From an optimization exercise on the open Yosys and OpenROAD flow, aimed at small area; shortcuts taken in it are not production practice.
RTL that was checked went through simulation tests only; none was proved equivalent to the original.
The series may have gaps, and a smaller design here may also do less where the tests do not look.
Only the layout flow was run in runs 7 and 8; the RTL was not checked for function there.

## flow/run.sh

```bash
#!/bin/bash
# synth_recipe.tcl (not shown) runs the flow's synth.tcl, then flattens the netlist and writes it again
# the make line also repeats each setting of config.mk as NAME=value (left out here)
make -C /OpenROAD-flow-scripts/flow DESIGN_CONFIG=/design/flow/config.mk WORK_HOME=/design/flow/orfs CLKGATE_MAP_FILE= SYNTH_SCRIPT=/design/flow/synth_recipe.tcl finish
```

## flow/config.mk

```make
export PLATFORM = sky130hd
export DESIGN_NAME = pacman_top
export DESIGN_NICKNAME = pacman_top
export VERILOG_FILES = /design/flow/design.v
export SDC_FILE = /design/flow/constraint.sdc
export NUM_CORES = 8
export LEC_CHECK = 0
export CAP_MARGIN = 20
export CORE_MARGIN = 2
export CORE_UTILIZATION = 40
export SLEW_MARGIN = 20
```

## flow/constraint.sdc

```tcl
create_clock -name core_clock -period 40.0 [get_ports {clk}]
set_input_delay 8.0000 -clock core_clock [delete_from_list [all_inputs] [get_ports {clk}]]
set_output_delay 8.0000 -clock core_clock [all_outputs]
set_load 0.01 [all_outputs]
```

## flow/design.v

```verilog
`timescale 1ns / 1ps
module vga_controller_640_480(
    input  wire        pixel_clk,
    input  wire        rst,
    output reg         hs,
    output reg         vs,
    output reg  [10:0] hcount,
    output reg  [10:0] vcount,
    output reg         blank
);
    localparam [10:0] HMAX   = 11'd800;
    localparam [10:0] HLINES = 11'd640;
    localparam [10:0] HFP    = 11'd648;
    localparam [10:0] HSP    = 11'd744;
    localparam [10:0] VMAX   = 11'd525;
    localparam [10:0] VLINES = 11'd480;
    localparam [10:0] VFP    = 11'd482;
    localparam [10:0] VSP    = 11'd484;
    localparam [10:0] HLAST = HMAX - 11'd1;
    localparam [10:0] VLAST = VMAX - 11'd1;
    always @(posedge pixel_clk) begin
        if (rst) begin
            hcount <= 11'd0;
        end else if (hcount == HLAST) begin
            hcount <= 11'd0;
        end else begin
            hcount <= hcount + 11'd1;
        end
    end
    always @(posedge pixel_clk) begin
        if (rst) hs <= 1'b1;
        else     hs <= (hcount >= HFP && hcount < HSP) ? 1'b0 : 1'b1;
    end
    always @(posedge pixel_clk) begin
        if (rst) begin
            vcount <= 11'd0;
        end else if (hcount == HLAST) begin
            if (vcount == VLAST) vcount <= 11'd0;
            else                 vcount <= vcount + 11'd1;
        end
    end
    always @(posedge pixel_clk) begin
        if (rst) begin
            vs <= 1'b1;
        end else if (hcount == HLAST) begin
            vs <= (vcount >= VFP && vcount < VSP) ? 1'b0 : 1'b1;
        end
    end
    always @(posedge pixel_clk) begin
        blank <= ((hcount < HLINES) && (vcount < VLINES)) ? 1'b0 : 1'b1;
    end
endmodule
`timescale 1ns/1ps
module move_control #(
    parameter [10:0] STEP_SIZE = 11'd4,
    parameter [10:0] START_X   = 11'd320,
    parameter [10:0] START_Y   = 11'd240,
    parameter [10:0] MIN_X     = 11'd30,
    parameter [10:0] MAX_X     = 11'd610,
    parameter [10:0] MIN_Y     = 11'd30,
    parameter [10:0] MAX_Y     = 11'd450
)(
    input  wire       pixel_clk,
    input  wire       rst,
    input  wire       vs,
    input  wire       btn_up,
    input  wire       btn_down,
    input  wire       btn_left,
    input  wire       btn_right,
    output reg [10:0] cx,
    output reg [10:0] cy
);
    reg up_d1, up_d2;
    reg dn_d1, dn_d2;
    reg lf_d1, lf_d2;
    reg rt_d1, rt_d2;
    always @(posedge pixel_clk) begin
        up_d1 <= btn_up;    up_d2 <= up_d1;
        dn_d1 <= btn_down;  dn_d2 <= dn_d1;
        lf_d1 <= btn_left;  lf_d2 <= lf_d1;
        rt_d1 <= btn_right; rt_d2 <= rt_d1;
    end
    wire up    = up_d2;
    wire down  = dn_d2;
    wire left  = lf_d2;
    wire right = rt_d2;
    reg vs_d;
    always @(posedge pixel_clk) begin
        if (rst) vs_d <= 1'b1;
        else     vs_d <= vs;
    end
    wire vs_rise = vs & ~vs_d;
    always @(posedge pixel_clk) begin
        if (rst) begin
            cx <= START_X;
            cy <= START_Y;
        end else if (vs_rise) begin
            if (up) begin
                if (cy >= (MIN_Y + STEP_SIZE)) cy <= cy - STEP_SIZE;
                else                           cy <= MIN_Y;
            end
            if (down) begin
                if ((cy + STEP_SIZE) <= MAX_Y) cy <= cy + STEP_SIZE;
                else                           cy <= MAX_Y;
            end
            if (left) begin
                if (cx >= (MIN_X + STEP_SIZE)) cx <= cx - STEP_SIZE;
                else                           cx <= MIN_X;
            end
            if (right) begin
                if ((cx + STEP_SIZE) <= MAX_X) cx <= cx + STEP_SIZE;
                else                           cx <= MAX_X;
            end
        end
    end
endmodule
`timescale 1ns / 1ps
module pacman_top (
    input  wire        clk,
    input  wire        rst,
    input  wire        btn_up,
    input  wire        btn_down,
    input  wire        btn_left,
    input  wire        btn_right,
    output wire        hs,
    output wire        vs,
    output reg  [11:0] rgb
);
    localparam BALL_RADIUS    = 10;
    localparam PELLET_RADIUS  = 4;
    localparam ENEMY_RADIUS   = 10;
    localparam WALL_THICKNESS = 20;
    localparam SCREEN_W       = 640;
    localparam SCREEN_H       = 480;
    wire pixel_clk = clk;
    wire [10:0] hcount, vcount;
    wire        blank;
    vga_controller_640_480 vga_ctrl (
        .pixel_clk (pixel_clk),
        .rst       (rst),
        .hs        (hs),
        .vs        (vs),
        .hcount    (hcount),
        .vcount    (vcount),
        .blank     (blank)
    );
    reg vs_d;
    always @(posedge pixel_clk) begin
        if (rst) vs_d <= 1'b1;
        else     vs_d <= vs;
    end
    wire vs_rise = vs & ~vs_d;
    wire [10:0] mover_cx, mover_cy;
    wire game_reset;
    move_control #(4) mover (
        .pixel_clk (pixel_clk),
        .rst       (game_reset),
        .vs        (vs),
        .btn_up    (btn_up),
        .btn_down  (btn_down),
        .btn_left  (btn_left),
        .btn_right (btn_right),
        .cx        (mover_cx),
        .cy        (mover_cy)
    );
    reg [10:0] cx, cy;
    reg        pacman_reset;
    reg [164:0] pellet_bits;
    reg [10:0] ex0, ey0;  reg dir0_h;
    reg [10:0] ex1, ey1;  reg dir1_h;
    reg [10:0] ex2, ey2;  reg dir2_h;
    reg [10:0] ex3, ey3;  reg dir3_h;
    reg [10:0] ex4, ey4;  reg dir4_h;
    reg [10:0] ex5, ey5;  reg dir5_h;
    reg [10:0] ex6, ey6;  reg dir6_h;
    reg [10:0] ex7, ey7;  reg dir7_h;
    reg [10:0] ex8, ey8;  reg dir8_h;
    reg [10:0] ex9, ey9;  reg dir9_h;
    reg [10:0] ex10, ey10;  reg dir10_v;
    reg [10:0] ex11, ey11;  reg dir11_v;
    reg [10:0] ex12, ey12;  reg dir12_v;
    reg [10:0] ex13, ey13;  reg dir13_v;
    reg [10:0] ex14, ey14;  reg dir14_v;
    reg [10:0] ex15, ey15;  reg dir15_v;
    reg [10:0] ex16, ey16;  reg dir16_v;
    reg [10:0] ex17, ey17;  reg dir17_v;
    reg [10:0] ex18, ey18;  reg dir18_v;
    reg [10:0] ex19, ey19;  reg dir19_v;
    reg  [4:0]  check_idx;
    reg  [10:0] target_ex, target_ey;
    reg         collide_latch;
    always @(*) begin
        case (check_idx)
            5'd0:  begin target_ex = ex0;  target_ey = ey0;  end
            5'd1:  begin target_ex = ex1;  target_ey = ey1;  end
            5'd2:  begin target_ex = ex2;  target_ey = ey2;  end
            5'd3:  begin target_ex = ex3;  target_ey = ey3;  end
            5'd4:  begin target_ex = ex4;  target_ey = ey4;  end
            5'd5:  begin target_ex = ex5;  target_ey = ey5;  end
            5'd6:  begin target_ex = ex6;  target_ey = ey6;  end
            5'd7:  begin target_ex = ex7;  target_ey = ey7;  end
            5'd8:  begin target_ex = ex8;  target_ey = ey8;  end
            5'd9:  begin target_ex = ex9;  target_ey = ey9;  end
            5'd10: begin target_ex = ex10; target_ey = ey10; end
            5'd11: begin target_ex = ex11; target_ey = ey11; end
            5'd12: begin target_ex = ex12; target_ey = ey12; end
            5'd13: begin target_ex = ex13; target_ey = ey13; end
            5'd14: begin target_ex = ex14; target_ey = ey14; end
            5'd15: begin target_ex = ex15; target_ey = ey15; end
            5'd16: begin target_ex = ex16; target_ey = ey16; end
            5'd17: begin target_ex = ex17; target_ey = ey17; end
            5'd18: begin target_ex = ex18; target_ey = ey18; end
            5'd19: begin target_ex = ex19; target_ey = ey19; end
            default: begin target_ex = ex0; target_ey = ey0; end
        endcase
    end
    wire [10:0] t_dx = (cx > target_ex) ? (cx - target_ex) : (target_ex - cx);
    wire [10:0] t_dy = (cy > target_ey) ? (cy - target_ey) : (target_ey - cy);
    wire [21:0] t_dist_sq = (t_dx * t_dx) + (t_dy * t_dy);
    wire [21:0] hit_enemy_sq = (BALL_RADIUS + ENEMY_RADIUS) * (BALL_RADIUS + ENEMY_RADIUS);
    wire        current_hit  = (t_dist_sq < hit_enemy_sq);
    always @(posedge pixel_clk) begin
        if (rst) begin
            check_idx     <= 0;
            collide_latch <= 1'b0;
        end else begin
            check_idx <= (check_idx == 5'd19) ? 5'd0 : (check_idx + 5'd1);
            if (vs_rise) begin
                collide_latch <= 1'b0;
            end else if (current_hit) begin
                collide_latch <= 1'b1;
            end
        end
    end
    reg collide_d;
    always @(posedge pixel_clk) begin
        if (rst) collide_d <= 1'b0;
        else     collide_d <= collide_latch;
    end
    wire collide_pulse = collide_latch & ~collide_d;
    assign game_reset = rst | collide_pulse;
    wire [10:0] pm_rel_x = (cx >= WALL_THICKNESS) ? (cx - WALL_THICKNESS) : 11'd0;
    wire [10:0] pm_rel_y = (cy >= WALL_THICKNESS) ? (cy - WALL_THICKNESS) : 11'd0;
    wire [3:0] pm_grid_x = pm_rel_x / 40;   
    wire [3:0] pm_grid_y = pm_rel_y / 40;   
    wire [7:0] pm_idx = (pm_grid_y * 8'd15) + pm_grid_x;
    wire [10:0] pellet_cx = 11'd40 + (pm_grid_x * 11'd40);
    wire [10:0] pellet_cy = 11'd40 + (pm_grid_y * 11'd40);
    wire [10:0] pm_dx = (cx > pellet_cx) ? (cx - pellet_cx) : (pellet_cx - cx);
    wire [10:0] pm_dy = (cy > pellet_cy) ? (cy - pellet_cy) : (pellet_cy - cy);
    wire [21:0] pm_dist_sq = (pm_dx * pm_dx) + (pm_dy * pm_dy);
    wire [21:0] eat_sq = (BALL_RADIUS + PELLET_RADIUS) * (BALL_RADIUS + PELLET_RADIUS);
    wire eat_signal =
        (pm_grid_x < 4'd15) && (pm_grid_y < 4'd11) &&
        (pellet_bits[pm_idx] == 1'b1) &&
        (pm_dist_sq < eat_sq);
    always @(posedge pixel_clk) begin
        if (game_reset) begin
            pellet_bits   <= {165{1'b1}};
            cx            <= 320;
            cy            <= 240;
            pacman_reset  <= 1'b1;
            ex0  <=  40;  ey0  <=  80;  dir0_h  <= 1'b1;
            ex1  <= 120;  ey1  <= 120;  dir1_h  <= 1'b0;
            ex2  <= 200;  ey2  <= 160;  dir2_h  <= 1'b1;
            ex3  <= 280;  ey3  <= 200;  dir3_h  <= 1'b0;
            ex4  <= 360;  ey4  <= 240;  dir4_h  <= 1'b1;
            ex5  <=  80;  ey5  <= 280;  dir5_h  <= 1'b0;
            ex6  <= 160;  ey6  <= 320;  dir6_h  <= 1'b1;
            ex7  <= 240;  ey7  <= 360;  dir7_h  <= 1'b0;
            ex8  <= 320;  ey8  <= 400;  dir8_h  <= 1'b1;
            ex9  <= 400;  ey9  <= 440;  dir9_h  <= 1'b0;
            ex10 <=  60;  ey10 <=  60;  dir10_v <= 1'b1;
            ex11 <= 140;  ey11 <= 140;  dir11_v <= 1'b0;
            ex12 <= 220;  ey12 <= 220;  dir12_v <= 1'b1;
            ex13 <= 300;  ey13 <= 300;  dir13_v <= 1'b0;
            ex14 <= 380;  ey14 <= 380;  dir14_v <= 1'b1;
            ex15 <=  60;  ey15 <= 440;  dir15_v <= 1'b0;
            ex16 <= 220;  ey16 <=  60;  dir16_v <= 1'b1;
            ex17 <= 380;  ey17 <= 140;  dir17_v <= 1'b0;
            ex18 <=  60;  ey18 <= 220;  dir18_v <= 1'b1;
            ex19 <= 140;  ey19 <= 300;  dir19_v <= 1'b0;
        end else if (vs_rise) begin
            if (eat_signal) pellet_bits[pm_idx] <= 1'b0;
            if (pacman_reset) begin
                cx <= 320;
                cy <= 240;
                if (btn_up || btn_down || btn_left || btn_right)
                    pacman_reset <= 1'b0;
            end else begin
                cx <= mover_cx;
                cy <= mover_cy;
            end
            if (dir0_h)  begin if (ex0  + 2 <= SCREEN_W - WALL_THICKNESS - ENEMY_RADIUS) ex0  <= ex0  + 2; else begin ex0  <= SCREEN_W - WALL_THICKNESS - ENEMY_RADIUS; dir0_h  <= 1'b0; end end
            else         begin if (ex0  >= WALL_THICKNESS + ENEMY_RADIUS + 2)           ex0  <= ex0  - 2; else begin ex0  <= WALL_THICKNESS + ENEMY_RADIUS;           dir0_h  <= 1'b1; end end
            if (dir1_h)  begin if (ex1  + 2 <= SCREEN_W - WALL_THICKNESS - ENEMY_RADIUS) ex1  <= ex1  + 2; else begin ex1  <= SCREEN_W - WALL_THICKNESS - ENEMY_RADIUS; dir1_h  <= 1'b0; end end
            else         begin if (ex1  >= WALL_THICKNESS + ENEMY_RADIUS + 2)           ex1  <= ex1  - 2; else begin ex1  <= WALL_THICKNESS + ENEMY_RADIUS;           dir1_h  <= 1'b1; end end
            if (dir2_h)  begin if (ex2  + 2 <= SCREEN_W - WALL_THICKNESS - ENEMY_RADIUS) ex2  <= ex2  + 2; else begin ex2  <= SCREEN_W - WALL_THICKNESS - ENEMY_RADIUS; dir2_h  <= 1'b0; end end
            else         begin if (ex2  >= WALL_THICKNESS + ENEMY_RADIUS + 2)           ex2  <= ex2  - 2; else begin ex2  <= WALL_THICKNESS + ENEMY_RADIUS;           dir2_h  <= 1'b1; end end
            if (dir3_h)  begin if (ex3  + 2 <= SCREEN_W - WALL_THICKNESS - ENEMY_RADIUS) ex3  <= ex3  + 2; else begin ex3  <= SCREEN_W - WALL_THICKNESS - ENEMY_RADIUS; dir3_h  <= 1'b0; end end
            else         begin if (ex3  >= WALL_THICKNESS + ENEMY_RADIUS + 2)           ex3  <= ex3  - 2; else begin ex3  <= WALL_THICKNESS + ENEMY_RADIUS;           dir3_h  <= 1'b1; end end
            if (dir4_h)  begin if (ex4  + 2 <= SCREEN_W - WALL_THICKNESS - ENEMY_RADIUS) ex4  <= ex4  + 2; else begin ex4  <= SCREEN_W - WALL_THICKNESS - ENEMY_RADIUS; dir4_h  <= 1'b0; end end
            else         begin if (ex4  >= WALL_THICKNESS + ENEMY_RADIUS + 2)           ex4  <= ex4  - 2; else begin ex4  <= WALL_THICKNESS + ENEMY_RADIUS;           dir4_h  <= 1'b1; end end
            if (dir5_h)  begin if (ex5  + 2 <= SCREEN_W - WALL_THICKNESS - ENEMY_RADIUS) ex5  <= ex5  + 2; else begin ex5  <= SCREEN_W - WALL_THICKNESS - ENEMY_RADIUS; dir5_h  <= 1'b0; end end
            else         begin if (ex5  >= WALL_THICKNESS + ENEMY_RADIUS + 2)           ex5  <= ex5  - 2; else begin ex5  <= WALL_THICKNESS + ENEMY_RADIUS;           dir5_h  <= 1'b1; end end
            if (dir6_h)  begin if (ex6  + 2 <= SCREEN_W - WALL_THICKNESS - ENEMY_RADIUS) ex6  <= ex6  + 2; else begin ex6  <= SCREEN_W - WALL_THICKNESS - ENEMY_RADIUS; dir6_h  <= 1'b0; end end
            else         begin if (ex6  >= WALL_THICKNESS + ENEMY_RADIUS + 2)           ex6  <= ex6  - 2; else begin ex6  <= WALL_THICKNESS + ENEMY_RADIUS;           dir6_h  <= 1'b1; end end
            if (dir7_h)  begin if (ex7  + 2 <= SCREEN_W - WALL_THICKNESS - ENEMY_RADIUS) ex7  <= ex7  + 2; else begin ex7  <= SCREEN_W - WALL_THICKNESS - ENEMY_RADIUS; dir7_h  <= 1'b0; end end
            else         begin if (ex7  >= WALL_THICKNESS + ENEMY_RADIUS + 2)           ex7  <= ex7  - 2; else begin ex7  <= WALL_THICKNESS + ENEMY_RADIUS;           dir7_h  <= 1'b1; end end
            if (dir8_h)  begin if (ex8  + 2 <= SCREEN_W - WALL_THICKNESS - ENEMY_RADIUS) ex8  <= ex8  + 2; else begin ex8  <= SCREEN_W - WALL_THICKNESS - ENEMY_RADIUS; dir8_h  <= 1'b0; end end
            else         begin if (ex8  >= WALL_THICKNESS + ENEMY_RADIUS + 2)           ex8  <= ex8  - 2; else begin ex8  <= WALL_THICKNESS + ENEMY_RADIUS;           dir8_h  <= 1'b1; end end
            if (dir9_h)  begin if (ex9  + 2 <= SCREEN_W - WALL_THICKNESS - ENEMY_RADIUS) ex9  <= ex9  + 2; else begin ex9  <= SCREEN_W - WALL_THICKNESS - ENEMY_RADIUS; dir9_h  <= 1'b0; end end
            else         begin if (ex9  >= WALL_THICKNESS + ENEMY_RADIUS + 2)           ex9  <= ex9  - 2; else begin ex9  <= WALL_THICKNESS + ENEMY_RADIUS;           dir9_h  <= 1'b1; end end
            if (dir10_v) begin if (ey10 + 2 <= SCREEN_H - WALL_THICKNESS - ENEMY_RADIUS) ey10 <= ey10 + 2; else begin ey10 <= SCREEN_H - WALL_THICKNESS - ENEMY_RADIUS; dir10_v <= 1'b0; end end
            else         begin if (ey10 >= WALL_THICKNESS + ENEMY_RADIUS + 2)           ey10 <= ey10 - 2; else begin ey10 <= WALL_THICKNESS + ENEMY_RADIUS;           dir10_v <= 1'b1; end end
            if (dir11_v) begin if (ey11 + 2 <= SCREEN_H - WALL_THICKNESS - ENEMY_RADIUS) ey11 <= ey11 + 2; else begin ey11 <= SCREEN_H - WALL_THICKNESS - ENEMY_RADIUS; dir11_v <= 1'b0; end end
            else         begin if (ey11 >= WALL_THICKNESS + ENEMY_RADIUS + 2)           ey11 <= ey11 - 2; else begin ey11 <= WALL_THICKNESS + ENEMY_RADIUS;           dir11_v <= 1'b1; end end
            if (dir12_v) begin if (ey12 + 2 <= SCREEN_H - WALL_THICKNESS - ENEMY_RADIUS) ey12 <= ey12 + 2; else begin ey12 <= SCREEN_H - WALL_THICKNESS - ENEMY_RADIUS; dir12_v <= 1'b0; end end
            else         begin if (ey12 >= WALL_THICKNESS + ENEMY_RADIUS + 2)           ey12 <= ey12 - 2; else begin ey12 <= WALL_THICKNESS + ENEMY_RADIUS;           dir12_v <= 1'b1; end end
            if (dir13_v) begin if (ey13 + 2 <= SCREEN_H - WALL_THICKNESS - ENEMY_RADIUS) ey13 <= ey13 + 2; else begin ey13 <= SCREEN_H - WALL_THICKNESS - ENEMY_RADIUS; dir13_v <= 1'b0; end end
            else         begin if (ey13 >= WALL_THICKNESS + ENEMY_RADIUS + 2)           ey13 <= ey13 - 2; else begin ey13 <= WALL_THICKNESS + ENEMY_RADIUS;           dir13_v <= 1'b1; end end
            if (dir14_v) begin if (ey14 + 2 <= SCREEN_H - WALL_THICKNESS - ENEMY_RADIUS) ey14 <= ey14 + 2; else begin ey14 <= SCREEN_H - WALL_THICKNESS - ENEMY_RADIUS; dir14_v <= 1'b0; end end
            else         begin if (ey14 >= WALL_THICKNESS + ENEMY_RADIUS + 2)           ey14 <= ey14 - 2; else begin ey14 <= WALL_THICKNESS + ENEMY_RADIUS;           dir14_v <= 1'b1; end end
            if (dir15_v) begin if (ey15 + 2 <= SCREEN_H - WALL_THICKNESS - ENEMY_RADIUS) ey15 <= ey15 + 2; else begin ey15 <= SCREEN_H - WALL_THICKNESS - ENEMY_RADIUS; dir15_v <= 1'b0; end end
            else         begin if (ey15 >= WALL_THICKNESS + ENEMY_RADIUS + 2)           ey15 <= ey15 - 2; else begin ey15 <= WALL_THICKNESS + ENEMY_RADIUS;           dir15_v <= 1'b1; end end
            if (dir16_v) begin if (ey16 + 2 <= SCREEN_H - WALL_THICKNESS - ENEMY_RADIUS) ey16 <= ey16 + 2; else begin ey16 <= SCREEN_H - WALL_THICKNESS - ENEMY_RADIUS; dir16_v <= 1'b0; end end
            else         begin if (ey16 >= WALL_THICKNESS + ENEMY_RADIUS + 2)           ey16 <= ey16 - 2; else begin ey16 <= WALL_THICKNESS + ENEMY_RADIUS;           dir16_v <= 1'b1; end end
            if (dir17_v) begin if (ey17 + 2 <= SCREEN_H - WALL_THICKNESS - ENEMY_RADIUS) ey17 <= ey17 + 2; else begin ey17 <= SCREEN_H - WALL_THICKNESS - ENEMY_RADIUS; dir17_v <= 1'b0; end end
            else         begin if (ey17 >= WALL_THICKNESS + ENEMY_RADIUS + 2)           ey17 <= ey17 - 2; else begin ey17 <= WALL_THICKNESS + ENEMY_RADIUS;           dir17_v <= 1'b1; end end
            if (dir18_v) begin if (ey18 + 2 <= SCREEN_H - WALL_THICKNESS - ENEMY_RADIUS) ey18 <= ey18 + 2; else begin ey18 <= SCREEN_H - WALL_THICKNESS - ENEMY_RADIUS; dir18_v <= 1'b0; end end
            else         begin if (ey18 >= WALL_THICKNESS + ENEMY_RADIUS + 2)           ey18 <= ey18 - 2; else begin ey18 <= WALL_THICKNESS + ENEMY_RADIUS;           dir18_v <= 1'b1; end end
            if (dir19_v) begin if (ey19 + 2 <= SCREEN_H - WALL_THICKNESS - ENEMY_RADIUS) ey19 <= ey19 + 2; else begin ey19 <= SCREEN_H - WALL_THICKNESS - ENEMY_RADIUS; dir19_v <= 1'b0; end end
            else         begin if (ey19 >= WALL_THICKNESS + ENEMY_RADIUS + 2)           ey19 <= ey19 - 2; else begin ey19 <= WALL_THICKNESS + ENEMY_RADIUS;           dir19_v <= 1'b1; end end
        end
    end
    function [21:0] dist_sq;
        input [10:0] x1, y1, x2, y2;
        reg   [10:0] dx, dy;
        begin
            dx = (x1 > x2) ? (x1 - x2) : (x2 - x1);
            dy = (y1 > y2) ? (y1 - y2) : (y2 - y1);
            dist_sq = (dx * dx) + (dy * dy);
        end
    endfunction
    wire [21:0] enemy_r_sq = ENEMY_RADIUS * ENEMY_RADIUS;
    wire [21:0] ball_r_sq  = BALL_RADIUS  * BALL_RADIUS;
    wire [21:0] pellet_r_sq = PELLET_RADIUS * PELLET_RADIUS;
    wire [10:0] rr_x = (hcount >= WALL_THICKNESS) ? (hcount - WALL_THICKNESS) : 11'd0;
    wire [10:0] rr_y = (vcount >= WALL_THICKNESS) ? (vcount - WALL_THICKNESS) : 11'd0;
    wire [3:0] rg_x = rr_x / 40;
    wire [3:0] rg_y = rr_y / 40;
    wire [7:0] render_idx = (rg_y * 8'd15) + rg_x;
    wire [10:0] p_cx = 11'd40 + (rg_x * 11'd40);
    wire [10:0] p_cy = 11'd40 + (rg_y * 11'd40);
    wire is_pellet_pixel =
        (hcount >= WALL_THICKNESS) && (vcount >= WALL_THICKNESS) &&
        (rg_x < 4'd15) && (rg_y < 4'd11) &&
        (pellet_bits[render_idx] == 1'b1) &&
        (dist_sq(hcount, vcount, p_cx, p_cy) < pellet_r_sq);
    always @(*) begin
        if (blank) begin
            rgb = 12'h000;
        end else if ((hcount < WALL_THICKNESS) ||
                     (hcount >= SCREEN_W - WALL_THICKNESS) ||
                     (vcount < WALL_THICKNESS) ||
                     (vcount >= SCREEN_H - WALL_THICKNESS)) begin
            rgb = 12'h00F;
        end else if (is_pellet_pixel) begin
            rgb = 12'hFFF;
        end else begin
            if      (dist_sq(hcount, vcount, ex0,  ey0)  < enemy_r_sq) rgb = 12'hF00;
            else if (dist_sq(hcount, vcount, ex1,  ey1)  < enemy_r_sq) rgb = 12'h0F0;
            else if (dist_sq(hcount, vcount, ex2,  ey2)  < enemy_r_sq) rgb = 12'h00F;
            else if (dist_sq(hcount, vcount, ex3,  ey3)  < enemy_r_sq) rgb = 12'h0FF;
            else if (dist_sq(hcount, vcount, ex4,  ey4)  < enemy_r_sq) rgb = 12'hF0F;
            else if (dist_sq(hcount, vcount, ex5,  ey5)  < enemy_r_sq) rgb = 12'hFF0;
            else if (dist_sq(hcount, vcount, ex6,  ey6)  < enemy_r_sq) rgb = 12'hF80;
            else if (dist_sq(hcount, vcount, ex7,  ey7)  < enemy_r_sq) rgb = 12'hF8F;
            else if (dist_sq(hcount, vcount, ex8,  ey8)  < enemy_r_sq) rgb = 12'h08F;
            else if (dist_sq(hcount, vcount, ex9,  ey9)  < enemy_r_sq) rgb = 12'h8F0;
            else if (dist_sq(hcount, vcount, ex10, ey10) < enemy_r_sq) rgb = 12'hF44;
            else if (dist_sq(hcount, vcount, ex11, ey11) < enemy_r_sq) rgb = 12'h4F4;
            else if (dist_sq(hcount, vcount, ex12, ey12) < enemy_r_sq) rgb = 12'h44F;
            else if (dist_sq(hcount, vcount, ex13, ey13) < enemy_r_sq) rgb = 12'hA50;
            else if (dist_sq(hcount, vcount, ex14, ey14) < enemy_r_sq) rgb = 12'hA0A;
            else if (dist_sq(hcount, vcount, ex15, ey15) < enemy_r_sq) rgb = 12'h0AF;
            else if (dist_sq(hcount, vcount, ex16, ey16) < enemy_r_sq) rgb = 12'h8A0;
            else if (dist_sq(hcount, vcount, ex17, ey17) < enemy_r_sq) rgb = 12'h00A;
            else if (dist_sq(hcount, vcount, ex18, ey18) < enemy_r_sq) rgb = 12'hA00;
            else if (dist_sq(hcount, vcount, ex19, ey19) < enemy_r_sq) rgb = 12'h888;
            else if (dist_sq(hcount, vcount, cx,   cy)   < ball_r_sq)  rgb = 12'hFF0;
            else rgb = 12'h000;
        end
    end
endmodule
```

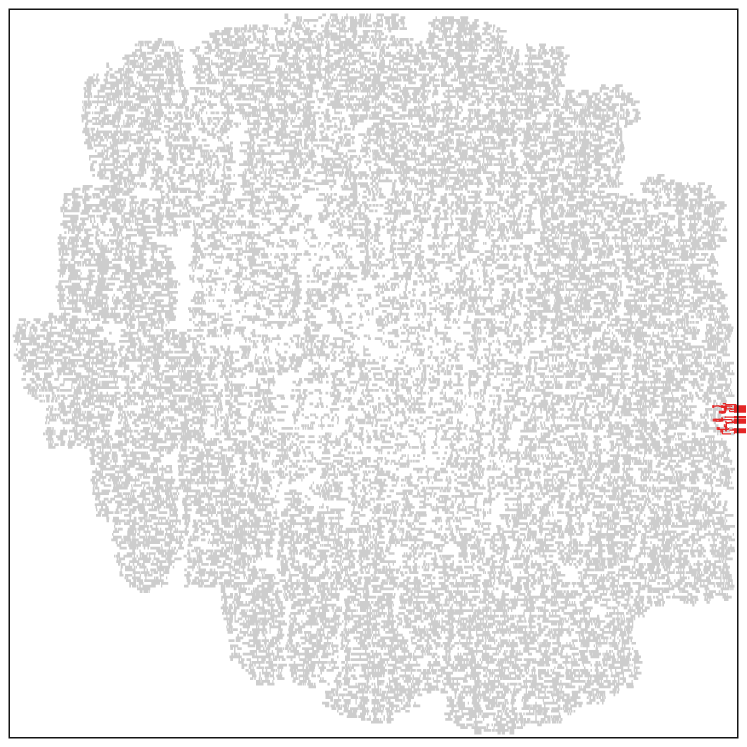
Run 1: I/O nets highlighted
Drawn at 1 px/micron.
- red: `rgb` (bits 12; direction output; edge east; end cells 12; buffers 12; wire 213 microns)

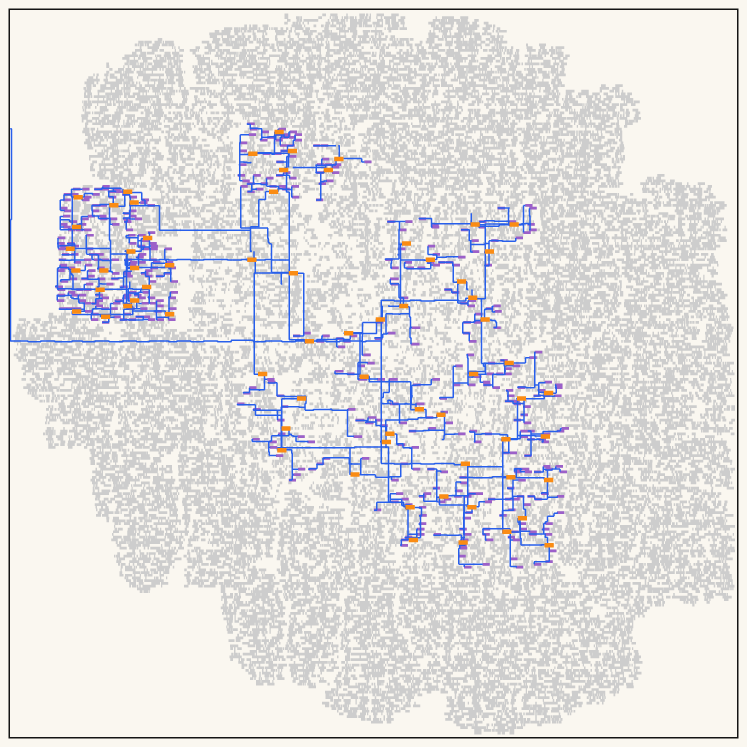
Run 1: clock distribution
Drawn at 1 px/micron.
- orange: clock-net drivers (count 67)
- blue: clock wires (length 9930 microns)
- purple: flip-flops (count 469)
- routed clock nets: 68
Clock Skews: 0.0872 ns
Skew-Pair Late Insertion Delay: 0.75 ns

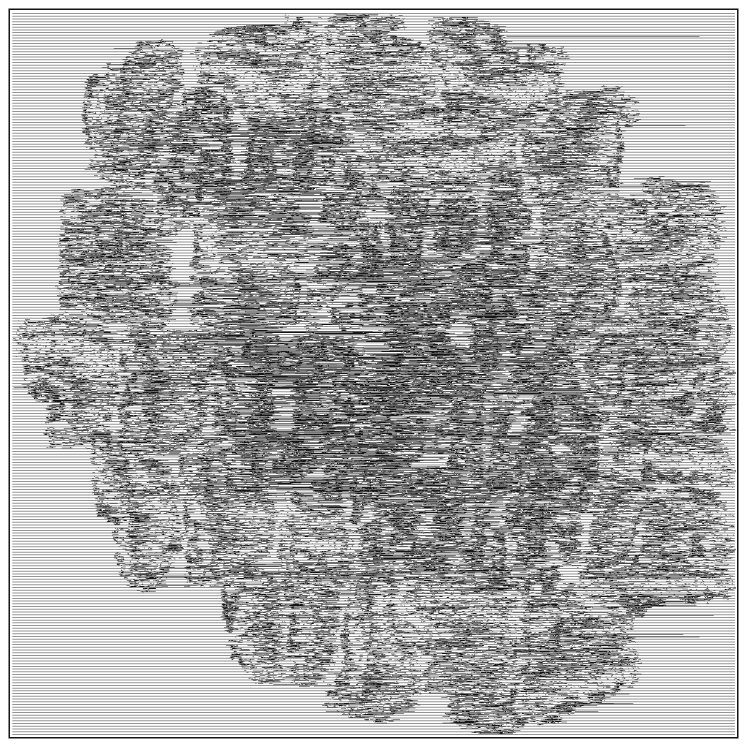
Run 1: M1 wires
Drawn at 1 px/micron. Supply wires on this layer in gray.
- longest straight run: 193 microns
- wire length on this layer: 289 mm
- main direction: horizontal
- share of all routed wire: 43%

==> flow_summary.toml, run 1 <==
[status]
outcome = "finished clean"

[floorplanning]
start_util_pct = 40.2
die_y_microns = 727
fp.coreArea_sq_mm = 0.521
n_tap_cell = 6942
rows = 265
num_io_pins = 20
die_area_sq_mm = 0.529

[drt]
viasPerCell = 5.43
drtPass1Iterations = 9
drtIter0Drc = 13987
drt-wirelength-per-cell_microns = 20.9
remaining_drc_errors = 0

[layout]
final-nonclk-buf-share_pct = 1.84
multi_input_gates = 18457
multi_input_area_share_pct = 79.9
seq_cells = 469
final_core_util_pct = 42.6
fin_nets = 31199
final_cell_mix = "inv_1 (5273), fa_1 (3524), ha_1 (2782)"
multiInputGateArea_sq_mm = 0.177
nClkBuffers = 91
clk_share_pct = 1.02
antenna_cells = 17
inv_count = 5361
final_area_sq_mm = 0.222

[synth]
synth.avg_cell_area_sq_um = 8.35
async_reset_ff_share_pct = 0
synth_edf_count = 0
ys.flop_type = "dfxtp_1"
ys_seq_area_share_pct = 4.49
synth_commonest_cells = "inv_1 (5283), fa_1 (3525), ha_1 (2787), nor2_1 (2736), nand2_1 (1486)"
yosysWarningCount = 3
synth_top_cell_area_share_pct = 33.7
synth.most_common_cell = "inv_1"
ys_ff_latch = 469
yosysTopAreaCell = "fa_1"
synth.distinct_cells = 127

[sta]
worst_slew_pin_slew_ns = 1.20
post-route-period-util_pct = 72.6
setup_viol = 0
max_freq_ghz = 0.0345
slew_viol_final = 0
slew_headroom_pct = 18.5
setup_tns_ns = 0
hold_viol = 0
period_minus_slack_ns = 29.02
rsz0062_at_grt = "false"

[setup_path]
critPathCaptureType = "output pin"
timing_worst_setup_path_type = "reg2out"
crit_cells = 64
cp-start-kind = "register"
slowest_stage = "xnor2_1"
critPathMostFrequentCell = "inv_1"
critPathRequiredTime_ns = 32.00
path_delay_family = "simple AND/OR/NAND/NOR gates"

[grt]
grt_pass1_vias = 176872
grt_util_all_layers_pct = 25.2
grt_use_met3_pct = 4.04
grt_max_degree = 95
antenna_found_initial = 28
use_met2_pct = 40.5
grt_pass1_wl_microns = 1050000
gr-usage-met1_pct = 34.1

[placement]
io_buffers = 19
dpl_cell_area_sq_mm = 0.219
gp_congestion = 1.00
dp_hpwl_microns = 557000

[clock_network]
h-tree-depth = 3
clkSlewWorstSetupHoldPaths_ns = 0.06
clockBufferDepth = 3
cts_buffers = 67
post-cts-setup-buffers = 0
hold_buffers = 0
cts_tree = "yes"

[hold_path]
hold_class = "reg2reg"
-- run 1: final timing paths --
check	from	endpoint
worst max register to register	cy[0]	pellet_bits[15]
worst max-delay path	vga_ctrl.hcount[3]	rgb[4]
worst min-delay path	mover.lf_d1	mover.lf_d2
worst min register to register	mover.lf_d1	mover.lf_d2
-- run 1: kinds of logic after synthesis --
group / after synthesis / share of synthesized area (%)
and+or+nand+nor: 6362 / 13.8
adders and majority gates: 6315 / 50.4
buffers and inverters: 6147 / 11.1
AOI/OAI and AO/OA: 4300 / 13.2
xor gates and xnor gates: 1035 / 4.39
DFF: 469 / 4.49
muxes: 411 / 2.61
other: 2 / 0.00359
-- run 1: registers in the layout, summed over array words and instances, names as in the netlist, 11 cells and up --
name             cells
pellet_bits        165
cy                  11
vga_ctrl.hcount     11
vga_ctrl.vcount     11
-- run 1: layer usage --
metal / vias to the layer above / routed length, microns
li1: 80226 / -
met1: 86108 / 289000
met2: 5609 / 300000
met3: 1134 / 47700
met4: 10 / 30200
met5: - / 70
-- run 1: stage by stage --
stage	cells	setup WS, ns
floorplan	25073	14.70
global placement	31751	11.89
detailed placement	31751	11.95
CTS	31866	11.13
global route	31871	9.87
finish	31886	10.98
Run 1, placed standard cells:
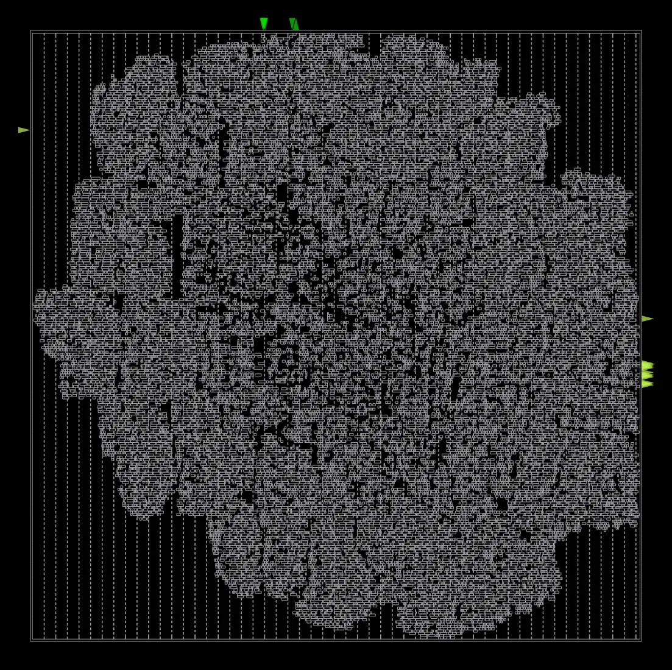

==> run 2: a larger rewrite; changed files in full <==
removed: flow/run.sh
==> flow/design.v <==
`timescale 1ns / 1ps
module pacman_top (
    input  wire        clk,
    input  wire        rst,
    input  wire        btn_up,
    input  wire        btn_down,
    input  wire        btn_left,
    input  wire        btn_right,
    output wire        hs,
    output wire        vs,
    output reg  [11:0] rgb
);
    function [10:0] add11;
        input [10:0] a, b;
        input        ci;
        reg c;
        integer i;
        begin
            c = ci;
            for (i = 0; i < 11; i = i + 1) begin
                add11[i] = a[i] ^ b[i] ^ c;
                c = (a[i] & b[i]) | (a[i] & c) | (b[i] & c);
            end
        end
    endfunction
    function [9:0] inc10;
        input [9:0] a;
        reg c;
        integer i;
        begin
            c = 1'b1;
            for (i = 0; i < 10; i = i + 1) begin
                inc10[i] = a[i] ^ c;
                c = c & a[i];
            end
        end
    endfunction
    function [8:0] dec9;
        input [8:0] a;
        reg b;
        integer i;
        begin
            b = 1'b1;
            for (i = 0; i < 9; i = i + 1) begin
                dec9[i] = a[i] ^ b;
                b = b & ~a[i];
            end
        end
    endfunction
    function [3:0] dstep;
        input [2:0] r;
        input       b;
        begin
            case ({r, b})
                4'd0: dstep = 4'b0_000;  4'd1: dstep = 4'b0_001;
                4'd2: dstep = 4'b0_010;  4'd3: dstep = 4'b0_011;
                4'd4: dstep = 4'b0_100;  4'd5: dstep = 4'b1_000;
                4'd6: dstep = 4'b1_001;  4'd7: dstep = 4'b1_010;
                4'd8: dstep = 4'b1_011;  4'd9: dstep = 4'b1_100;
                default: dstep = 4'bxxxx;
            endcase
        end
    endfunction
    function [7:0] dm5;
        input [6:0] x;
        reg [2:0] r;
        reg [6:0] q;
        reg [3:0] t;
        integer i;
        begin
            r = 3'd0;
            for (i = 6; i >= 0; i = i - 1) begin
                t = dstep(r, x[i]);
                q[i] = t[3];
                r = t[2:0];
            end
            dm5 = {q[4:0], r};
        end
    endfunction
    function [2:0] wcode;
        input [4:0] a;
        begin
            case (a)
                5'd0, 5'd1, 5'd2, 5'd3, 5'd4: wcode = 3'd5;
                5'd5:       wcode = 3'd4;
                5'd6, 5'd7: wcode = 3'd3;
                5'd8:       wcode = 3'd2;
                5'd9:       wcode = 3'd1;
                default:    wcode = 3'd0;
            endcase
        end
    endfunction
    function covers;
        input [2:0] c;
        input [4:0] a;
        begin
            case (c)
                3'd1: covers = (a <= 5'd4);
                3'd2: covers = (a <= 5'd5);
                3'd3: covers = (a <= 5'd7);
                3'd4: covers = (a <= 5'd8);
                3'd5: covers = (a <= 5'd9);
                default: covers = 1'b0;
            endcase
        end
    endfunction
    function [4:0] abs5;
        input [9:0] d;
        reg [4:0] n;
        reg c;
        integer i;
        begin
            c = 1'b1;
            for (i = 0; i < 5; i = i + 1) begin
                n[i] = ~d[i] ^ c;
                c = c & ~d[i];
            end
            if (d[9:5] == 5'b00000)                   abs5 = d[4:0];
            else if ((d[9:5] == 5'b11111) & ~c)       abs5 = n;
            else                                      abs5 = 5'd31;
        end
    endfunction
    function [4:0] ad20;
        input [5:0] a;
        begin
            ad20 = (a >= 6'd20) ? (a - 6'd20) : (6'd20 - a);
        end
    endfunction
    reg  [9:0] hb;             
    reg  [9:0] vb;             
    reg        blank;
    wire       hend = hb[9] & hb[8] & hb[5] & hb[4] & hb[1] & hb[0];    
    wire       vend = vb[9] & vb[5];                                    
    always @(posedge clk) begin
        if (rst) begin
            hb <= 10'd20;
            vb <= 10'd20;
        end else begin
            hb <= hend ? 10'd20 : inc10(hb);
            if (hend) vb <= vend ? 10'd20 : inc10(vb);
        end
    end
    always @(posedge clk)
        blank <= ~((hb < 10'd660) & (vb < 10'd500));
    assign hs = ~((hb >= 10'd669) & (hb <= 10'd764));
    assign vs = ~((vb == 10'd503) | (vb == 10'd504));
    wire pretick = hend & (vb == 10'd504);            
    wire tick    = (hb == 10'd20) & (vb == 10'd505);  
    wire colmode = (vb == 10'd506);                   
    wire line0e  = hend & (vb == 10'd20);
    reg  [3:0] d1;             
    reg  [3:0] step;           
    reg  [8:0] Rx;             
    reg  [7:0] Ry;
    reg        PR;             
    reg        T;              
    reg  [9:0] P;              
    reg  [8:0] Q;              
    reg        F;              
    reg        eatp;           
    wire       C320 = PR | T;
    wire [8:0] CXe  = C320 ? 9'd170 : Rx;
    wire [7:0] CYe  = C320 ? 8'd130 : Ry;
    wire       collide;
    wire       greset = rst | collide;
    wire [3:0] smv = PR ? d1 : (T ? 4'd0 : step);
    wire       anyb = btn_up | btn_down | btn_left | btn_right;
    wire [8:0] Rxp = {inc10({2'b0, Rx[8:1]}), Rx[0]};
    wire [8:0] Rxm = {dec9({1'b0, Rx[8:1]}), Rx[0]};
    wire [7:0] Ryp = {inc10({3'b0, Ry[7:1]}), Ry[0]};
    wire [7:0] Rym = {dec9({2'b0, Ry[7:1]}), Ry[0]};
    always @(posedge clk) d1 <= {btn_up, btn_down, btn_left, btn_right};
    always @(posedge clk) begin
        if (greset) begin
            Rx <= 9'd170;
            Ry <= 8'd130;
            PR <= 1'b1;
            T  <= 1'b0;
            P  <= 10'd0;
            Q  <= 9'd0;
        end else begin
            if (pretick) begin
                step <= d1;
                if (smv[2])      Ry <= (Ry <= 8'd233) ? Ryp : 8'd235;
                else if (smv[3]) Ry <= (Ry >= 8'd27)  ? Rym : 8'd25;
                if (smv[0])      Rx <= (Rx <= 9'd313) ? Rxp : 9'd315;
                else if (smv[1]) Rx <= (Rx >= 9'd27)  ? Rxm : 9'd25;
            end
            if (tick) begin
                T  <= PR & anyb;
                PR <= PR & ~anyb;
                P  <= (P == 10'd581) ? 10'd0 : inc10(P);
                Q  <= (Q == 9'd421)  ? 9'd0  : inc10({1'b0, Q});
            end
        end
    end
    wire [9:0] vbe = colmode ? {1'b0, CYe, 1'b0} : vb;
    wire [7:0] hdm = dm5(hb[9:3]);
    wire [7:0] vdm = dm5(vbe[9:3]);
    wire [4:0] hq  = hdm[7:3];
    wire [5:0] hr  = {hdm[2:0], hb[2:0]};
    wire [4:0] vq  = vdm[7:3];
    wire [5:0] vr  = {vdm[2:0], vbe[2:0]};
    wire op_slot = (hq[4:1] <= 4'd4) & ~hq[0] & (hr >= 6'd20) & (hr <= 6'd22);
    wire op_pdy  = (hq == 5'd0) & (hr == 6'd23);
    wire op_hx   = (hq == 5'd0) & (hr == 6'd24);
    wire [2:0] cj = hq[3:1];
    wire [1:0] cs = hr[1:0];           
    wire [3:0] hk = vq[3:0] - 4'd2;    
    reg  [9:0] off;
    reg        slot_ok;
    always @(*) begin
        off = 10'd0;
        slot_ok = 1'b0;
        if (op_hx) begin
            case (hk)
                4'd0: off = 10'd5;
                4'd1: off = 10'd536;
                4'd2: off = 10'd85;
                4'd3: off = 10'd456;
                4'd4: off = 10'd165;
                4'd5: off = 10'd556;
                4'd6: off = 10'd65;
                4'd7: off = 10'd476;
                4'd8: off = 10'd145;
                4'd9: off = 10'd396;
                default: off = 10'd0;
            endcase
        end else begin
            case ({cj, cs})
                {3'd0, 2'd0}: begin off = 10'd15; slot_ok = 1'b1; end
                {3'd0, 2'd1}: begin off = 10'd216; slot_ok = 1'b1; end
                {3'd0, 2'd2}: begin off = 10'd95; slot_ok = 1'b1; end
                {3'd1, 2'd0}: begin off = 10'd366; slot_ok = 1'b1; end
                {3'd1, 2'd1}: begin off = 10'd286; slot_ok = 1'b1; end
                {3'd2, 2'd0}: begin off = 10'd95; slot_ok = 1'b1; end
                {3'd2, 2'd1}: begin off = 10'd15; slot_ok = 1'b1; end
                {3'd3, 2'd0}: begin off = 10'd286; slot_ok = 1'b1; end
                {3'd4, 2'd0}: begin off = 10'd175; slot_ok = 1'b1; end
                {3'd4, 2'd1}: begin off = 10'd366; slot_ok = 1'b1; end
                default: ;
            endcase
        end
    end
    wire        isH = op_hx;
    wire [10:0] t   = add11(isH ? {1'b0, P} : {2'b0, Q}, {1'b0, off}, 1'b0);
    wire c1 = isH ? (t >= 11'd291) : (t >= 11'd211);
    wire c2 = isH ? (t >= 11'd582) : (t >= 11'd422);
    wire c3 = isH ? (t >= 11'd873) : (t >= 11'd633);
    wire neg = c1 ^ c2 ^ c3;
    reg [10:0] K;
    always @(*) begin
        case ({isH, c2, c3, c1})
            4'b1000: K = 11'd25;
            4'b1001: K = 11'd607;
            4'b1100: K = 11'd1491;
            4'b1101: K = 11'd1491;
            4'b1110: K = 11'd1189;
            4'b1111: K = 11'd1189;
            4'b0000: K = 11'd25;
            4'b0001: K = 11'd447;
            4'b0100: K = 11'd1651;
            4'b0101: K = 11'd1651;
            4'b0110: K = 11'd869;
            4'b0111: K = 11'd869;
            default: K = 11'd0;
        endcase
    end
    wire [10:0] tx   = add11(t ^ {11{neg}}, K, 1'b0);
    wire [8:0]  E    = tx[8:0];
    wire [8:0]  Ysel = op_pdy ? {1'b0, CYe} : E;
    wire [10:0] Dx   = add11({1'b0, vbe}, {1'b1, ~Ysel, 1'b1}, 1'b1);
    wire [9:0]  D    = Dx[9:0];
    wire [4:0]  Da   = abs5(D);
    wire [4:0]  Dah  = colmode ? {1'b0, Da[4:1]} : Da;
    wire [2:0]  Dw   = wcode(Dah);
    reg  [8:0] HX;
    reg  [2:0] PYw;
    reg        PYc;
    reg  [2:0] sl0, sl1, sl2;
    always @(posedge clk) begin
        if (op_hx)  HX <= E;
        if (op_pdy) begin PYw <= Dw; PYc <= (D == 10'd0); end
        if (op_slot & (cs == 2'd0)) sl0 <= slot_ok ? Dw : 3'd0;
        if (op_slot & (cs == 2'd1)) sl1 <= slot_ok ? Dw : 3'd0;
        if (op_slot & (cs == 2'd2)) sl2 <= slot_ok ? Dw : 3'd0;
    end
    wire [10:0] dxpx = add11({1'b0, hb}, {1'b1, ~CXe, 1'b1}, 1'b1);
    wire [10:0] dxhx = add11({1'b0, hb}, {1'b1, ~HX, 1'b1}, 1'b1);
    wire [9:0] dxp  = dxpx[9:0];
    wire [9:0] dxh  = dxhx[9:0];
    wire [4:0] axp  = abs5(dxp);
    wire [4:0] axh  = abs5(dxh);
    wire [4:0] axhh = colmode ? {1'b0, axh[4:1]} : axh;
    wire [4:0] ayr  = ad20(vr);
    wire [4:0] ayrh = colmode ? {1'b0, ayr[4:1]} : ayr;
    wire       hrow = (vq >= 5'd2) & (vq <= 5'd11);
    wire       hen  = hrow & covers(wcode(ayrh), axhh);
    wire       cwin = (hq >= 5'd1) & (hq <= 5'd10) & (hq[0] ? (hr >= 6'd20) : (hr <= 6'd19));
    wire [4:0] axc  = (hr <= 6'd19) ? hr[4:0] : (5'd8 - hr[4:0]);    
    wire [4:0] axch = colmode ? {1'b0, axc[4:1]} : axc;
    wire [2:0] wj   = hq[3:1] - {2'b0, ~hq[0]};                    
    wire       v0   = cwin & covers(sl0, axch);
    wire       v1   = cwin & covers(sl1, axch);
    wire       v2   = cwin & covers(sl2, axch);
    wire       ven  = v0 | v1 | v2;
    wire       ply  = covers(PYw, axp);
    assign collide = colmode & (dxp == 10'd0) & (hen | ven);
    reg  [199:0] ring;
    reg          cur;
    wire         load = (hr == {1'b0, vq});
    wire [1:0]   grp  = (hq <= 5'd5) ? 2'd0 : (hq <= 5'd10) ? 2'd1 : 2'd2;
    wire         tap  = (grp == 2'd0) ? ring[199] : (grp == 2'd1) ? ring[188] : ring[177];
    wire         cellm = (dxp[9:5] == 5'b11111) | (dxp[9:3] == 7'd0);
    wire         clr  = eatp & load & cellm & (vr >= 6'd23) & (vr <= 6'd39);
    wire         clr0 = clr & (grp == 2'd0);
    wire         clr1 = clr & (grp == 2'd1);
    wire         clr2 = clr & (grp == 2'd2);
    reg        ein;
    always @(*) begin
        case (ayr)
            5'd0, 5'd2, 5'd4, 5'd6: ein = (axp <= 5'd13);
            5'd8:                   ein = (axp <= 5'd11);
            5'd10:                  ein = (axp <= 5'd9);
            5'd12:                  ein = (axp <= 5'd7);
            default:                ein = 1'b0;
        endcase
    end
    wire eset = ~colmode & PYc & (hr == 6'd20) & ein;
    always @(posedge clk) begin
        ring <= {ring[198:189], ring[188] & ~clr1, ring[187:178], ring[177] & ~clr2,
                 ring[176:0], F | (ring[199] & ~clr0)};
        if (load) cur <= tap;
    end
    always @(posedge clk) begin
        if (greset) begin
            F    <= 1'b1;
            eatp <= 1'b0;
        end else begin
            if (line0e) F <= 1'b0;
            if (eset) eatp <= 1'b1;
            else if (clr) eatp <= 1'b0;
        end
    end
    wire [4:0] pax = ad20(hr);
    wire       pel = cur & ((ayr <= 5'd2) ? (pax <= 5'd3) : (ayr == 5'd3) ? (pax <= 5'd2) : 1'b0);
    wire wall = (hq == 5'd0) | (hq >= 5'd16) | (vq == 5'd0) | (vq >= 5'd12);
    reg [11:0] hcol, vcol;
    always @(*) begin
        case (hk)
            4'd0: hcol = 12'hF00;
            4'd1: hcol = 12'h0F0;
            4'd2: hcol = 12'h00F;
            4'd3: hcol = 12'h0FF;
            4'd4: hcol = 12'hF0F;
            4'd5: hcol = 12'hFF0;
            4'd6: hcol = 12'hF80;
            4'd7: hcol = 12'hF8F;
            4'd8: hcol = 12'h08F;
            4'd9: hcol = 12'h8F0;
            default: hcol = 12'h000;
        endcase
        vcol = 12'h000;
        case ({wj, v0 ? 2'd0 : v1 ? 2'd1 : 2'd2})
            {3'd0, 2'd0}: vcol = 12'hF44;
            {3'd0, 2'd1}: vcol = 12'h0AF;
            {3'd0, 2'd2}: vcol = 12'hA00;
            {3'd1, 2'd0}: vcol = 12'h4F4;
            {3'd1, 2'd1}: vcol = 12'h888;
            {3'd2, 2'd0}: vcol = 12'h44F;
            {3'd2, 2'd1}: vcol = 12'h8A0;
            {3'd3, 2'd0}: vcol = 12'hA50;
            {3'd4, 2'd0}: vcol = 12'hA0A;
            {3'd4, 2'd1}: vcol = 12'h00A;
            default: ;
        endcase
    end
    always @(*) begin
        if (blank)      rgb = 12'h000;
        else if (wall)  rgb = 12'h00F;
        else if (pel)   rgb = 12'hFFF;
        else if (hen)   rgb = hcol;
        else if (ven)   rgb = vcol;
        else if (ply)   rgb = 12'hFF0;
        else            rgb = 12'h000;
    end
endmodule
==> flow/flow/run.sh <==
#!/bin/bash
# Layout flow: the standard synthesis, then its combinational logic mapped
# again by ABC for area (registers untouched), then the standard layout.
set -eo pipefail
R=orfs/results/$FLOW_PLATFORM/pacman_top/base
LIB=$FLOW_HOME/platforms/$FLOW_PLATFORM/lib/sky130_fd_sc_hd__tt_025C_1v80.lib
PCFG=$FLOW_HOME/platforms/$FLOW_PLATFORM/config.mk
if [ -z "$YOSYS_EXE" ]; then
  if command -v yosys > /dev/null; then export YOSYS_EXE=$(command -v yosys);
  else export YOSYS_EXE=$FLOW_HOME/../tools/install/yosys/bin/yosys; fi
fi
bash standard.sh synth > std_synth.log 2>&1
cp $R/1_2_yosys.v synth_std.v
mkdir -p reopt
python3 flow/reopt.py $LIB $PCFG synth_std.v reopt/reopt.v reopt > reopt.log 2>&1
cp reopt/reopt.v $R/1_2_yosys.v
touch $R/1_2_yosys.v
bash standard.sh > std_layout.log 2>&1
==> flow/flow/mkcells.py <==
#!/usr/bin/env python3
"""Write Verilog models of the combinational sky130hd cells from the liberty file."""
import re, sys
lib = open(sys.argv[1]).read()
out = []
# split into cells
for m in re.finditer(r'\n\s*cell\s*\(\s*"?(\w+)"?\s*\)\s*\{', lib):
    name = m.group(1)
    start = m.end()
    depth = 1; i = start
    while depth:
        c = lib[i]
        if c == '{': depth += 1
        elif c == '}': depth -= 1
        i += 1
    body = lib[start:i]
    if re.search(r'\b(ff|latch|statetable)\s*\(', body):
        continue
    pins = []
    for pm in re.finditer(r'\n\s*pin\s*\(\s*"?(\w+)"?\s*\)\s*\{', body):
        pn = pm.group(1)
        s = pm.end(); d = 1; j = s
        while d:
            c = body[j]
            if c == '{': d += 1
            elif c == '}': d -= 1
            j += 1
        pb = body[s:j]
        dirm = re.search(r'direction\s*:\s*"?(\w+)"?', pb)
        fm = re.search(r'\n\s*function\s*:\s*"([^"]*)"', pb)
        pins.append((pn, dirm.group(1) if dirm else None, fm.group(1) if fm else None))
    ins = [p for p in pins if p[1] == 'input']
    outs = [p for p in pins if p[1] == 'output']
    if not outs or any(f is None for _, _, f in outs):
        continue
    def conv(f):
        f = f.replace('!', '~').replace('+', '|').replace('*', '&')
        # implicit AND by space between operands: "A B" -> "A & B"
        f = re.sub(r'(?<=[\w\)])\s+(?=[\w\(~])', ' & ', f)
        return f
    ports = [p[0] for p in ins] + [p[0] for p in outs]
    s = "module %s(%s);\n" % (name, ", ".join(ports))
    for p in ins: s += "  input %s;\n" % p[0]
    for p in outs: s += "  output %s;\n  assign %s = %s;\n" % (p[0], p[0], conv(p[2]))
    s += "endmodule\n"
    out.append(s)
print("".join(out))
==> flow/flow/reopt.py <==
#!/usr/bin/env python3
"""Maps the combinational logic of the standard synthesis netlist again with
ABC for area.  Registers (and their names and cell types) are left as they are.

usage: reopt.py LIB PLATFORM_CONFIG IN.v OUT.v WORKDIR
"""
import os, re, subprocess, sys

lib, pcfg, vin, vout, wd = sys.argv[1:6]
here = os.path.dirname(os.path.abspath(__file__))
yosys = os.environ.get("YOSYS_EXE") or "yosys"

# dont-use cells of the platform
cfg = open(pcfg).read()
m = re.search(r"DONT_USE_CELLS\s*\+?=((?:[^\n]*\\\n)*[^\n]*)", cfg)
du = re.findall(r"sky130_fd_sc_hd__\w+", m.group(1)) if m else []
duargs = " ".join("-dont_use " + c for c in du)

cells = os.path.join(wd, "cells.v")
with open(cells, "w") as f:
    subprocess.run([sys.executable, os.path.join(here, "mkcells.py"), lib], stdout=f, check=True)

abc = os.path.join(wd, "area.abc")
open(abc, "w").write(
    "strash; &get -n; &fraig -x; &put; dc2; strash; &get -n; &deepsyn -T 30; "
    "&dch -f; &nf -R 1000 -F 10 -A 10 -E 100; &put\n")

ys = os.path.join(wd, "reopt.ys")
open(ys, "w").write(f"""
read_verilog {cells}
read_liberty -lib -ignore_redef {lib}
read_verilog {vin}
hierarchy -top {os.environ.get('FLOW_TOP', 'pacman_top')}
flatten
opt -purge
techmap
opt -purge
abc -liberty {lib} {duargs} -script {abc}
opt_clean -purge
read_liberty -lib -ignore_redef {lib}
hilomap -singleton -hicell sky130_fd_sc_hd__conb_1 HI -locell sky130_fd_sc_hd__conb_1 LO
insbuf -buf sky130_fd_sc_hd__buf_4 A X
opt_clean -purge
tee -o {os.path.join(wd, 'reopt_stat.txt')} stat -liberty {lib}
check -assert -mapped
write_verilog -noattr -nohex -nodec {vout}
""")
subprocess.run([yosys, "-q", "-l", os.path.join(wd, "reopt_yosys.log"), ys], check=True)

# registers must be the same instances, names and cell types
def regs(path):
    txt = open(path).read()
    return sorted(re.findall(r"^\s*(sky130_fd_sc_hd__\w*df\w*)\s+(\S+)\s*\(", txt, re.M))
a, b = regs(vin), regs(vout)
if a != b:
    sys.exit("register mismatch: %d vs %d" % (len(a), len(b)))
print("registers kept:", len(a))
==> flow/standard.sh <==
#!/bin/bash
# synth_recipe.tcl (not shown) runs the flow's synth.tcl, then flattens the netlist and writes it again
# the make line also repeats each setting of config.mk as NAME=value (left out here)
make -C /OpenROAD-flow-scripts/flow DESIGN_CONFIG=/design/flow/config.mk WORK_HOME=/design/flow/orfs CLKGATE_MAP_FILE= SYNTH_SCRIPT=/design/flow/synth_recipe.tcl "${@:-finish}"
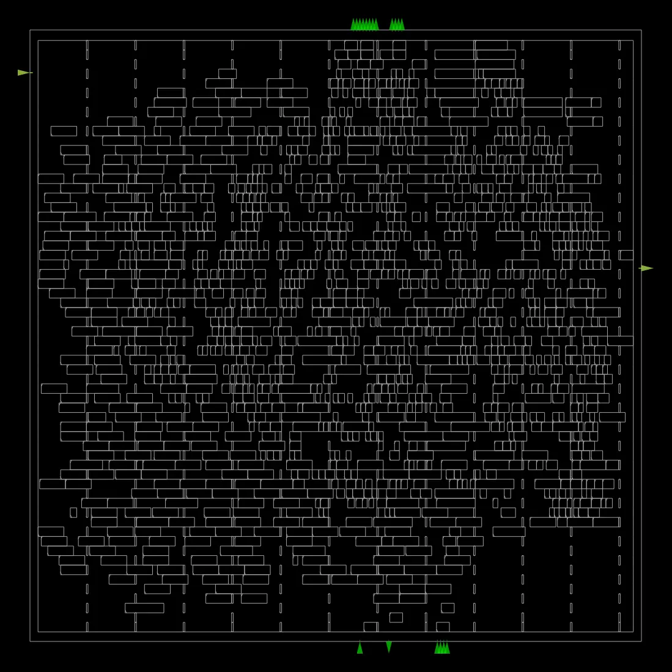
Run 2: placed standard cells
layout filler cell count: 2727
num tapcells: 384

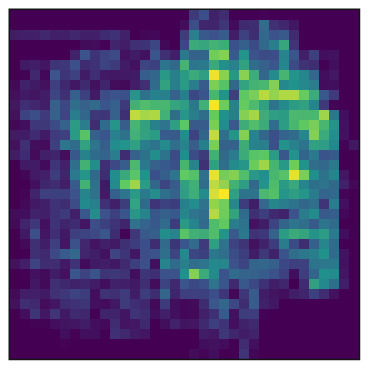
Run 2: routed metal per tile
Drawn at 2 px/micron. 35 x 35 tiles, from dark purple (low) to yellow (high), scaled to the fullest tile. Values are wire area over tile area, all layers added.
- densest ninth of the die: center
- mean over tiles: 0.15
- nearly empty tiles: 22%
- fullest tile: 0.65
- emptiest ninth of the die: south-west
- tiles over half the peak: 15%
WL final: 28900 microns
via count: 9343
Total GRT Usage: 19.0%
drt wl/cell: 16.8 microns

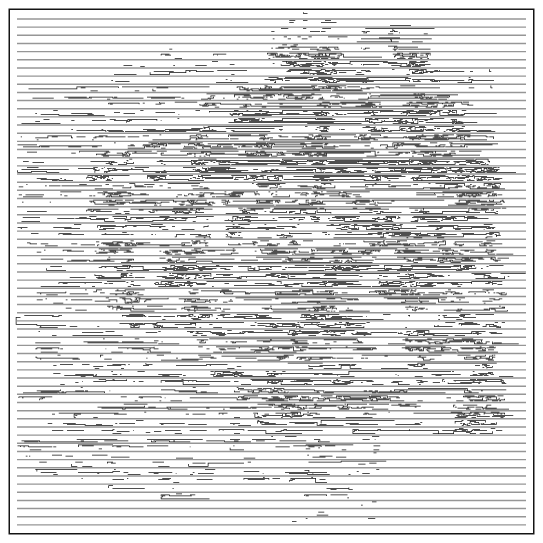
Run 2: M1 wires
Drawn at 3 px/micron. Supply wires on this layer in gray.
- longest straight run: 49.2 microns
- nets with wire on the layer: 1271
- main direction: horizontal
- share of all routed wire: 46%
met1 Use GR: 25.9%

==> flow_summary.toml, run 2 <==
[floorplanning]
start_util_pct = 40.6
num_io_pins = 20
die_y_microns = 174
die_area_sq_mm = 0.0304
rows = 62

[status]
outcome = "finished clean"

[clock_network]
clkSlewWorstSetupHoldPaths_ns = 0.07
hold_buffers = 0
post-cts-setup-buffers = 0
clkLatencyLatePin_ns = 0.57
clockBufferDepth = 3
cts_buffers = 29
cts_tree = "yes"

[grt]
grt_use_met3_pct = 3.22
grt_max_degree = 27
grt_pass1_wl_microns = 47100
grt_pass1_vias = 8986

[placement]
dp_cells = 1666
dpl_cell_area_sq_mm = 0.0124
dp_hpwl_microns = 20700
io_buffers = 19
dp_slack_ns = 24.46

[drt]
drtPass1Iterations = 5
viasPerCell = 5.44
drtIter0Drc = 642

[layout]
largest_register = "ring"
largest_reg_flops = 200
fin_nets = 1319
final_cell_mix = "dfxtp_1 (265), nor2_1 (137), nand2_1 (132)"
final_area_sq_mm = 0.0134
instances_no_fill = 1719
antenna_cells = 0
final_core_util_pct = 46.8

[setup_path]
slowest_stage = "clkdlybuf4s50_1"
critPathRequiredTime_ns = 32.00
critPathCaptureType = "output pin"
path_delay_family = "compound AO/OA/AOI/OAI gates"

[sta]
max_freq_ghz = 0.0612
finalWorstSetupSlack_ns = 23.66
worst_slew_pin_slew_ns = 0.906
setup_viol = 0
rsz0062_at_grt = "false"
period_minus_slack_ns = 16.34
post-route-period-util_pct = 40.9
hold_viol = 0

[synth]
synth.avg_cell_area_sq_um = 9.28
yosysWarningCount = 1

[hold_path]
hold_class = "reg2reg"
-- run 2: cell type report --
class,count,area (sq um)
clock buffers,44,896
clock inverters,9,116
fillers,2727,15200
inverters,38,143
multi-input cells,921,5360
flip-flops and latches,292,6120
well taps,384,480
repair buffers,31,280
-- run 2: path summary, 6_finish.rpt --
kind | from | to | slack (ns) | depth (start not counted)
setup / recovery | vb[9] | rgb[5] | 23.66 | 31
hold / removal | ring[187] | ring[188] | 0.30 | 0
setup reg to reg | vb[9] | sl0[1] | 25.29 | 63
hold reg to reg | ring[187] | ring[188] | 0.30 | 0
-- run 2: layer usage --
| metal | vias to the layer above | share of wire, % | wire (microns) |
|---|---|---|---|
| li1 | 4591 | - | - |
| met1 | 4377 | 46 | 13400 |
| met2 | 303 | 44 | 12800 |
| met3 | 72 | 5.8 | 1670 |
| met4 | 0 | 3.3 | 966 |
| met5 | - | 0 | 0 |
==> inputs of run 3 (changes only) <==
--- a/flow/config.mk
+++ b/flow/config.mk
@@ -7,5 +7,8 @@
 export LEC_CHECK = 0
 export CAP_MARGIN = 20
 export CORE_MARGIN = 2
-export CORE_UTILIZATION = 40
+export CORE_UTILIZATION = 60
+export CTS_BUF_LIST = sky130_fd_sc_hd__clkbuf_4 sky130_fd_sc_hd__clkbuf_8
+export CTS_CLUSTER_DIAMETER = 80
+export CTS_CLUSTER_SIZE = 20
 export SLEW_MARGIN = 20
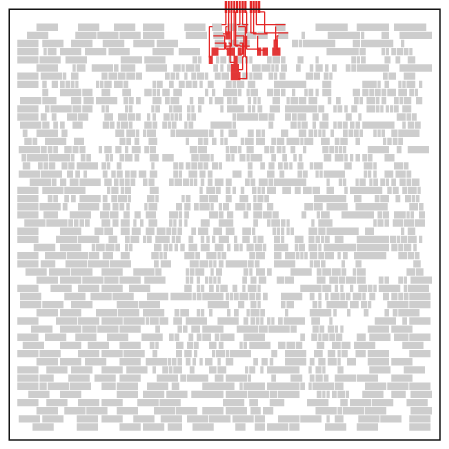
Run 3: I/O nets highlighted
Drawn at 3 px/micron.
- red: `rgb` (bits 12; direction output; edge north; end cells 12; buffers 12; wire 242 microns)

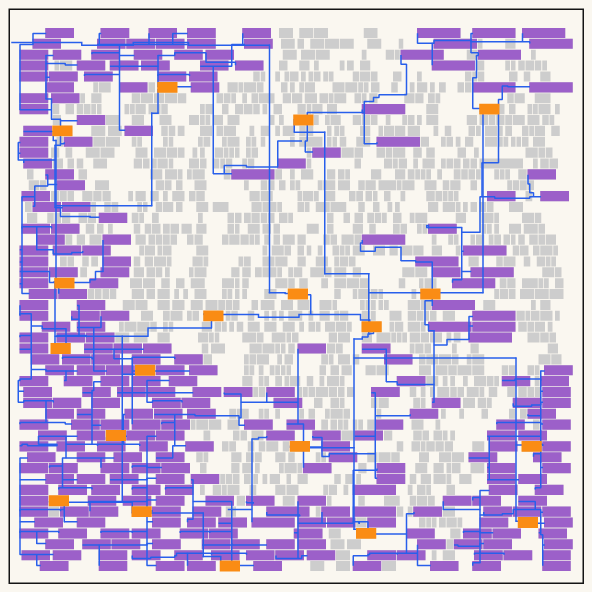
Run 3: clock distribution
Drawn at 4 px/micron.
- purple: flip-flops (count 292)
- orange: clock-net drivers (count 19)
- blue: clock wires (length 2800 microns)
- flops lie: all over the die
- routed clock nets: 20
Skew-Pair Late Insertion Delay: 0.56 ns
Clock Skews: 0.0332 ns

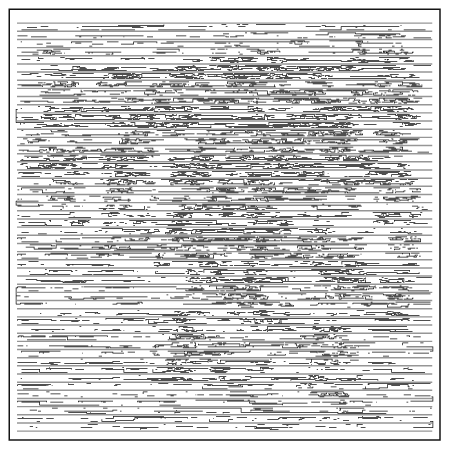
Run 3: M1 wires
Drawn at 3 px/micron. Supply wires on this layer in gray.
- nets with wire on the layer: 1272
- main direction: horizontal
- wire length on this layer: 12100 microns
WL final: 26900 microns
met1 Use GR: 36.5%
via count: 9261

==> flow_summary.toml, run 3 <==
[layout]
fillerInstances = 1560
final_cell_mix = "dfxtp_1 (265), nor2_1 (137), nand2_1 (132)"
instances_no_fill = 1567
num-nonclk-buffers = 30
inv_count = 38
largest_reg_flops = 200
multiInputGateArea_sq_mm = 0.00536
antenna_cells = 0
final_area_sq_mm = 0.0126

[placement]
dp_hpwl_microns = 19800
dp_cells = 1541
io_buffers = 19

[grt]
grt_max_degree = 26
antenna_found_initial = 0
grt_pass1_wl_microns = 43400

[clock_network]
clockBufferDepth = 3
cts_tree = "yes"
post-cts-setup-buffers = 0

[synth]
synth.avg_cell_area_sq_um = 9.28
yosysWarningCount = 1

[sta]
rsz0062_at_grt = "false"
post-route-period-util_pct = 40.6
worst_slew_pin_slew_ns = 1.11
slew_viol_final = 0
period_minus_slack_ns = 16.25
max_freq_ghz = 0.0615

[setup_path]
cp-start-kind = "register"
timing_worst_setup_path_type = "reg2out"
critPathRequiredTime_ns = 32.00
worst_r2r_endpoint = "sl2[1]"

[floorplanning]
rows = 50
die_area_sq_mm = 0.0205
fp.coreArea_sq_mm = 0.0188

[drt]
remaining_drc_errors = 0

[hold_path]
hold_class = "reg2reg"
hold_end = "ring[174]"

[status]
outcome = "finished clean"
[run 3: through the flow]
step | utilization [%] | hold slack, ns | setup WS [ns]
after CTS | 66.7 | 0.316 | 23.93
after floorplan | - | 0.310 | 26.09
after global placement | 64.9 | 0.311 | 25.00
after global routing | 66.7 | 0.320 | 22.91
after detailed placement | 64.9 | 0.312 | 24.62
final | 66.7 | 0.307 | 23.75
[run 3: per-layer routing]
layer  track usage, %  vias up  part of all wire, %
li1                 -     4553                    -
met2             42.5      301                   45
met3             4.56       78                  6.2
met1             36.5     4329                   45
met4             10.2        0                  3.9
met5                0        -                    0
[run 3: worst max path at each step]
stage	end	slack (ns)	cells after the start
4_1_cts	rgb[5]	23.93	31
3_3_place_gp	rgb[5]	25.00	31
5_1_grt	rgb[5]	22.91	30
6_report	rgb[5]	23.75	31
2_1_floorplan	rgb[5]	26.09	30
3_5_place_dp	rgb[5]	24.62	31
[run 3: critical path: cells and delay by family, from the launching register on]
family,cells,cell delay [ns]
muxes,1,0.39
and+or+nand+nor,14,2.37
AOI/OAI and AO/OA,12,3.58
buffers and inverters,4,0.91
DFF,1,0.45
Run 3, placed standard cells:
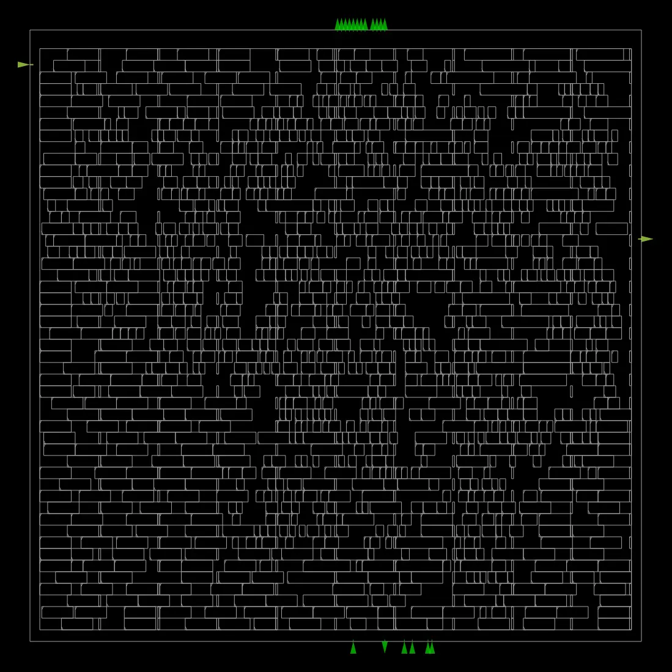

==> inputs of run 4 (changes only) <==
--- a/flow/flow/run.sh
+++ b/flow/flow/run.sh
@@ -15,4 +15,4 @@
 python3 flow/reopt.py $LIB $PCFG synth_std.v reopt/reopt.v reopt > reopt.log 2>&1
 cp reopt/reopt.v $R/1_2_yosys.v
 touch $R/1_2_yosys.v
-bash standard.sh > std_layout.log 2>&1
+bash standard.sh "BUFFER_PORTS_ARGS=-buffer_cell sky130_fd_sc_hd__buf_1" finish > std_layout.log 2>&1
--- a/flow/config.mk
+++ b/flow/config.mk
@@ -8,7 +8,7 @@
 export CAP_MARGIN = 20
 export CORE_MARGIN = 2
 export CORE_UTILIZATION = 60
-export CTS_BUF_LIST = sky130_fd_sc_hd__clkbuf_4 sky130_fd_sc_hd__clkbuf_8
-export CTS_CLUSTER_DIAMETER = 80
-export CTS_CLUSTER_SIZE = 20
+export CTS_BUF_LIST = sky130_fd_sc_hd__clkbuf_16
+export CTS_CLUSTER_DIAMETER = 60
+export CTS_CLUSTER_SIZE = 25
 export SLEW_MARGIN = 20
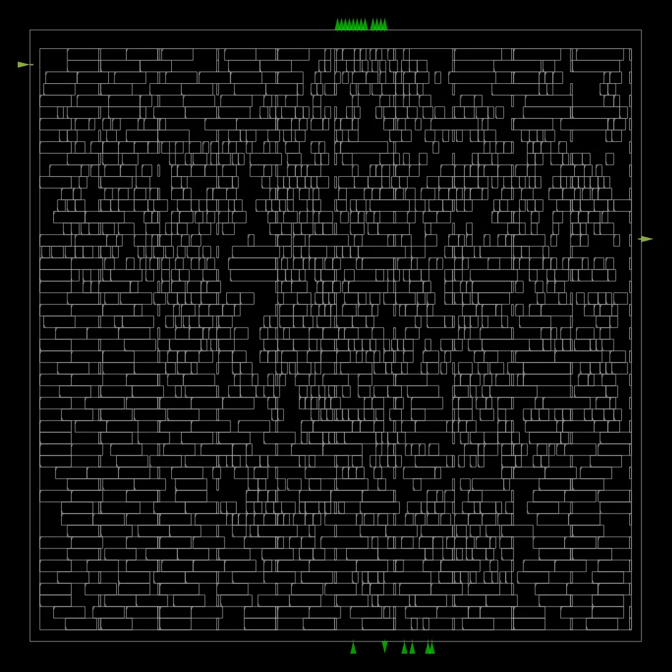
Run 4: placed standard cells
# rows: 50
num tapcells: 260
non-filler cells, final: 1570
core area: 0.0188 sq mm

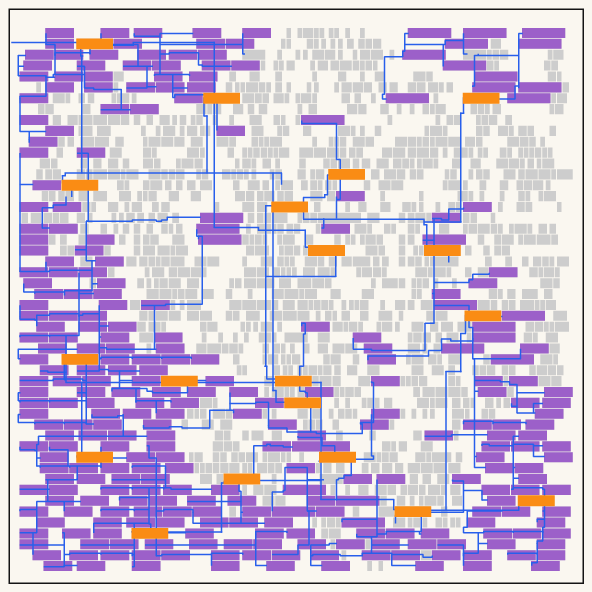
Run 4: clock distribution
Drawn at 4 px/micron.
- blue: clock wires (length 2980 microns)
- orange: clock-net drivers (count 19)
- purple: flip-flops (count 292)
- routed clock nets: 20
- flops lie: all over the die
Clock Skews: 0.0177 ns

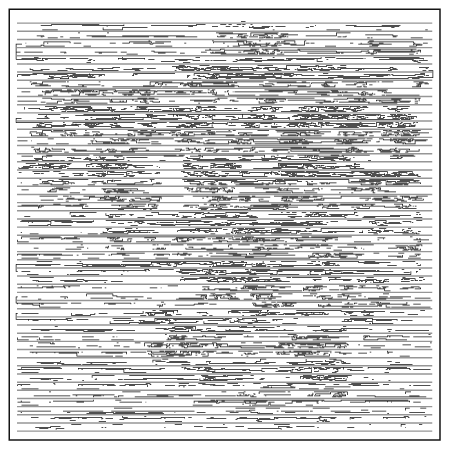
Run 4: M1 wires
Drawn at 3 px/micron. Supply wires on this layer in gray.
- nets with wire on the layer: 1277
- share of all routed wire: 46%
- wire length on this layer: 12500 microns
- main direction: horizontal
met1 Use GR: 37.4%
via count: 9244
WL final: 27000 microns

==> flow_summary.toml, run 4 <==
[status]
outcome = "finished clean"

[sta]
slew_viol_final = 0
rsz0062_at_grt = "false"
period_minus_slack_ns = 15.97
setup_viol = 0
slew_headroom_pct = 27.4
setup_tns_ns = 0
max_freq_ghz = 0.0626
finalWorstSetupSlack_ns = 24.03
worst_slew_pin_slew_ns = 1.08
post-route-period-util_pct = 39.9
whs_ns = 0.326
hold_viol = 0

[placement]
io_buffers = 19
dp_hpwl_microns = 19400
gp_congestion = 0.991
dp_slack_ns = 24.85

[drt]
wl_met1_microns = 12500
routed-wl-met3_microns = 1880
drtPass1Iterations = 7
final_antenna_net_count = 0
dr_wl_met2_microns = 11900
drtIter0Drc = 688
viasPerCell = 5.89
drt-wirelength-per-cell_microns = 17.2
highest_layer = "met4"
remaining_drc_errors = 0

[synth]
yosysWarningCount = 1
synth.avg_cell_area_sq_um = 9.28

[hold_path]
hold_end = "ring[142]"
min_from = "ring[141]"
hold_class = "reg2reg"
hold-path-cell-count = 0

[layout]
nClkBuffers = 19
seq_cells = 292
inv_count = 38
multi_input_gates = 921
num-nonclk-buffers = 29
sh_seq_area_pct = 48.1
seq_area_sq_mm = 0.00612
final_core_util_pct = 67.5
largest_reg_flops = 200
multiInputGateArea_sq_mm = 0.00536
largest_register = "ring"
fin_nets = 1307
multi_input_area_share_pct = 42.2
final-nonclk-buf-share_pct = 1.15
final_common_cell = "dfxtp_1"
clk_share_pct = 4.90
fillerInstances = 1541
final_cell_mix = "dfxtp_1 (265), nor2_1 (137), nand2_1 (132)"
antenna_cells = 0

[clock_network]
clockBufferDepth = 3
cts_tree = "yes"
cts_buffers = 19
clkLatencyLatePin_ns = 0.52
h-tree-depth = 1
clkSinkCount = 292
clkSlewWorstSetupHoldPaths_ns = 0.09
hold_buffers = 0
post-cts-setup-buffers = 0

[setup_path]
worst_r2r_endpoint = "sl2[1]"
rrSetupSlack_ns = 25.07
path_buf_inv = 4
path_delay_family = "compound AO/OA/AOI/OAI gates"
critPathRequiredTime_ns = 32.00
slowest_stage = "o31ai_1"
critPathMostFrequentCell = "nor2_1"
r2r-start = "vb[9]"
critPathCaptureType = "output pin"
rr_worst_depth = 61
cp-start-kind = "register"
timing_worst_setup_path_type = "reg2out"

[grt]
grt_util_all_layers_pct = 26.4
grt_pass1_wl_microns = 43100
grt_max_degree = 27
antenna_found_initial = 0
grt_pass1_vias = 8382
grt_use_met3_pct = 4.93
top_usage_layer = "met2"
use_met2_pct = 41.0
grt-ovfl-total = 0

[floorplanning]
num_io_pins = 20
die_area_sq_mm = 0.0205
die_y_microns = 143
start_util_pct = 61.6
[run 4: cell types whose count changed in the layout (fill, tap and decap cells not counted), moves of 2 or more]
cell / before / now
clkbuf_4: 2 / 0
clkdlybuf4s50_1: 19 / 0
buf_1: 0 / 19
inv_12: 0 / 3
clkinvlp_4: 2 / 0
clkbuf_16: 0 / 19
clkbuf_8: 19 / 0
[run 4: how the worst max path moves through the flow]
stage / start / endpoint / depth (start not counted) / slack (ns)
floorplan: vb[9] / rgb[5] / 30 / 26.09
global placement: vb[9] / rgb[5] / 30 / 24.97
detailed placement: vb[9] / rgb[5] / 30 / 24.85
CTS: vb[9] / rgb[5] / 30 / 24.21
global route: vb[9] / rgb[5] / 30 / 23.12
finish: vb[9] / rgb[5] / 30 / 24.03
[run 4: stage by stage]
stage | cells | cell area (sq um)
2_1_floorplan | 1251 | 11600
3_3_place_gp | 1540 | 12100
3_5_place_dp | 1540 | 12100
4_1_cts | 1570 | 12700
5_1_grt | 1570 | 12700
6_report | 1570 | 12700
==> inputs of run 5 (changes only) <==
--- a/flow/config.mk
+++ b/flow/config.mk
@@ -8,7 +8,7 @@
 export CAP_MARGIN = 20
 export CORE_MARGIN = 2
 export CORE_UTILIZATION = 60
-export CTS_BUF_LIST = sky130_fd_sc_hd__clkbuf_16
-export CTS_CLUSTER_DIAMETER = 60
-export CTS_CLUSTER_SIZE = 25
+export CTS_BUF_LIST = sky130_fd_sc_hd__clkbuf_4
+export CTS_CLUSTER_DIAMETER = 40
+export CTS_CLUSTER_SIZE = 10
 export SLEW_MARGIN = 20
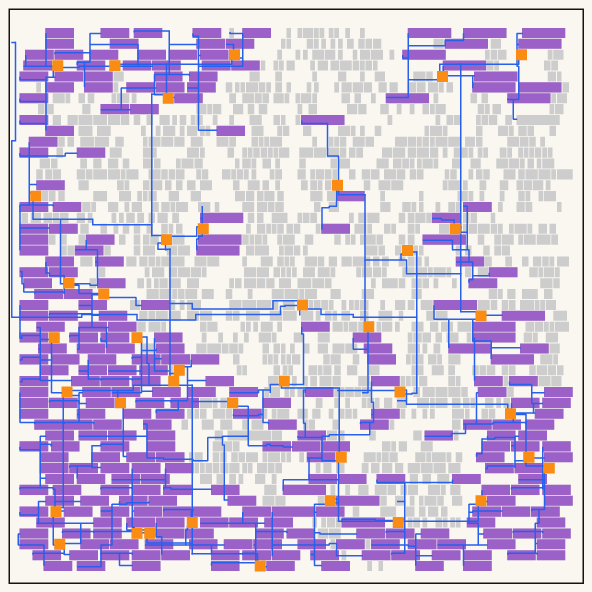
Run 5: clock distribution
Drawn at 4 px/micron.
- blue: clock wires (length 2950 microns)
- orange: clock-net drivers (count 39)
- purple: flip-flops (count 292)
- routed clock nets: 40
- flops lie: all over the die
Clock Skews: 0.0302 ns
Skew-Pair Late Insertion Delay: 0.66 ns

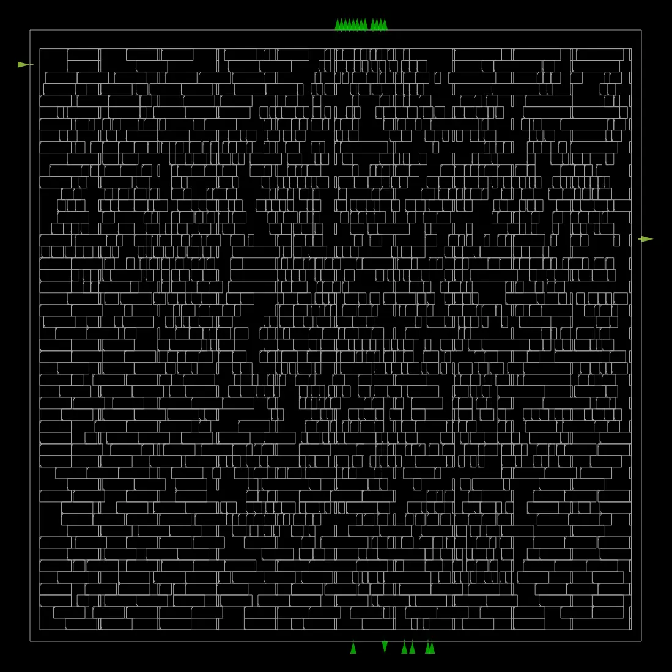
Run 5: placed standard cells
sequential cell count: 292
non-filler cells, final: 1596

==> flow_summary.toml, run 5 <==
[setup_path]
worst_r2r_endpoint = "sl0[1]"
path_delay_family = "compound AO/OA/AOI/OAI gates"
startpoint = "vb[9]"
crit_cells = 30
r2r-start = "vb[9]"
timing_worst_setup_path_type = "reg2out"
critPathRequiredTime_ns = 32.00
cp-start-kind = "register"
rr_worst_depth = 61
crit_path_end = "rgb[5]"
critPathCaptureType = "output pin"
rrSetupSlack_ns = 25.03
critPathMostFrequentCell = "nor2_1"

[clock_network]
clkSlewWorstSetupHoldPaths_ns = 0.10
hold_buffers = 0
cts_tree = "yes"
clockBufferDepth = 3
cts_buffers = 39
clkSinkCount = 292

[sta]
slew_viol_final = 0
setup_tns_ns = 0
worst_slew_pin_slew_ns = 1.08
period_minus_slack_ns = 16.04
rsz0062_at_grt = "false"
finalWorstSetupSlack_ns = 23.96
post-route-period-util_pct = 40.1
setup_viol = 0
slew_headroom_pct = 27.4
max_freq_ghz = 0.0623
hold_viol = 0

[hold_path]
hold_class = "reg2reg"

[grt]
grt_pass1_wl_microns = 42800
gr-usage-met1_pct = 37.1
grt-ovfl-total = 0
grt_pass1_vias = 8452
antenna_found_initial = 1
grt_max_degree = 27
grt_util_all_layers_pct = 26.4
top_usage_layer = "met2"
grt_use_met3_pct = 5.13

[layout]
largest_reg_flops = 200
final_cell_mix = "dfxtp_1 (265), nor2_1 (137), nand2_1 (132)"
fin_nets = 1327
final_common_cell = "dfxtp_1"
final_core_util_pct = 66.6
largest_register = "ring"

[placement]
dpl_cell_area_sq_mm = 0.0121
dp_cells = 1540
dp_hpwl_microns = 19400
io_buffers = 19
gp_congestion = 0.991

[floorplanning]
die_area_sq_mm = 0.0205
num_io_pins = 20
fp.coreArea_sq_mm = 0.0188
start_util_pct = 61.6

[drt]
remaining_drc_errors = 0
final_antenna_net_count = 0
drtPass1Iterations = 5
num_vias = 9291
viasPerCell = 5.82
drtIter0Drc = 743
drt-wirelength-per-cell_microns = 16.8

[status]
outcome = "finished clean"

[synth]
yosysWarningCount = 1
synth.avg_cell_area_sq_um = 9.28
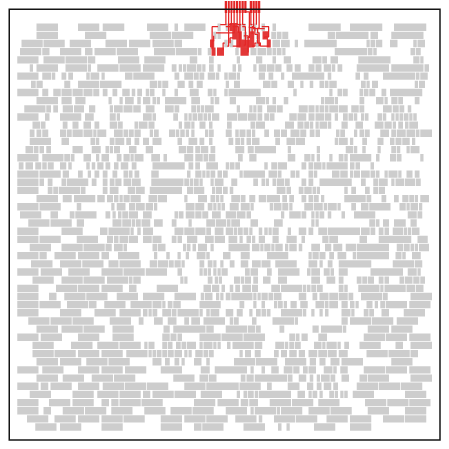
Run 5: I/O nets highlighted
Drawn at 3 px/micron.
- red: `rgb` (bits 12; direction output; edge north; end cells 12; buffers 12; wire 169 microns)

## run 5: worst min-delay path by stage
stage,from,end,slack (ns),cells after the start
after floorplan,ring[99],ring[100],0.31,0
after global placement,ring[120],ring[121],0.31,0
after detailed placement,ring[148],ring[149],0.31,0
after CTS,ring[184],ring[185],0.32,0
after global routing,ring[91],ring[92],0.33,0
final,ring[114],ring[115],0.32,0
## run 5: metal layers
layer,part of all wire (%),wire (microns)
met5,0,0
met4,2.8,756
met3,6.8,1830
met2,44,11800
met1,46,12400
## run 5: area by class of cell
class | instances | area [sq um]
Fill cell | 1601 | 6290
Sequential cell | 292 | 6120
Multi-Input combinational cell | 921 | 5360
Tap cell | 260 | 325
Clock buffer | 43 | 323
Timing Repair Buffer | 29 | 146
Inverter | 38 | 143
Clock inverter | 12 | 126
Antenna cell | 1 | 2.50
Run 5, routed metal per tile:
Drawn at 2 px/micron. 29 x 29 tiles, from dark purple (low) to yellow (high), scaled to the fullest tile. Values are wire area over tile area, all layers added.
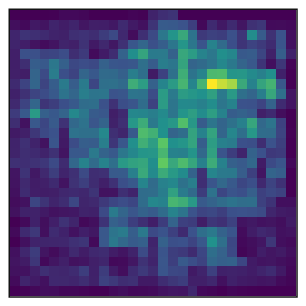

==> inputs of run 6 (changes only) <==
--- a/flow/config.mk
+++ b/flow/config.mk
@@ -8,7 +8,7 @@
 export CAP_MARGIN = 20
 export CORE_MARGIN = 2
 export CORE_UTILIZATION = 60
-export CTS_BUF_LIST = sky130_fd_sc_hd__clkbuf_4
-export CTS_CLUSTER_DIAMETER = 40
-export CTS_CLUSTER_SIZE = 10
+export CTS_BUF_LIST = sky130_fd_sc_hd__clkbuf_8
+export CTS_CLUSTER_DIAMETER = 50
+export CTS_CLUSTER_SIZE = 15
 export SLEW_MARGIN = 20
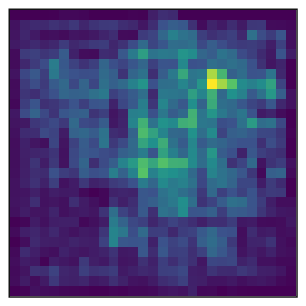
Run 6: routed metal per tile
Drawn at 2 px/micron. 29 x 29 tiles, from dark purple (low) to yellow (high), scaled to the fullest tile. Values are wire area over tile area, all layers added.
- mean over tiles: 0.21
- emptiest ninth of the die: south-west
- nearly empty tiles: 6.9%

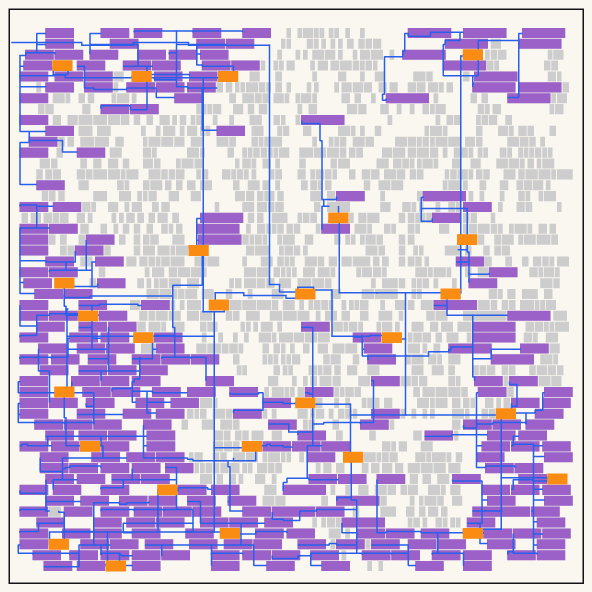
Run 6: clock distribution
Drawn at 4 px/micron.
- orange: clock-net drivers (count 26)
- blue: clock wires (length 2930 microns)
- purple: flip-flops (count 292)
- routed clock nets: 27

==> flow_summary.toml, run 6 <==
[grt]
grt_util_all_layers_pct = 26.2
grt_pass1_vias = 8368
antenna_found_initial = 0
grt-ovfl-total = 0
use_met2_pct = 39.9
top_usage_layer = "met2"
gr-usage-met1_pct = 37.1
grt_pass1_wl_microns = 42700

[sta]
max_freq_ghz = 0.0626
setup_tns_ns = 0
slew_headroom_pct = 29.5
post-route-period-util_pct = 40.0
rsz0062_at_grt = "false"
slew_viol_final = 0
finalWorstSetupSlack_ns = 24.01
worst_slew_pin_slew_ns = 1.05

[clock_network]
clockBufferDepth = 3
clkLatencyLatePin_ns = 0.58
h-tree-depth = 1
cts_buffers = 26
cts_tree = "yes"
hold_buffers = 0
clkSlewWorstSetupHoldPaths_ns = 0.09
clkSinkCount = 292

[drt]
drt-wirelength-per-cell_microns = 16.9
drtPass1Iterations = 7
num_vias = 9197
highest_layer = "met4"
routed-wl-met3_microns = 1950
wl_microns = 26700
final_antenna_net_count = 0
dr_wl_met2_microns = 11500
viasPerCell = 5.83
drtIter0Drc = 637

[layout]
largest_reg_flops = 200
final_cell_mix = "dfxtp_1 (265), nor2_1 (137), nand2_1 (132)"
fin_nets = 1314
final_common_cell = "dfxtp_1"
final_core_util_pct = 66.7
fillerInstances = 1580
largest_register = "ring"

[setup_path]
cp-start-kind = "register"
timing_worst_setup_path_type = "reg2out"
slowest_stage = "o31ai_1"
critPathCaptureType = "output pin"
critPathMostFrequentCell = "nor2_1"

[hold_path]
hold_class = "reg2reg"

[floorplanning]
num_io_pins = 20
die_area_sq_mm = 0.0205
die_y_microns = 143
fp.coreArea_sq_mm = 0.0188
rows = 50

[placement]
dp_slack_ns = 24.85
io_buffers = 19

[status]
outcome = "finished clean"

[synth]
yosysWarningCount = 1
synth.avg_cell_area_sq_um = 9.28
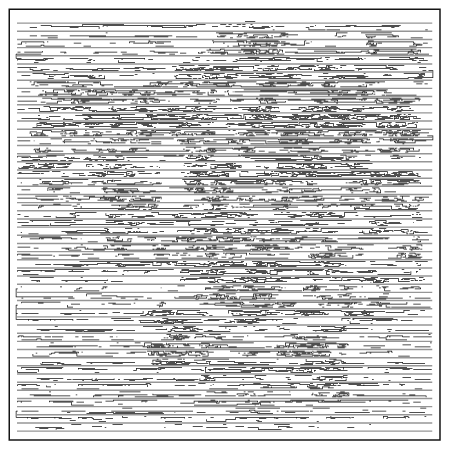
Run 6: M1 wires
Drawn at 3 px/micron. Supply wires on this layer in gray.
- longest straight run: 47.8 microns
- share of all routed wire: 46%
- nets with wire on the layer: 1278
- main direction: horizontal

run 6: through the flow:
step | std cells | area [sq um] | hold WS [ns]
floorplan | 1251 | 11600 | 0.310
global placement | 1540 | 12100 | 0.310
detailed placement | 1540 | 12100 | 0.312
CTS | 1577 | 12600 | 0.325
global route | 1577 | 12600 | 0.323
finish | 1577 | 12600 | 0.324
run 6: worst paths after layout:
check,startpoint,to,slack (ns),cells after the start
min reg2reg,ring[91],ring[92],0.32,0
max,vb[9],rgb[5],24.01,30
max reg2reg,vb[9],sl0[1],25.04,61
min,ring[91],ring[92],0.32,0
run 6: area by class of cell:
type	instances	area (sq um)	share of cell area [%]
Sequential cell	292	6120	48.7
Clock inverter	11	118	0.936
Multi-Input combinational cell	921	5360	42.7
Tap cell	260	325	2.59
Clock buffer	26	358	2.85
Inverter	38	143	1.14
Timing Repair Buffer	29	146	1.16
run 6: worst max-delay path: cells and delay by family, from the launching register on:
| kind | cells | cell delay [ns] |
|---|---|---|
| and+or+nand+nor | 13 | 2.33 |
| buffers and inverters | 4 | 0.52 |
| AOI/OAI and AO/OA | 13 | 4.10 |
| DFF | 1 | 0.45 |
==> inputs of run 7 (changes only) <==
--- a/flow/design.v
+++ b/flow/design.v
@@ -306,16 +306,63 @@
     wire       ven  = v0 | v1 | v2;
     wire       ply  = covers(PYw, axp);
     assign collide = colmode & (dxp == 10'd0) & (hen | ven);
-    reg  [199:0] ring;
+    reg  [174:0] ring;
     reg          cur;
-    wire         load = (hr == {1'b0, vq});
     wire [1:0]   grp  = (hq <= 5'd5) ? 2'd0 : (hq <= 5'd10) ? 2'd1 : 2'd2;
-    wire         tap  = (grp == 2'd0) ? ring[199] : (grp == 2'd1) ? ring[188] : ring[177];
+    reg  [3:0]   ldo;
+    always @(*) begin
+        case ({vq[3:0], grp})
+            {4'd1, 2'd0}: ldo = 4'd0;
+            {4'd1, 2'd1}: ldo = 4'd0;
+            {4'd1, 2'd2}: ldo = 4'd0;
+            {4'd2, 2'd0}: ldo = 4'd0;
+            {4'd2, 2'd1}: ldo = 4'd1;
+            {4'd2, 2'd2}: ldo = 4'd1;
+            {4'd3, 2'd0}: ldo = 4'd0;
+            {4'd3, 2'd1}: ldo = 4'd1;
+            {4'd3, 2'd2}: ldo = 4'd2;
+            {4'd4, 2'd0}: ldo = 4'd0;
+            {4'd4, 2'd1}: ldo = 4'd1;
+            {4'd4, 2'd2}: ldo = 4'd2;
+            {4'd5, 2'd0}: ldo = 4'd0;
+            {4'd5, 2'd1}: ldo = 4'd1;
+            {4'd5, 2'd2}: ldo = 4'd2;
+            {4'd6, 2'd0}: ldo = 4'd1;
+            {4'd6, 2'd1}: ldo = 4'd1;
+            {4'd6, 2'd2}: ldo = 4'd2;
+            {4'd7, 2'd0}: ldo = 4'd2;
+            {4'd7, 2'd1}: ldo = 4'd2;
+            {4'd7, 2'd2}: ldo = 4'd2;
+            {4'd8, 2'd0}: ldo = 4'd3;
+            {4'd8, 2'd1}: ldo = 4'd3;
+            {4'd8, 2'd2}: ldo = 4'd3;
+            {4'd9, 2'd0}: ldo = 4'd3;
+            {4'd9, 2'd1}: ldo = 4'd4;
+            {4'd9, 2'd2}: ldo = 4'd4;
+            {4'd10, 2'd0}: ldo = 4'd3;
+            {4'd10, 2'd1}: ldo = 4'd4;
+            {4'd10, 2'd2}: ldo = 4'd9;
+            {4'd11, 2'd0}: ldo = 4'd3;
+            {4'd11, 2'd1}: ldo = 4'd9;
+            {4'd11, 2'd2}: ldo = 4'd9;
+            default: ldo = 4'd0;
+        endcase
+    end
+    wire         load = (hr == {2'b00, ldo});
+    reg          tap;
+    always @(*) begin
+        case (vr[2:0])    
+            3'd1: tap = ring[0];
+            3'd2: tap = ring[100];
+            3'd3: tap = ring[25];
+            3'd4: tap = ring[125];
+            3'd5: tap = ring[50];
+            3'd6: tap = ring[150];
+            default: tap = ring[75];
+        endcase
+    end
     wire         cellm = (dxp[9:5] == 5'b11111) | (dxp[9:3] == 7'd0);
-    wire         clr  = eatp & load & cellm & (vr >= 6'd23) & (vr <= 6'd39);
-    wire         clr0 = clr & (grp == 2'd0);
-    wire         clr1 = clr & (grp == 2'd1);
-    wire         clr2 = clr & (grp == 2'd2);
+    wire         clr  = eatp & load & cellm & ((vr == 6'd23) | (vr == 6'd30) | (vr == 6'd37));
     reg        ein;
     always @(*) begin
         case (ayr)
@@ -328,8 +375,7 @@
     end
     wire eset = ~colmode & PYc & (hr == 6'd20) & ein;
     always @(posedge clk) begin
-        ring <= {ring[198:189], ring[188] & ~clr1, ring[187:178], ring[177] & ~clr2,
-                 ring[176:0], F | (ring[199] & ~clr0)};
+        ring <= {ring[173:76], ring[75] & ~clr, ring[74:0], F | ring[174]};
         if (load) cur <= tap;
     end
     always @(posedge clk) begin
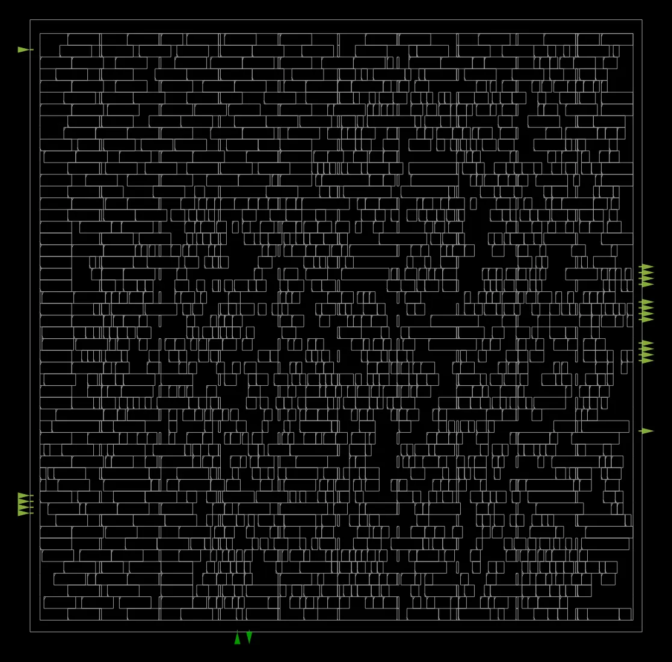
Run 7: placed standard cells
core area: 0.0187 sq mm
layout filler cell count: 1578
non-filler cells, final: 1576
Finished Core Util: 66.0%
Seq area share: 45.5%

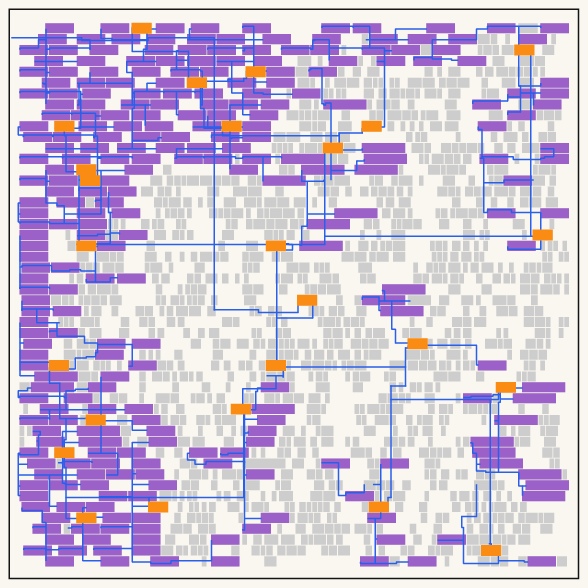
Run 7: clock distribution
Drawn at 4 px/micron.
- blue: clock wires (length 2740 microns)
- orange: clock-net drivers (count 25)
- purple: flip-flops (count 267)
- routed clock nets: 26
- flops lie: all over the die
Clock Skews: 0.0185 ns

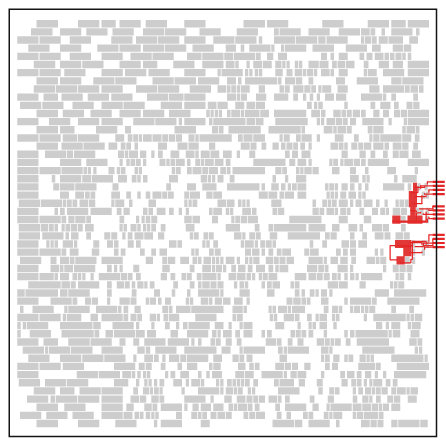
Run 7: I/O nets highlighted
Drawn at 3 px/micron.
- red: `rgb` (bits 12; direction output; edge east; end cells 12; buffers 12; wire 142 microns)
Port Buffers: 19
IO Pins: 20

==> flow_summary.toml, run 7 <==
[grt]
antenna_found_initial = 0
grt_util_all_layers_pct = 27.4
grt_pass1_wl_microns = 44300
grt_max_degree = 33
gr-usage-met1_pct = 37.5
top_usage_layer = "met2"
grt_pass1_vias = 8724
use_met2_pct = 44.9
grt_use_met3_pct = 4.37
grt-ovfl-total = 0

[job]
drv_cap = 0

[sta]
finalWorstSetupSlack_ns = 23.32
whs_ns = 0.327
slew_headroom_pct = 33.4
max_freq_ghz = 0.0599
hold_viol = 0
rsz0062_at_grt = "false"
period_minus_slack_ns = 16.68
post-route-period-util_pct = 41.7
setup_tns_ns = 0
setup_viol = 0
worst_slew_pin_slew_ns = 0.990
slew_viol_final = 0

[placement]
gp_congestion = 0.954
dp_hpwl_microns = 20200
dp_cells = 1535
dp_slack_ns = 23.45
dpl_cell_area_sq_mm = 0.0119

[drt]
drtIter0Drc = 877
num_vias = 9484
drt-wirelength-per-cell_microns = 17.5
wl_microns = 27600
dr_wl_met2_microns = 12400
final_antenna_net_count = 0
viasPerCell = 6.02
highest_layer = "met4"
drtPass1Iterations = 8
wl_met1_microns = 12700
remaining_drc_errors = 0
routed-wl-met3_microns = 1710

[layout]
area_delta_synth_final_pct = 8.17
final_area_sq_mm = 0.0123
final_cell_mix = "dfxtp_1 (240), nor2_1 (162), nand2_1 (111)"
largest_register = "ring"
final_common_cell = "dfxtp_1"
largest_reg_flops = 175
fin_nets = 1335
drive_above_1_share_pct = 3.58
antenna_cells = 0

[setup_path]
cp_max_fo = 18
path_delay_family = "compound AO/OA/AOI/OAI gates"
startpoint = "vb[5]"
max_stage_delay_ns = 0.75
critPathCaptureType = "output pin"
timing_worst_setup_path_type = "reg2out"
critPathMostFrequentCell = "nor2_1"
cp-start-kind = "register"
slowest_stage = "o21ai_0"
critPathRequiredTime_ns = 32.00
path_buf_inv = 2
cp.arrival_ns = 8.68
r2r-start = "vb[5]"

[clock_network]
clockBufferDepth = 3
cts_buffers = 25
hold_buffers = 0
clkSlewWorstSetupHoldPaths_ns = 0.09
h-tree-depth = 1
post-cts-setup-buffers = 0
clkSinkCount = 267
cts_repair_resize_count = 0
root_buffer = "clkbuf_8"
cts_tree = "yes"
clkLatencyLatePin_ns = 0.57

[floorplanning]
start_util_pct = 61.0
die_x_microns = 142
rows = 50
die_y_microns = 142
die_area_sq_mm = 0.0201

[synth]
synth_cells = 1273
syn_area_sq_mm = 0.0114
synth.avg_cell_area_sq_um = 8.97
yosysWarningCount = 1

[hold_path]
min_from = "ring[13]"
hold_class = "reg2reg"

[status]
outcome = "finished clean"
run 7: changes by cell type in the layout (fill, tap and decap cells not counted), moves of 14 or more:
cell     change
nor2_1      +25
nand2_1     -21
a21oi_1     -14
nor3_1      +18
and3_1      +14
dfxtp_1     -25
run 7: path summary, 6_finish.rpt:
| path | to | depth (start not counted) | slack, ns |
|---|---|---|---|
| worst max-delay path | rgb[11] | 33 | 23.32 |
| worst min-delay path | ring[14] | 0 | 0.33 |
| worst max register to register | sl0[2] | 59 | 24.00 |
| worst min register to register | ring[14] | 0 | 0.33 |
run 7: layout make-up:
| type | instances | area (sq um) |
|---|---|---|
| repair buffers | 29 | 144 |
| clock buffers | 26 | 358 |
| multi-input cells | 961 | 5640 |
| well taps | 234 | 293 |
| inverters | 45 | 169 |
| flip-flops and latches | 267 | 5620 |
| fillers | 1578 | 6360 |
| clock inverters | 14 | 128 |
==> inputs of run 8 (changes only) <==
==> flow/flow/run.sh (replaced) <==
#!/bin/bash
# Layout flow: the standard synthesis (for reference), then an area-oriented
# synthesis that keeps the same registers (flow/resynth.py), then the
# standard layout steps with smaller port buffers.
set -eo pipefail
R=orfs/results/$FLOW_PLATFORM/pacman_top/base
LIB=$FLOW_HOME/platforms/$FLOW_PLATFORM/lib/sky130_fd_sc_hd__tt_025C_1v80.lib
PCFG=$FLOW_HOME/platforms/$FLOW_PLATFORM/config.mk
if [ -z "$YOSYS_EXE" ]; then
  if command -v yosys > /dev/null; then export YOSYS_EXE=$(command -v yosys);
  else export YOSYS_EXE=$FLOW_HOME/../tools/install/yosys/bin/yosys; fi
fi
bash standard.sh synth > std_synth.log 2>&1
cp $R/1_2_yosys.v synth_std.v
mkdir -p resynth
python3 flow/resynth.py $LIB $PCFG design.v synth_std.v resynth/out.v resynth > resynth.log 2>&1
cp resynth/out.v $R/1_2_yosys.v
touch $R/1_2_yosys.v
bash standard.sh "BUFFER_PORTS_ARGS=-buffer_cell sky130_fd_sc_hd__buf_1" finish > std_layout.log 2>&1
==> flow/flow/resynth.py (new file) <==
#!/usr/bin/env python3
"""Area-oriented logic synthesis for the layout, keeping the registers of the
standard synthesis (same count, names and cell types).

Two candidates are made, and the smaller one whose registers match is kept:
  own:   the design synthesized again from the RTL (same front end, register
         naming and -nofsm -noshare as the standard synthesis), mapped by ABC
         with an area script;
  remap: the standard synthesis netlist with its combinational cells mapped
         again by ABC (registers kept as they are).

usage: resynth.py LIB PLATFORM_CONFIG DESIGN.v STD.v OUT.v WORKDIR
"""
import os, re, subprocess, sys

lib, pcfg, design, std, vout, wd = sys.argv[1:7]
here = os.path.dirname(os.path.abspath(__file__))
yosys = os.environ.get("YOSYS_EXE") or "yosys"
top = os.environ.get("FLOW_TOP", "pacman_top")
T = int(os.environ.get("DEEPSYN_T", "300"))

cfg = open(pcfg).read()
m = re.search(r"DONT_USE_CELLS\s*\+?=((?:[^\n]*\\\n)*[^\n]*)", cfg)
du = re.findall(r"sky130_fd_sc_hd__\w+", m.group(1)) if m else []
duargs = " ".join("-dont_use " + c for c in du)

abc = os.path.join(wd, "area.abc")
open(abc, "w").write(
    "strash; &get -n; &fraig -x; &put; dc2; strash; &get -n; &deepsyn -T %d; "
    "&dch -f; &nf -R 1000 -F 10 -A 10 -E 100; &put\n" % T)

tail = f"""
abc -liberty {lib} {duargs} -script {abc}
opt_clean -purge
read_liberty -lib -ignore_redef {lib}
hilomap -singleton -hicell sky130_fd_sc_hd__conb_1 HI -locell sky130_fd_sc_hd__conb_1 LO
insbuf -buf sky130_fd_sc_hd__buf_4 A X
splitnets
opt_clean -purge
check -assert -mapped
"""

cells = os.path.join(wd, "cells.v")
with open(cells, "w") as f:
    subprocess.run([sys.executable, os.path.join(here, "mkcells.py"), lib], stdout=f, check=True)

scripts = {
    "own": f"""
read_liberty -lib {lib}
read_verilog -defer -sv {design}
hierarchy -check -top {top}
synth -top {top} -flatten -nofsm -noshare
rename -wire
opt -purge
rename -hide w:*$func$*
dfflibmap -liberty {lib} {duargs}
opt
setundef -zero
""" + tail,
    "remap": f"""
read_verilog {cells}
read_liberty -lib -ignore_redef {lib}
read_verilog {std}
hierarchy -top {top}
flatten
opt -purge
techmap
opt -purge
""" + tail,
}

procs = {}
for name, body in scripts.items():
    out = os.path.join(wd, name + ".v")
    ys = os.path.join(wd, name + ".ys")
    open(ys, "w").write(body + f"tee -o {os.path.join(wd, name + '_stat.txt')} stat -liberty {lib}\n"
                        f"write_verilog -noattr -nohex -nodec {out}\n")
    log = open(os.path.join(wd, name + "_yosys.log"), "w")
    procs[name] = subprocess.Popen([yosys, "-q", "-l", os.path.join(wd, name + "_yosys_q.log"), ys],
                                   stdout=log, stderr=subprocess.STDOUT)

def regs(path):
    txt = open(path).read()
    return sorted(re.findall(r"^\s*(sky130_fd_sc_hd__\w*df\w*)\s+(\S+)\s*\(", txt, re.M))

ref = regs(std)
best = None
for name, p in procs.items():
    rc = p.wait()
    out = os.path.join(wd, name + ".v")
    if rc != 0 or not os.path.exists(out):
        print(name, "failed", rc)
        continue
    r = regs(out)
    st = open(os.path.join(wd, name + "_stat.txt")).read()
    area = float(re.search(r"Chip area for module .*?: ([\d.]+)", st).group(1))
    ok = (r == ref)
    print(name, "area", area, "registers", len(r), "match" if ok else "MISMATCH")
    if ok and (best is None or area < best[1]):
        best = (name, area)
if best is None:
    sys.exit("no candidate kept the registers")
print("kept", best[0])
subprocess.run(["cp", os.path.join(wd, best[0] + ".v"), vout], check=True)
removed: flow/flow/reopt.py
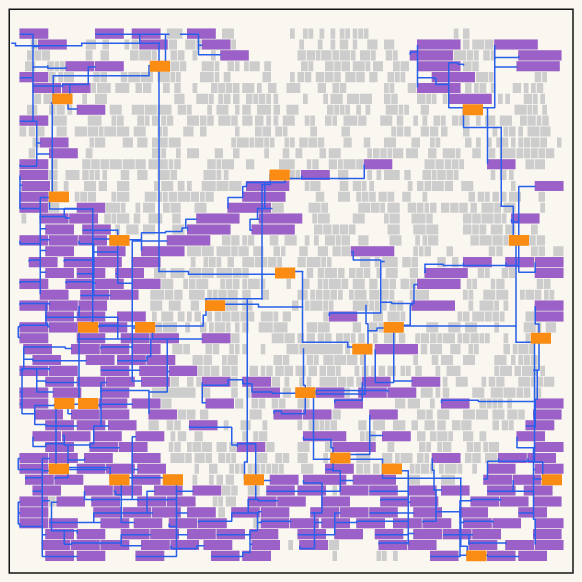
Run 8: clock distribution
Drawn at 4 px/micron.
- blue: clock wires (length 2730 microns)
- purple: flip-flops (count 267)
- orange: clock-net drivers (count 25)
- flops lie: all over the die
Clock Skews: 0.0134 ns

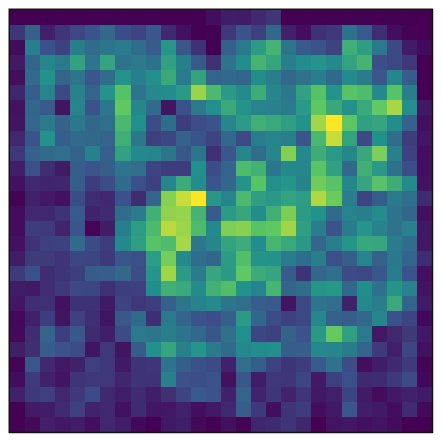
Run 8: routed metal per tile
Drawn at 3 px/micron. 28 x 28 tiles, from dark purple (low) to yellow (high), scaled to the fullest tile. Values are wire area over tile area, all layers added.
- densest ninth of the die: center
- emptiest ninth of the die: south-west
- tiles over half the peak: 20%

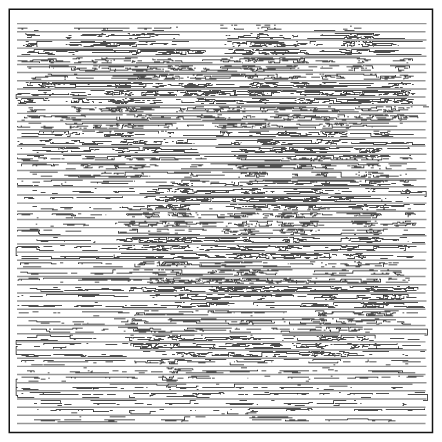
Run 8: M1 wires
Drawn at 3 px/micron. Supply wires on this layer in gray.
- main direction: horizontal
- longest straight run: 59.3 microns
- wire length on this layer: 12500 microns
- nets with wire on the layer: 1254
- share of all routed wire: 48%

==> flow_summary.toml, run 8 <==
[layout]
final_core_util_pct = 66.8
final_cell_mix = "dfxtp_1 (240), nor2_1 (141), nand2_1 (130)"
fillerInstances = 1537
largest_register = "ring"
area_delta_synth_final_pct = 8.31
final_area_sq_mm = 0.0121
final_common_cell = "dfxtp_1"
antenna_cells = 0
instances_no_fill = 1539
fin_nets = 1305
seq_area_sq_mm = 0.00562
drive_above_1_share_pct = 3.59

[clock_network]
cts_buffers = 25
post-cts-setup-buffers = 0
clkSinkCount = 267
cts_tree = "yes"
root_buffer = "clkbuf_8"
hold_buffers = 0
clkLatencyLatePin_ns = 0.57
h-tree-depth = 1
cts_repair_resize_count = 0
clockBufferDepth = 3

[job]
drv_cap = 0

[placement]
dpl_cell_area_sq_mm = 0.0116
dp_hpwl_microns = 18900
gp_congestion = 0.917
io_buffers = 19
dp_cells = 1501
dp_slack_ns = 24.32

[grt]
grt_util_all_layers_pct = 26.4
grt_max_degree = 35
grt_pass1_wl_microns = 42800
grt-ovfl-total = 0

[setup_path]
rrSetupSlack_ns = 25.57
critPathCaptureType = "output pin"
path_delay_family = "compound AO/OA/AOI/OAI gates"
cp.arrival_ns = 8.42
critPathRequiredTime_ns = 32.00
timing_worst_setup_path_type = "reg2out"
slowest_stage = "o21ai_0"
path_buf_inv = 3
cp-start-kind = "register"
cp_max_fo = 25
max_stage_delay_ns = 0.93

[drt]
remaining_drc_errors = 0
drtIter0Drc = 798
num_vias = 9174
drtPass1Iterations = 5
viasPerCell = 5.96

[floorplanning]
start_util_pct = 61.6
die_x_microns = 141
die_area_sq_mm = 0.0198
die_y_microns = 141

[synth]
yosysWarningCount = 1
syn_area_sq_mm = 0.0112
synth.avg_cell_area_sq_um = 9.00

[sta]
finalWorstSetupSlack_ns = 23.58
whs_ns = 0.324
setup_tns_ns = 0
slew_viol_final = 0
rsz0062_at_grt = "false"
worst_slew_pin_slew_ns = 1.00
hold_viol = 0
post-route-period-util_pct = 41.1
setup_viol = 0
slew_headroom_pct = 32.3
max_freq_ghz = 0.0609

[status]
outcome = "finished clean"
[run 8: cell count changes in the layout (fill, tap and decap cells not counted), sizes merged, moves of 5 or more]
| cell | change |
|---|---|
| xor2 | +9 |
| nor2 | -21 |
| or3 | +6 |
| o22ai | -5 |
| o21ai | +14 |
| o21bai | +8 |
| clkinv | -9 |
| nand2 | +19 |
| xnor2 | -13 |
| a21oi | -7 |
| o31ai | -6 |
| and3 | -7 |
[run 8: worst paths after layout]
check / from / to / depth (start not counted)
max: vb[9] / rgb[3] / 29
min: ring[115] / ring[116] / 0
max reg2reg: vb[9] / sl2[1] / 58
min reg2reg: ring[115] / ring[116] / 0
[run 8: metal layers]
layer  up-vias  share of wire [%]  global-route usage [%]
li1       4553                  -                       -
met1      4265                 48                    39.4
met2       313                 44                    41.2
met3        43                5.8                    3.25
met4         0                2.2                    6.58
met5         -                  0                       0
[run 8: layout make-up]
cell class / instances / area share (%)
flip-flops and latches: 267 / 46.3
well taps: 229 / 2.36
multi-input cells: 937 / 44.8
inverters: 39 / 1.21
clock inverters: 13 / 1.21
clock buffers: 25 / 2.84
repair buffers: 29 / 1.21
==> inputs of run 9 (changes only) <==
--- a/flow/design.v
+++ b/flow/design.v
@@ -99,7 +99,7 @@
                 3'd2: covers = (a <= 5'd5);
                 3'd3: covers = (a <= 5'd7);
                 3'd4: covers = (a <= 5'd8);
-                3'd5: covers = (a <= 5'd9);
+                3'd5, 3'd6: covers = (a <= 5'd9);
                 default: covers = 1'b0;
             endcase
         end
@@ -214,59 +214,41 @@
         slot_ok = 1'b0;
         if (op_hx) begin
             case (hk)
-                4'd0: off = 10'd5;
-                4'd1: off = 10'd536;
-                4'd2: off = 10'd85;
-                4'd3: off = 10'd456;
-                4'd4: off = 10'd165;
-                4'd5: off = 10'd556;
-                4'd6: off = 10'd65;
-                4'd7: off = 10'd476;
-                4'd8: off = 10'd145;
-                4'd9: off = 10'd396;
+                4'd0: off = 10'd447;
+                4'd1: off = 10'd978;
+                4'd2: off = 10'd527;
+                4'd3: off = 10'd898;
+                4'd4: off = 10'd607;
+                4'd5: off = 10'd998;
+                4'd6: off = 10'd507;
+                4'd7: off = 10'd918;
+                4'd8: off = 10'd587;
+                4'd9: off = 10'd838;
                 default: off = 10'd0;
             endcase
         end else begin
             case ({cj, cs})
-                {3'd0, 2'd0}: begin off = 10'd15; slot_ok = 1'b1; end
-                {3'd0, 2'd1}: begin off = 10'd216; slot_ok = 1'b1; end
-                {3'd0, 2'd2}: begin off = 10'd95; slot_ok = 1'b1; end
-                {3'd1, 2'd0}: begin off = 10'd366; slot_ok = 1'b1; end
-                {3'd1, 2'd1}: begin off = 10'd286; slot_ok = 1'b1; end
-                {3'd2, 2'd0}: begin off = 10'd95; slot_ok = 1'b1; end
-                {3'd2, 2'd1}: begin off = 10'd15; slot_ok = 1'b1; end
-                {3'd3, 2'd0}: begin off = 10'd286; slot_ok = 1'b1; end
-                {3'd4, 2'd0}: begin off = 10'd175; slot_ok = 1'b1; end
-                {3'd4, 2'd1}: begin off = 10'd366; slot_ok = 1'b1; end
+                {3'd0, 2'd0}: begin off = 10'd617; slot_ok = 1'b1; end
+                {3'd0, 2'd1}: begin off = 10'd818; slot_ok = 1'b1; end
+                {3'd0, 2'd2}: begin off = 10'd697; slot_ok = 1'b1; end
+                {3'd1, 2'd0}: begin off = 10'd968; slot_ok = 1'b1; end
+                {3'd1, 2'd1}: begin off = 10'd888; slot_ok = 1'b1; end
+                {3'd2, 2'd0}: begin off = 10'd697; slot_ok = 1'b1; end
+                {3'd2, 2'd1}: begin off = 10'd617; slot_ok = 1'b1; end
+                {3'd3, 2'd0}: begin off = 10'd888; slot_ok = 1'b1; end
+                {3'd4, 2'd0}: begin off = 10'd777; slot_ok = 1'b1; end
+                {3'd4, 2'd1}: begin off = 10'd968; slot_ok = 1'b1; end
                 default: ;
             endcase
         end
     end
     wire        isH = op_hx;
-    wire [10:0] t   = add11(isH ? {1'b0, P} : {2'b0, Q}, {1'b0, off}, 1'b0);
-    wire c1 = isH ? (t >= 11'd291) : (t >= 11'd211);
-    wire c2 = isH ? (t >= 11'd582) : (t >= 11'd422);
-    wire c3 = isH ? (t >= 11'd873) : (t >= 11'd633);
-    wire neg = c1 ^ c2 ^ c3;
-    reg [10:0] K;
-    always @(*) begin
-        case ({isH, c2, c3, c1})
-            4'b1000: K = 11'd25;
-            4'b1001: K = 11'd607;
-            4'b1100: K = 11'd1491;
-            4'b1101: K = 11'd1491;
-            4'b1110: K = 11'd1189;
-            4'b1111: K = 11'd1189;
-            4'b0000: K = 11'd25;
-            4'b0001: K = 11'd447;
-            4'b0100: K = 11'd1651;
-            4'b0101: K = 11'd1651;
-            4'b0110: K = 11'd869;
-            4'b0111: K = 11'd869;
-            default: K = 11'd0;
-        endcase
-    end
-    wire [10:0] tx   = add11(t ^ {11{neg}}, K, 1'b0);
+    wire [10:0] tp  = add11(isH ? {1'b0, P} : {2'b0, Q}, {1'b1, off}, 1'b0);
+    wire lo  = tp[10] & (isH ? (tp[9:0] < 10'd733) : (tp[9:0] < 10'd813));     
+    wire hi  = ~tp[10] & (isH ? (tp[9:0] >= 10'd291) : (tp[9:0] >= 10'd211));  
+    wire neg = (tp[10] & ~lo) | hi;
+    wire [10:0] K = (lo | hi) ? (isH ? 11'd607 : 11'd447) : 11'd25;
+    wire [10:0] tx   = add11(tp ^ {11{neg}}, K, 1'b0);
     wire [8:0]  E    = tx[8:0];
     wire [8:0]  Ysel = op_pdy ? {1'b0, CYe} : E;
     wire [10:0] Dx   = add11({1'b0, vbe}, {1'b1, ~Ysel, 1'b1}, 1'b1);
@@ -276,11 +258,10 @@
     wire [2:0]  Dw   = wcode(Dah);
     reg  [8:0] HX;
     reg  [2:0] PYw;
-    reg        PYc;
     reg  [2:0] sl0, sl1, sl2;
     always @(posedge clk) begin
         if (op_hx)  HX <= E;
-        if (op_pdy) begin PYw <= Dw; PYc <= (D == 10'd0); end
+        if (op_pdy) PYw <= (D == 10'd0) ? 3'd6 : Dw;    
         if (op_slot & (cs == 2'd0)) sl0 <= slot_ok ? Dw : 3'd0;
         if (op_slot & (cs == 2'd1)) sl1 <= slot_ok ? Dw : 3'd0;
         if (op_slot & (cs == 2'd2)) sl2 <= slot_ok ? Dw : 3'd0;
@@ -373,7 +354,7 @@
             default:                ein = 1'b0;
         endcase
     end
-    wire eset = ~colmode & PYc & (hr == 6'd20) & ein;
+    wire eset = ~colmode & (PYw == 3'd6) & (hr == 6'd20) & ein;
     always @(posedge clk) begin
         ring <= {ring[173:76], ring[75] & ~clr, ring[74:0], F | ring[174]};
         if (load) cur <= tap;
--- a/flow/flow/resynth.py
+++ b/flow/flow/resynth.py
@@ -24,12 +24,15 @@
 du = re.findall(r"sky130_fd_sc_hd__\w+", m.group(1)) if m else []
 duargs = " ".join("-dont_use " + c for c in du)
 
-abc = os.path.join(wd, "area.abc")
-open(abc, "w").write(
-    "strash; &get -n; &fraig -x; &put; dc2; strash; &get -n; &deepsyn -T %d; "
-    "&dch -f; &nf -R 1000 -F 10 -A 10 -E 100; &put\n" % T)
+pre = "strash; &get -n; &fraig -x; &put; dc2; strash; &get -n; &deepsyn -T %d; " % T
+mappers = {
+    "nf": pre + "&dch -f; &nf -R 1000 -F 10 -A 10 -E 100; &put\n",
+    "amap": pre + "&put; dch -f; amap -m -F 2 -A 20 -C 1000; topo\n",
+}
+for mname, text in mappers.items():
+    open(os.path.join(wd, mname + ".abc"), "w").write(text)
 
-tail = f"""
+tail = """
 abc -liberty {lib} {duargs} -script {abc}
 opt_clean -purge
 read_liberty -lib -ignore_redef {lib}
@@ -44,7 +47,7 @@
 with open(cells, "w") as f:
     subprocess.run([sys.executable, os.path.join(here, "mkcells.py"), lib], stdout=f, check=True)
 
-scripts = {
+fronts = {
     "own": f"""
 read_liberty -lib {lib}
 read_verilog -defer -sv {design}
@@ -56,7 +59,7 @@
 dfflibmap -liberty {lib} {duargs}
 opt
 setundef -zero
-""" + tail,
+""",
     "remap": f"""
 read_verilog {cells}
 read_liberty -lib -ignore_redef {lib}
@@ -66,8 +69,13 @@
 opt -purge
 techmap
 opt -purge
-""" + tail,
+""",
 }
+scripts = {}
+for fname, ftext in fronts.items():
+    for mname in mappers:
+        scripts[fname + "_" + mname] = ftext + tail.format(
+            lib=lib, duargs=duargs, abc=os.path.join(wd, mname + ".abc"))
 
 procs = {}
 for name, body in scripts.items():
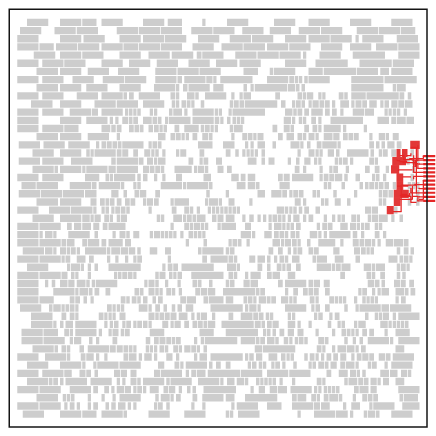
Run 9: I/O nets highlighted
Drawn at 3 px/micron.
- red: `rgb` (bits 12; direction output; edge east; end cells 12; buffers 12; wire 152 microns)

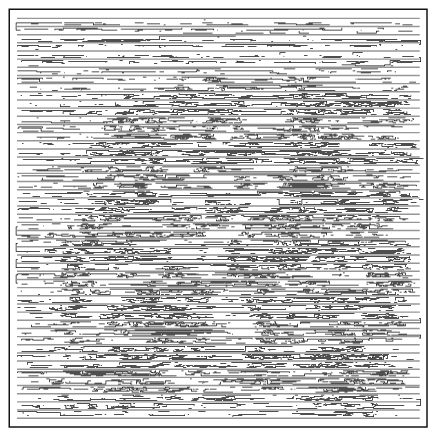
Run 9: M1 wires
Drawn at 3 px/micron. Supply wires on this layer in gray.
- nets with wire on the layer: 1374
- longest straight run: 41.4 microns
- share of all routed wire: 45%
- wire length on this layer: 13000 microns
WL final: 29100 microns
via count: 9808
met1 Use GR: 42.3%

==> flow_summary.toml, run 9 <==
[grt]
grt_pass1_wl_microns = 46800
grt_pass1_vias = 9025
grt_use_met3_pct = 5.11
grt_util_all_layers_pct = 30.0
grt-ovfl-total = 0

[sta]
finalWorstSetupSlack_ns = 23.59
slew_viol_final = 0
setup_viol = 0
whs_ns = 0.322
rsz0062_at_grt = "false"
skew_ns = 0.0480
slew_headroom_pct = 30.9
worst_slew_pin_slew_ns = 1.03

[placement]
dp_cells = 1607
gp_congestion = 1.07
dpl_cell_area_sq_mm = 0.0113
io_buffers = 19
dp_slack_ns = 24.45
dp_hpwl_microns = 22200

[synth]
synth.avg_cell_area_sq_um = 8.06
yosysWarningCount = 1
synth_cells = 1353
syn_area_sq_mm = 0.0109

[status]
outcome = "finished clean"

[clock_network]
cts_buffers = 28
clkSlewWorstSetupHoldPaths_ns = 0.09
cts_tree = "yes"
clockBufferDepth = 3
h-tree-depth = 1
root_buffer = "clkbuf_8"
cts_repair_resize_count = 0
post-cts-setup-buffers = 0

[drt]
drt-wirelength-per-cell_microns = 17.6
drtPass1Iterations = 6
drtIter0Drc = 1020
viasPerCell = 5.94
routed-wl-met3_microns = 2250
wl_met1_microns = 13000
final_antenna_net_count = 0

[setup_path]
critPathCaptureType = "output pin"
path_delay_family = "simple AND/OR/NAND/NOR gates"
slowest_stage = "clkinv_1"
max_stage_delay_ns = 0.61
cp.arrival_ns = 8.41
path_buf_inv = 9

[layout]
final_area_sq_mm = 0.0119
final_cell_mix = "nor2_1 (279), dfxtp_1 (240), clkinv_1 (169)"
area_delta_synth_final_pct = 8.82
final_core_util_pct = 66.3
final_common_cell = "nor2_1"
fin_nets = 1414
drive_above_1_share_pct = 3.37
largest_register = "ring"

[floorplanning]
die_area_sq_mm = 0.0193
die_y_microns = 139
num_io_pins = 20
fp.coreArea_sq_mm = 0.0179
start_util_pct = 60.9

[hold_path]
hold_class = "reg2reg"
hold-path-cell-count = 0
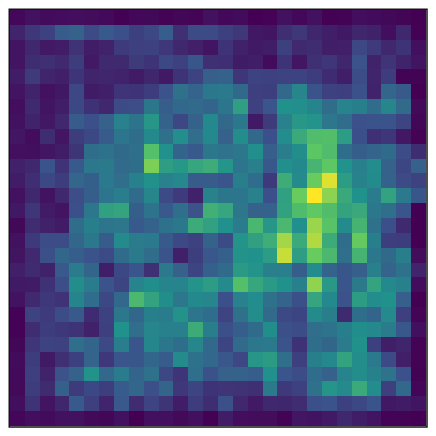
Run 9: routed metal per tile
Drawn at 3 px/micron. 28 x 28 tiles, from dark purple (low) to yellow (high), scaled to the fullest tile. Values are wire area over tile area, all layers added.
- densest ninth of the die: east
- tiles over half the peak: 12%
- mean over tiles: 0.25
- fullest tile: 0.91

[run 9: cell types whose count changed in the layout (fill, tap and decap cells not counted), sizes merged, moves of 19 or more]
cell | previous run | this run
nand2 | 130 | 109
o21ai | 91 | 135
o22ai | 11 | 37
nor2 | 141 | 279
clkinv | 41 | 176
nand2b | 22 | 3
xor2 | 41 | 1
xnor2 | 53 | 0
and2 | 23 | 1
[run 9: cell type report]
type / count / area (sq um)
clock buffer: 28 / 385
clock inverter: 17 / 168
fill: 1567 / 6040
inverter: 169 / 634
multi-input combinational: 918 / 4690
sequential: 266 / 5590
tap: 229 / 287
timing repair buffer: 25 / 116
[run 9: final timing paths]
kind	startpoint	slack, ns	to
max	vb[9]	23.59	rgb[8]
min	ring[68]	0.32	ring[69]
min reg2reg	ring[68]	0.32	ring[69]
max reg2reg	vb[9]	25.07	sl1[1]
[run 9: worst reg2reg max path: cells and delay by family (launching register included)]
kind	cells	cell delay, ns
DFF	1	0.39
AOI/OAI and AO/OA	23	6.59
and+or+nand+nor	34	5.43
buffers and inverters	9	2.25

afterwards: timing with drivers on the ports:
How much do the figures lean on ideal ports? The routed layouts below were timed once more, with nothing changed but the port constraints. Step 1 assumes that a clkbuf_16 drives the clock port and a buf_2 every other input. Step 2 moves the port delays by t, midway between the first and last clock arrival at a register: inputs arrive t later, outputs are due t later. That takes back most of the time a late clock gives input paths. Slacks: no drivers / after step 1 / after step 2; pairs: no drivers / after step 1.
run | t (ns) | slack for setup (ns) | worst setup path at the end | worst slew at a driven data input, ns
run 1 | 0.804 | 10.977 / 10.880 / 11.685 | register to output | 0.03
run 2 | 0.601 | 23.658 / 23.610 / 24.211 | register to output | 0.04
run 3 | 0.584 | 23.749 / 23.709 / 24.293 | register to output | 0.04
run 4 | 0.559 | 24.026 / 23.983 / 24.542 | register to output | 0.04
run 5 | 0.682 | 23.957 / 23.917 / 24.599 | register to output | 0.04
run 6 | 0.609 | 24.014 / 23.973 / 24.583 | register to output | 0.04
run 7 | 0.599 | 23.317 / 23.274 / 23.873 | register to output | 0.04
run 8 | 0.600 | 23.578 / 23.537 / 24.137 | register to output | 0.03
run 9 | 0.629 | 23.594 / 23.549 / 24.178 | register to output | 0.03
After both steps setup and hold are still met in every run listed.
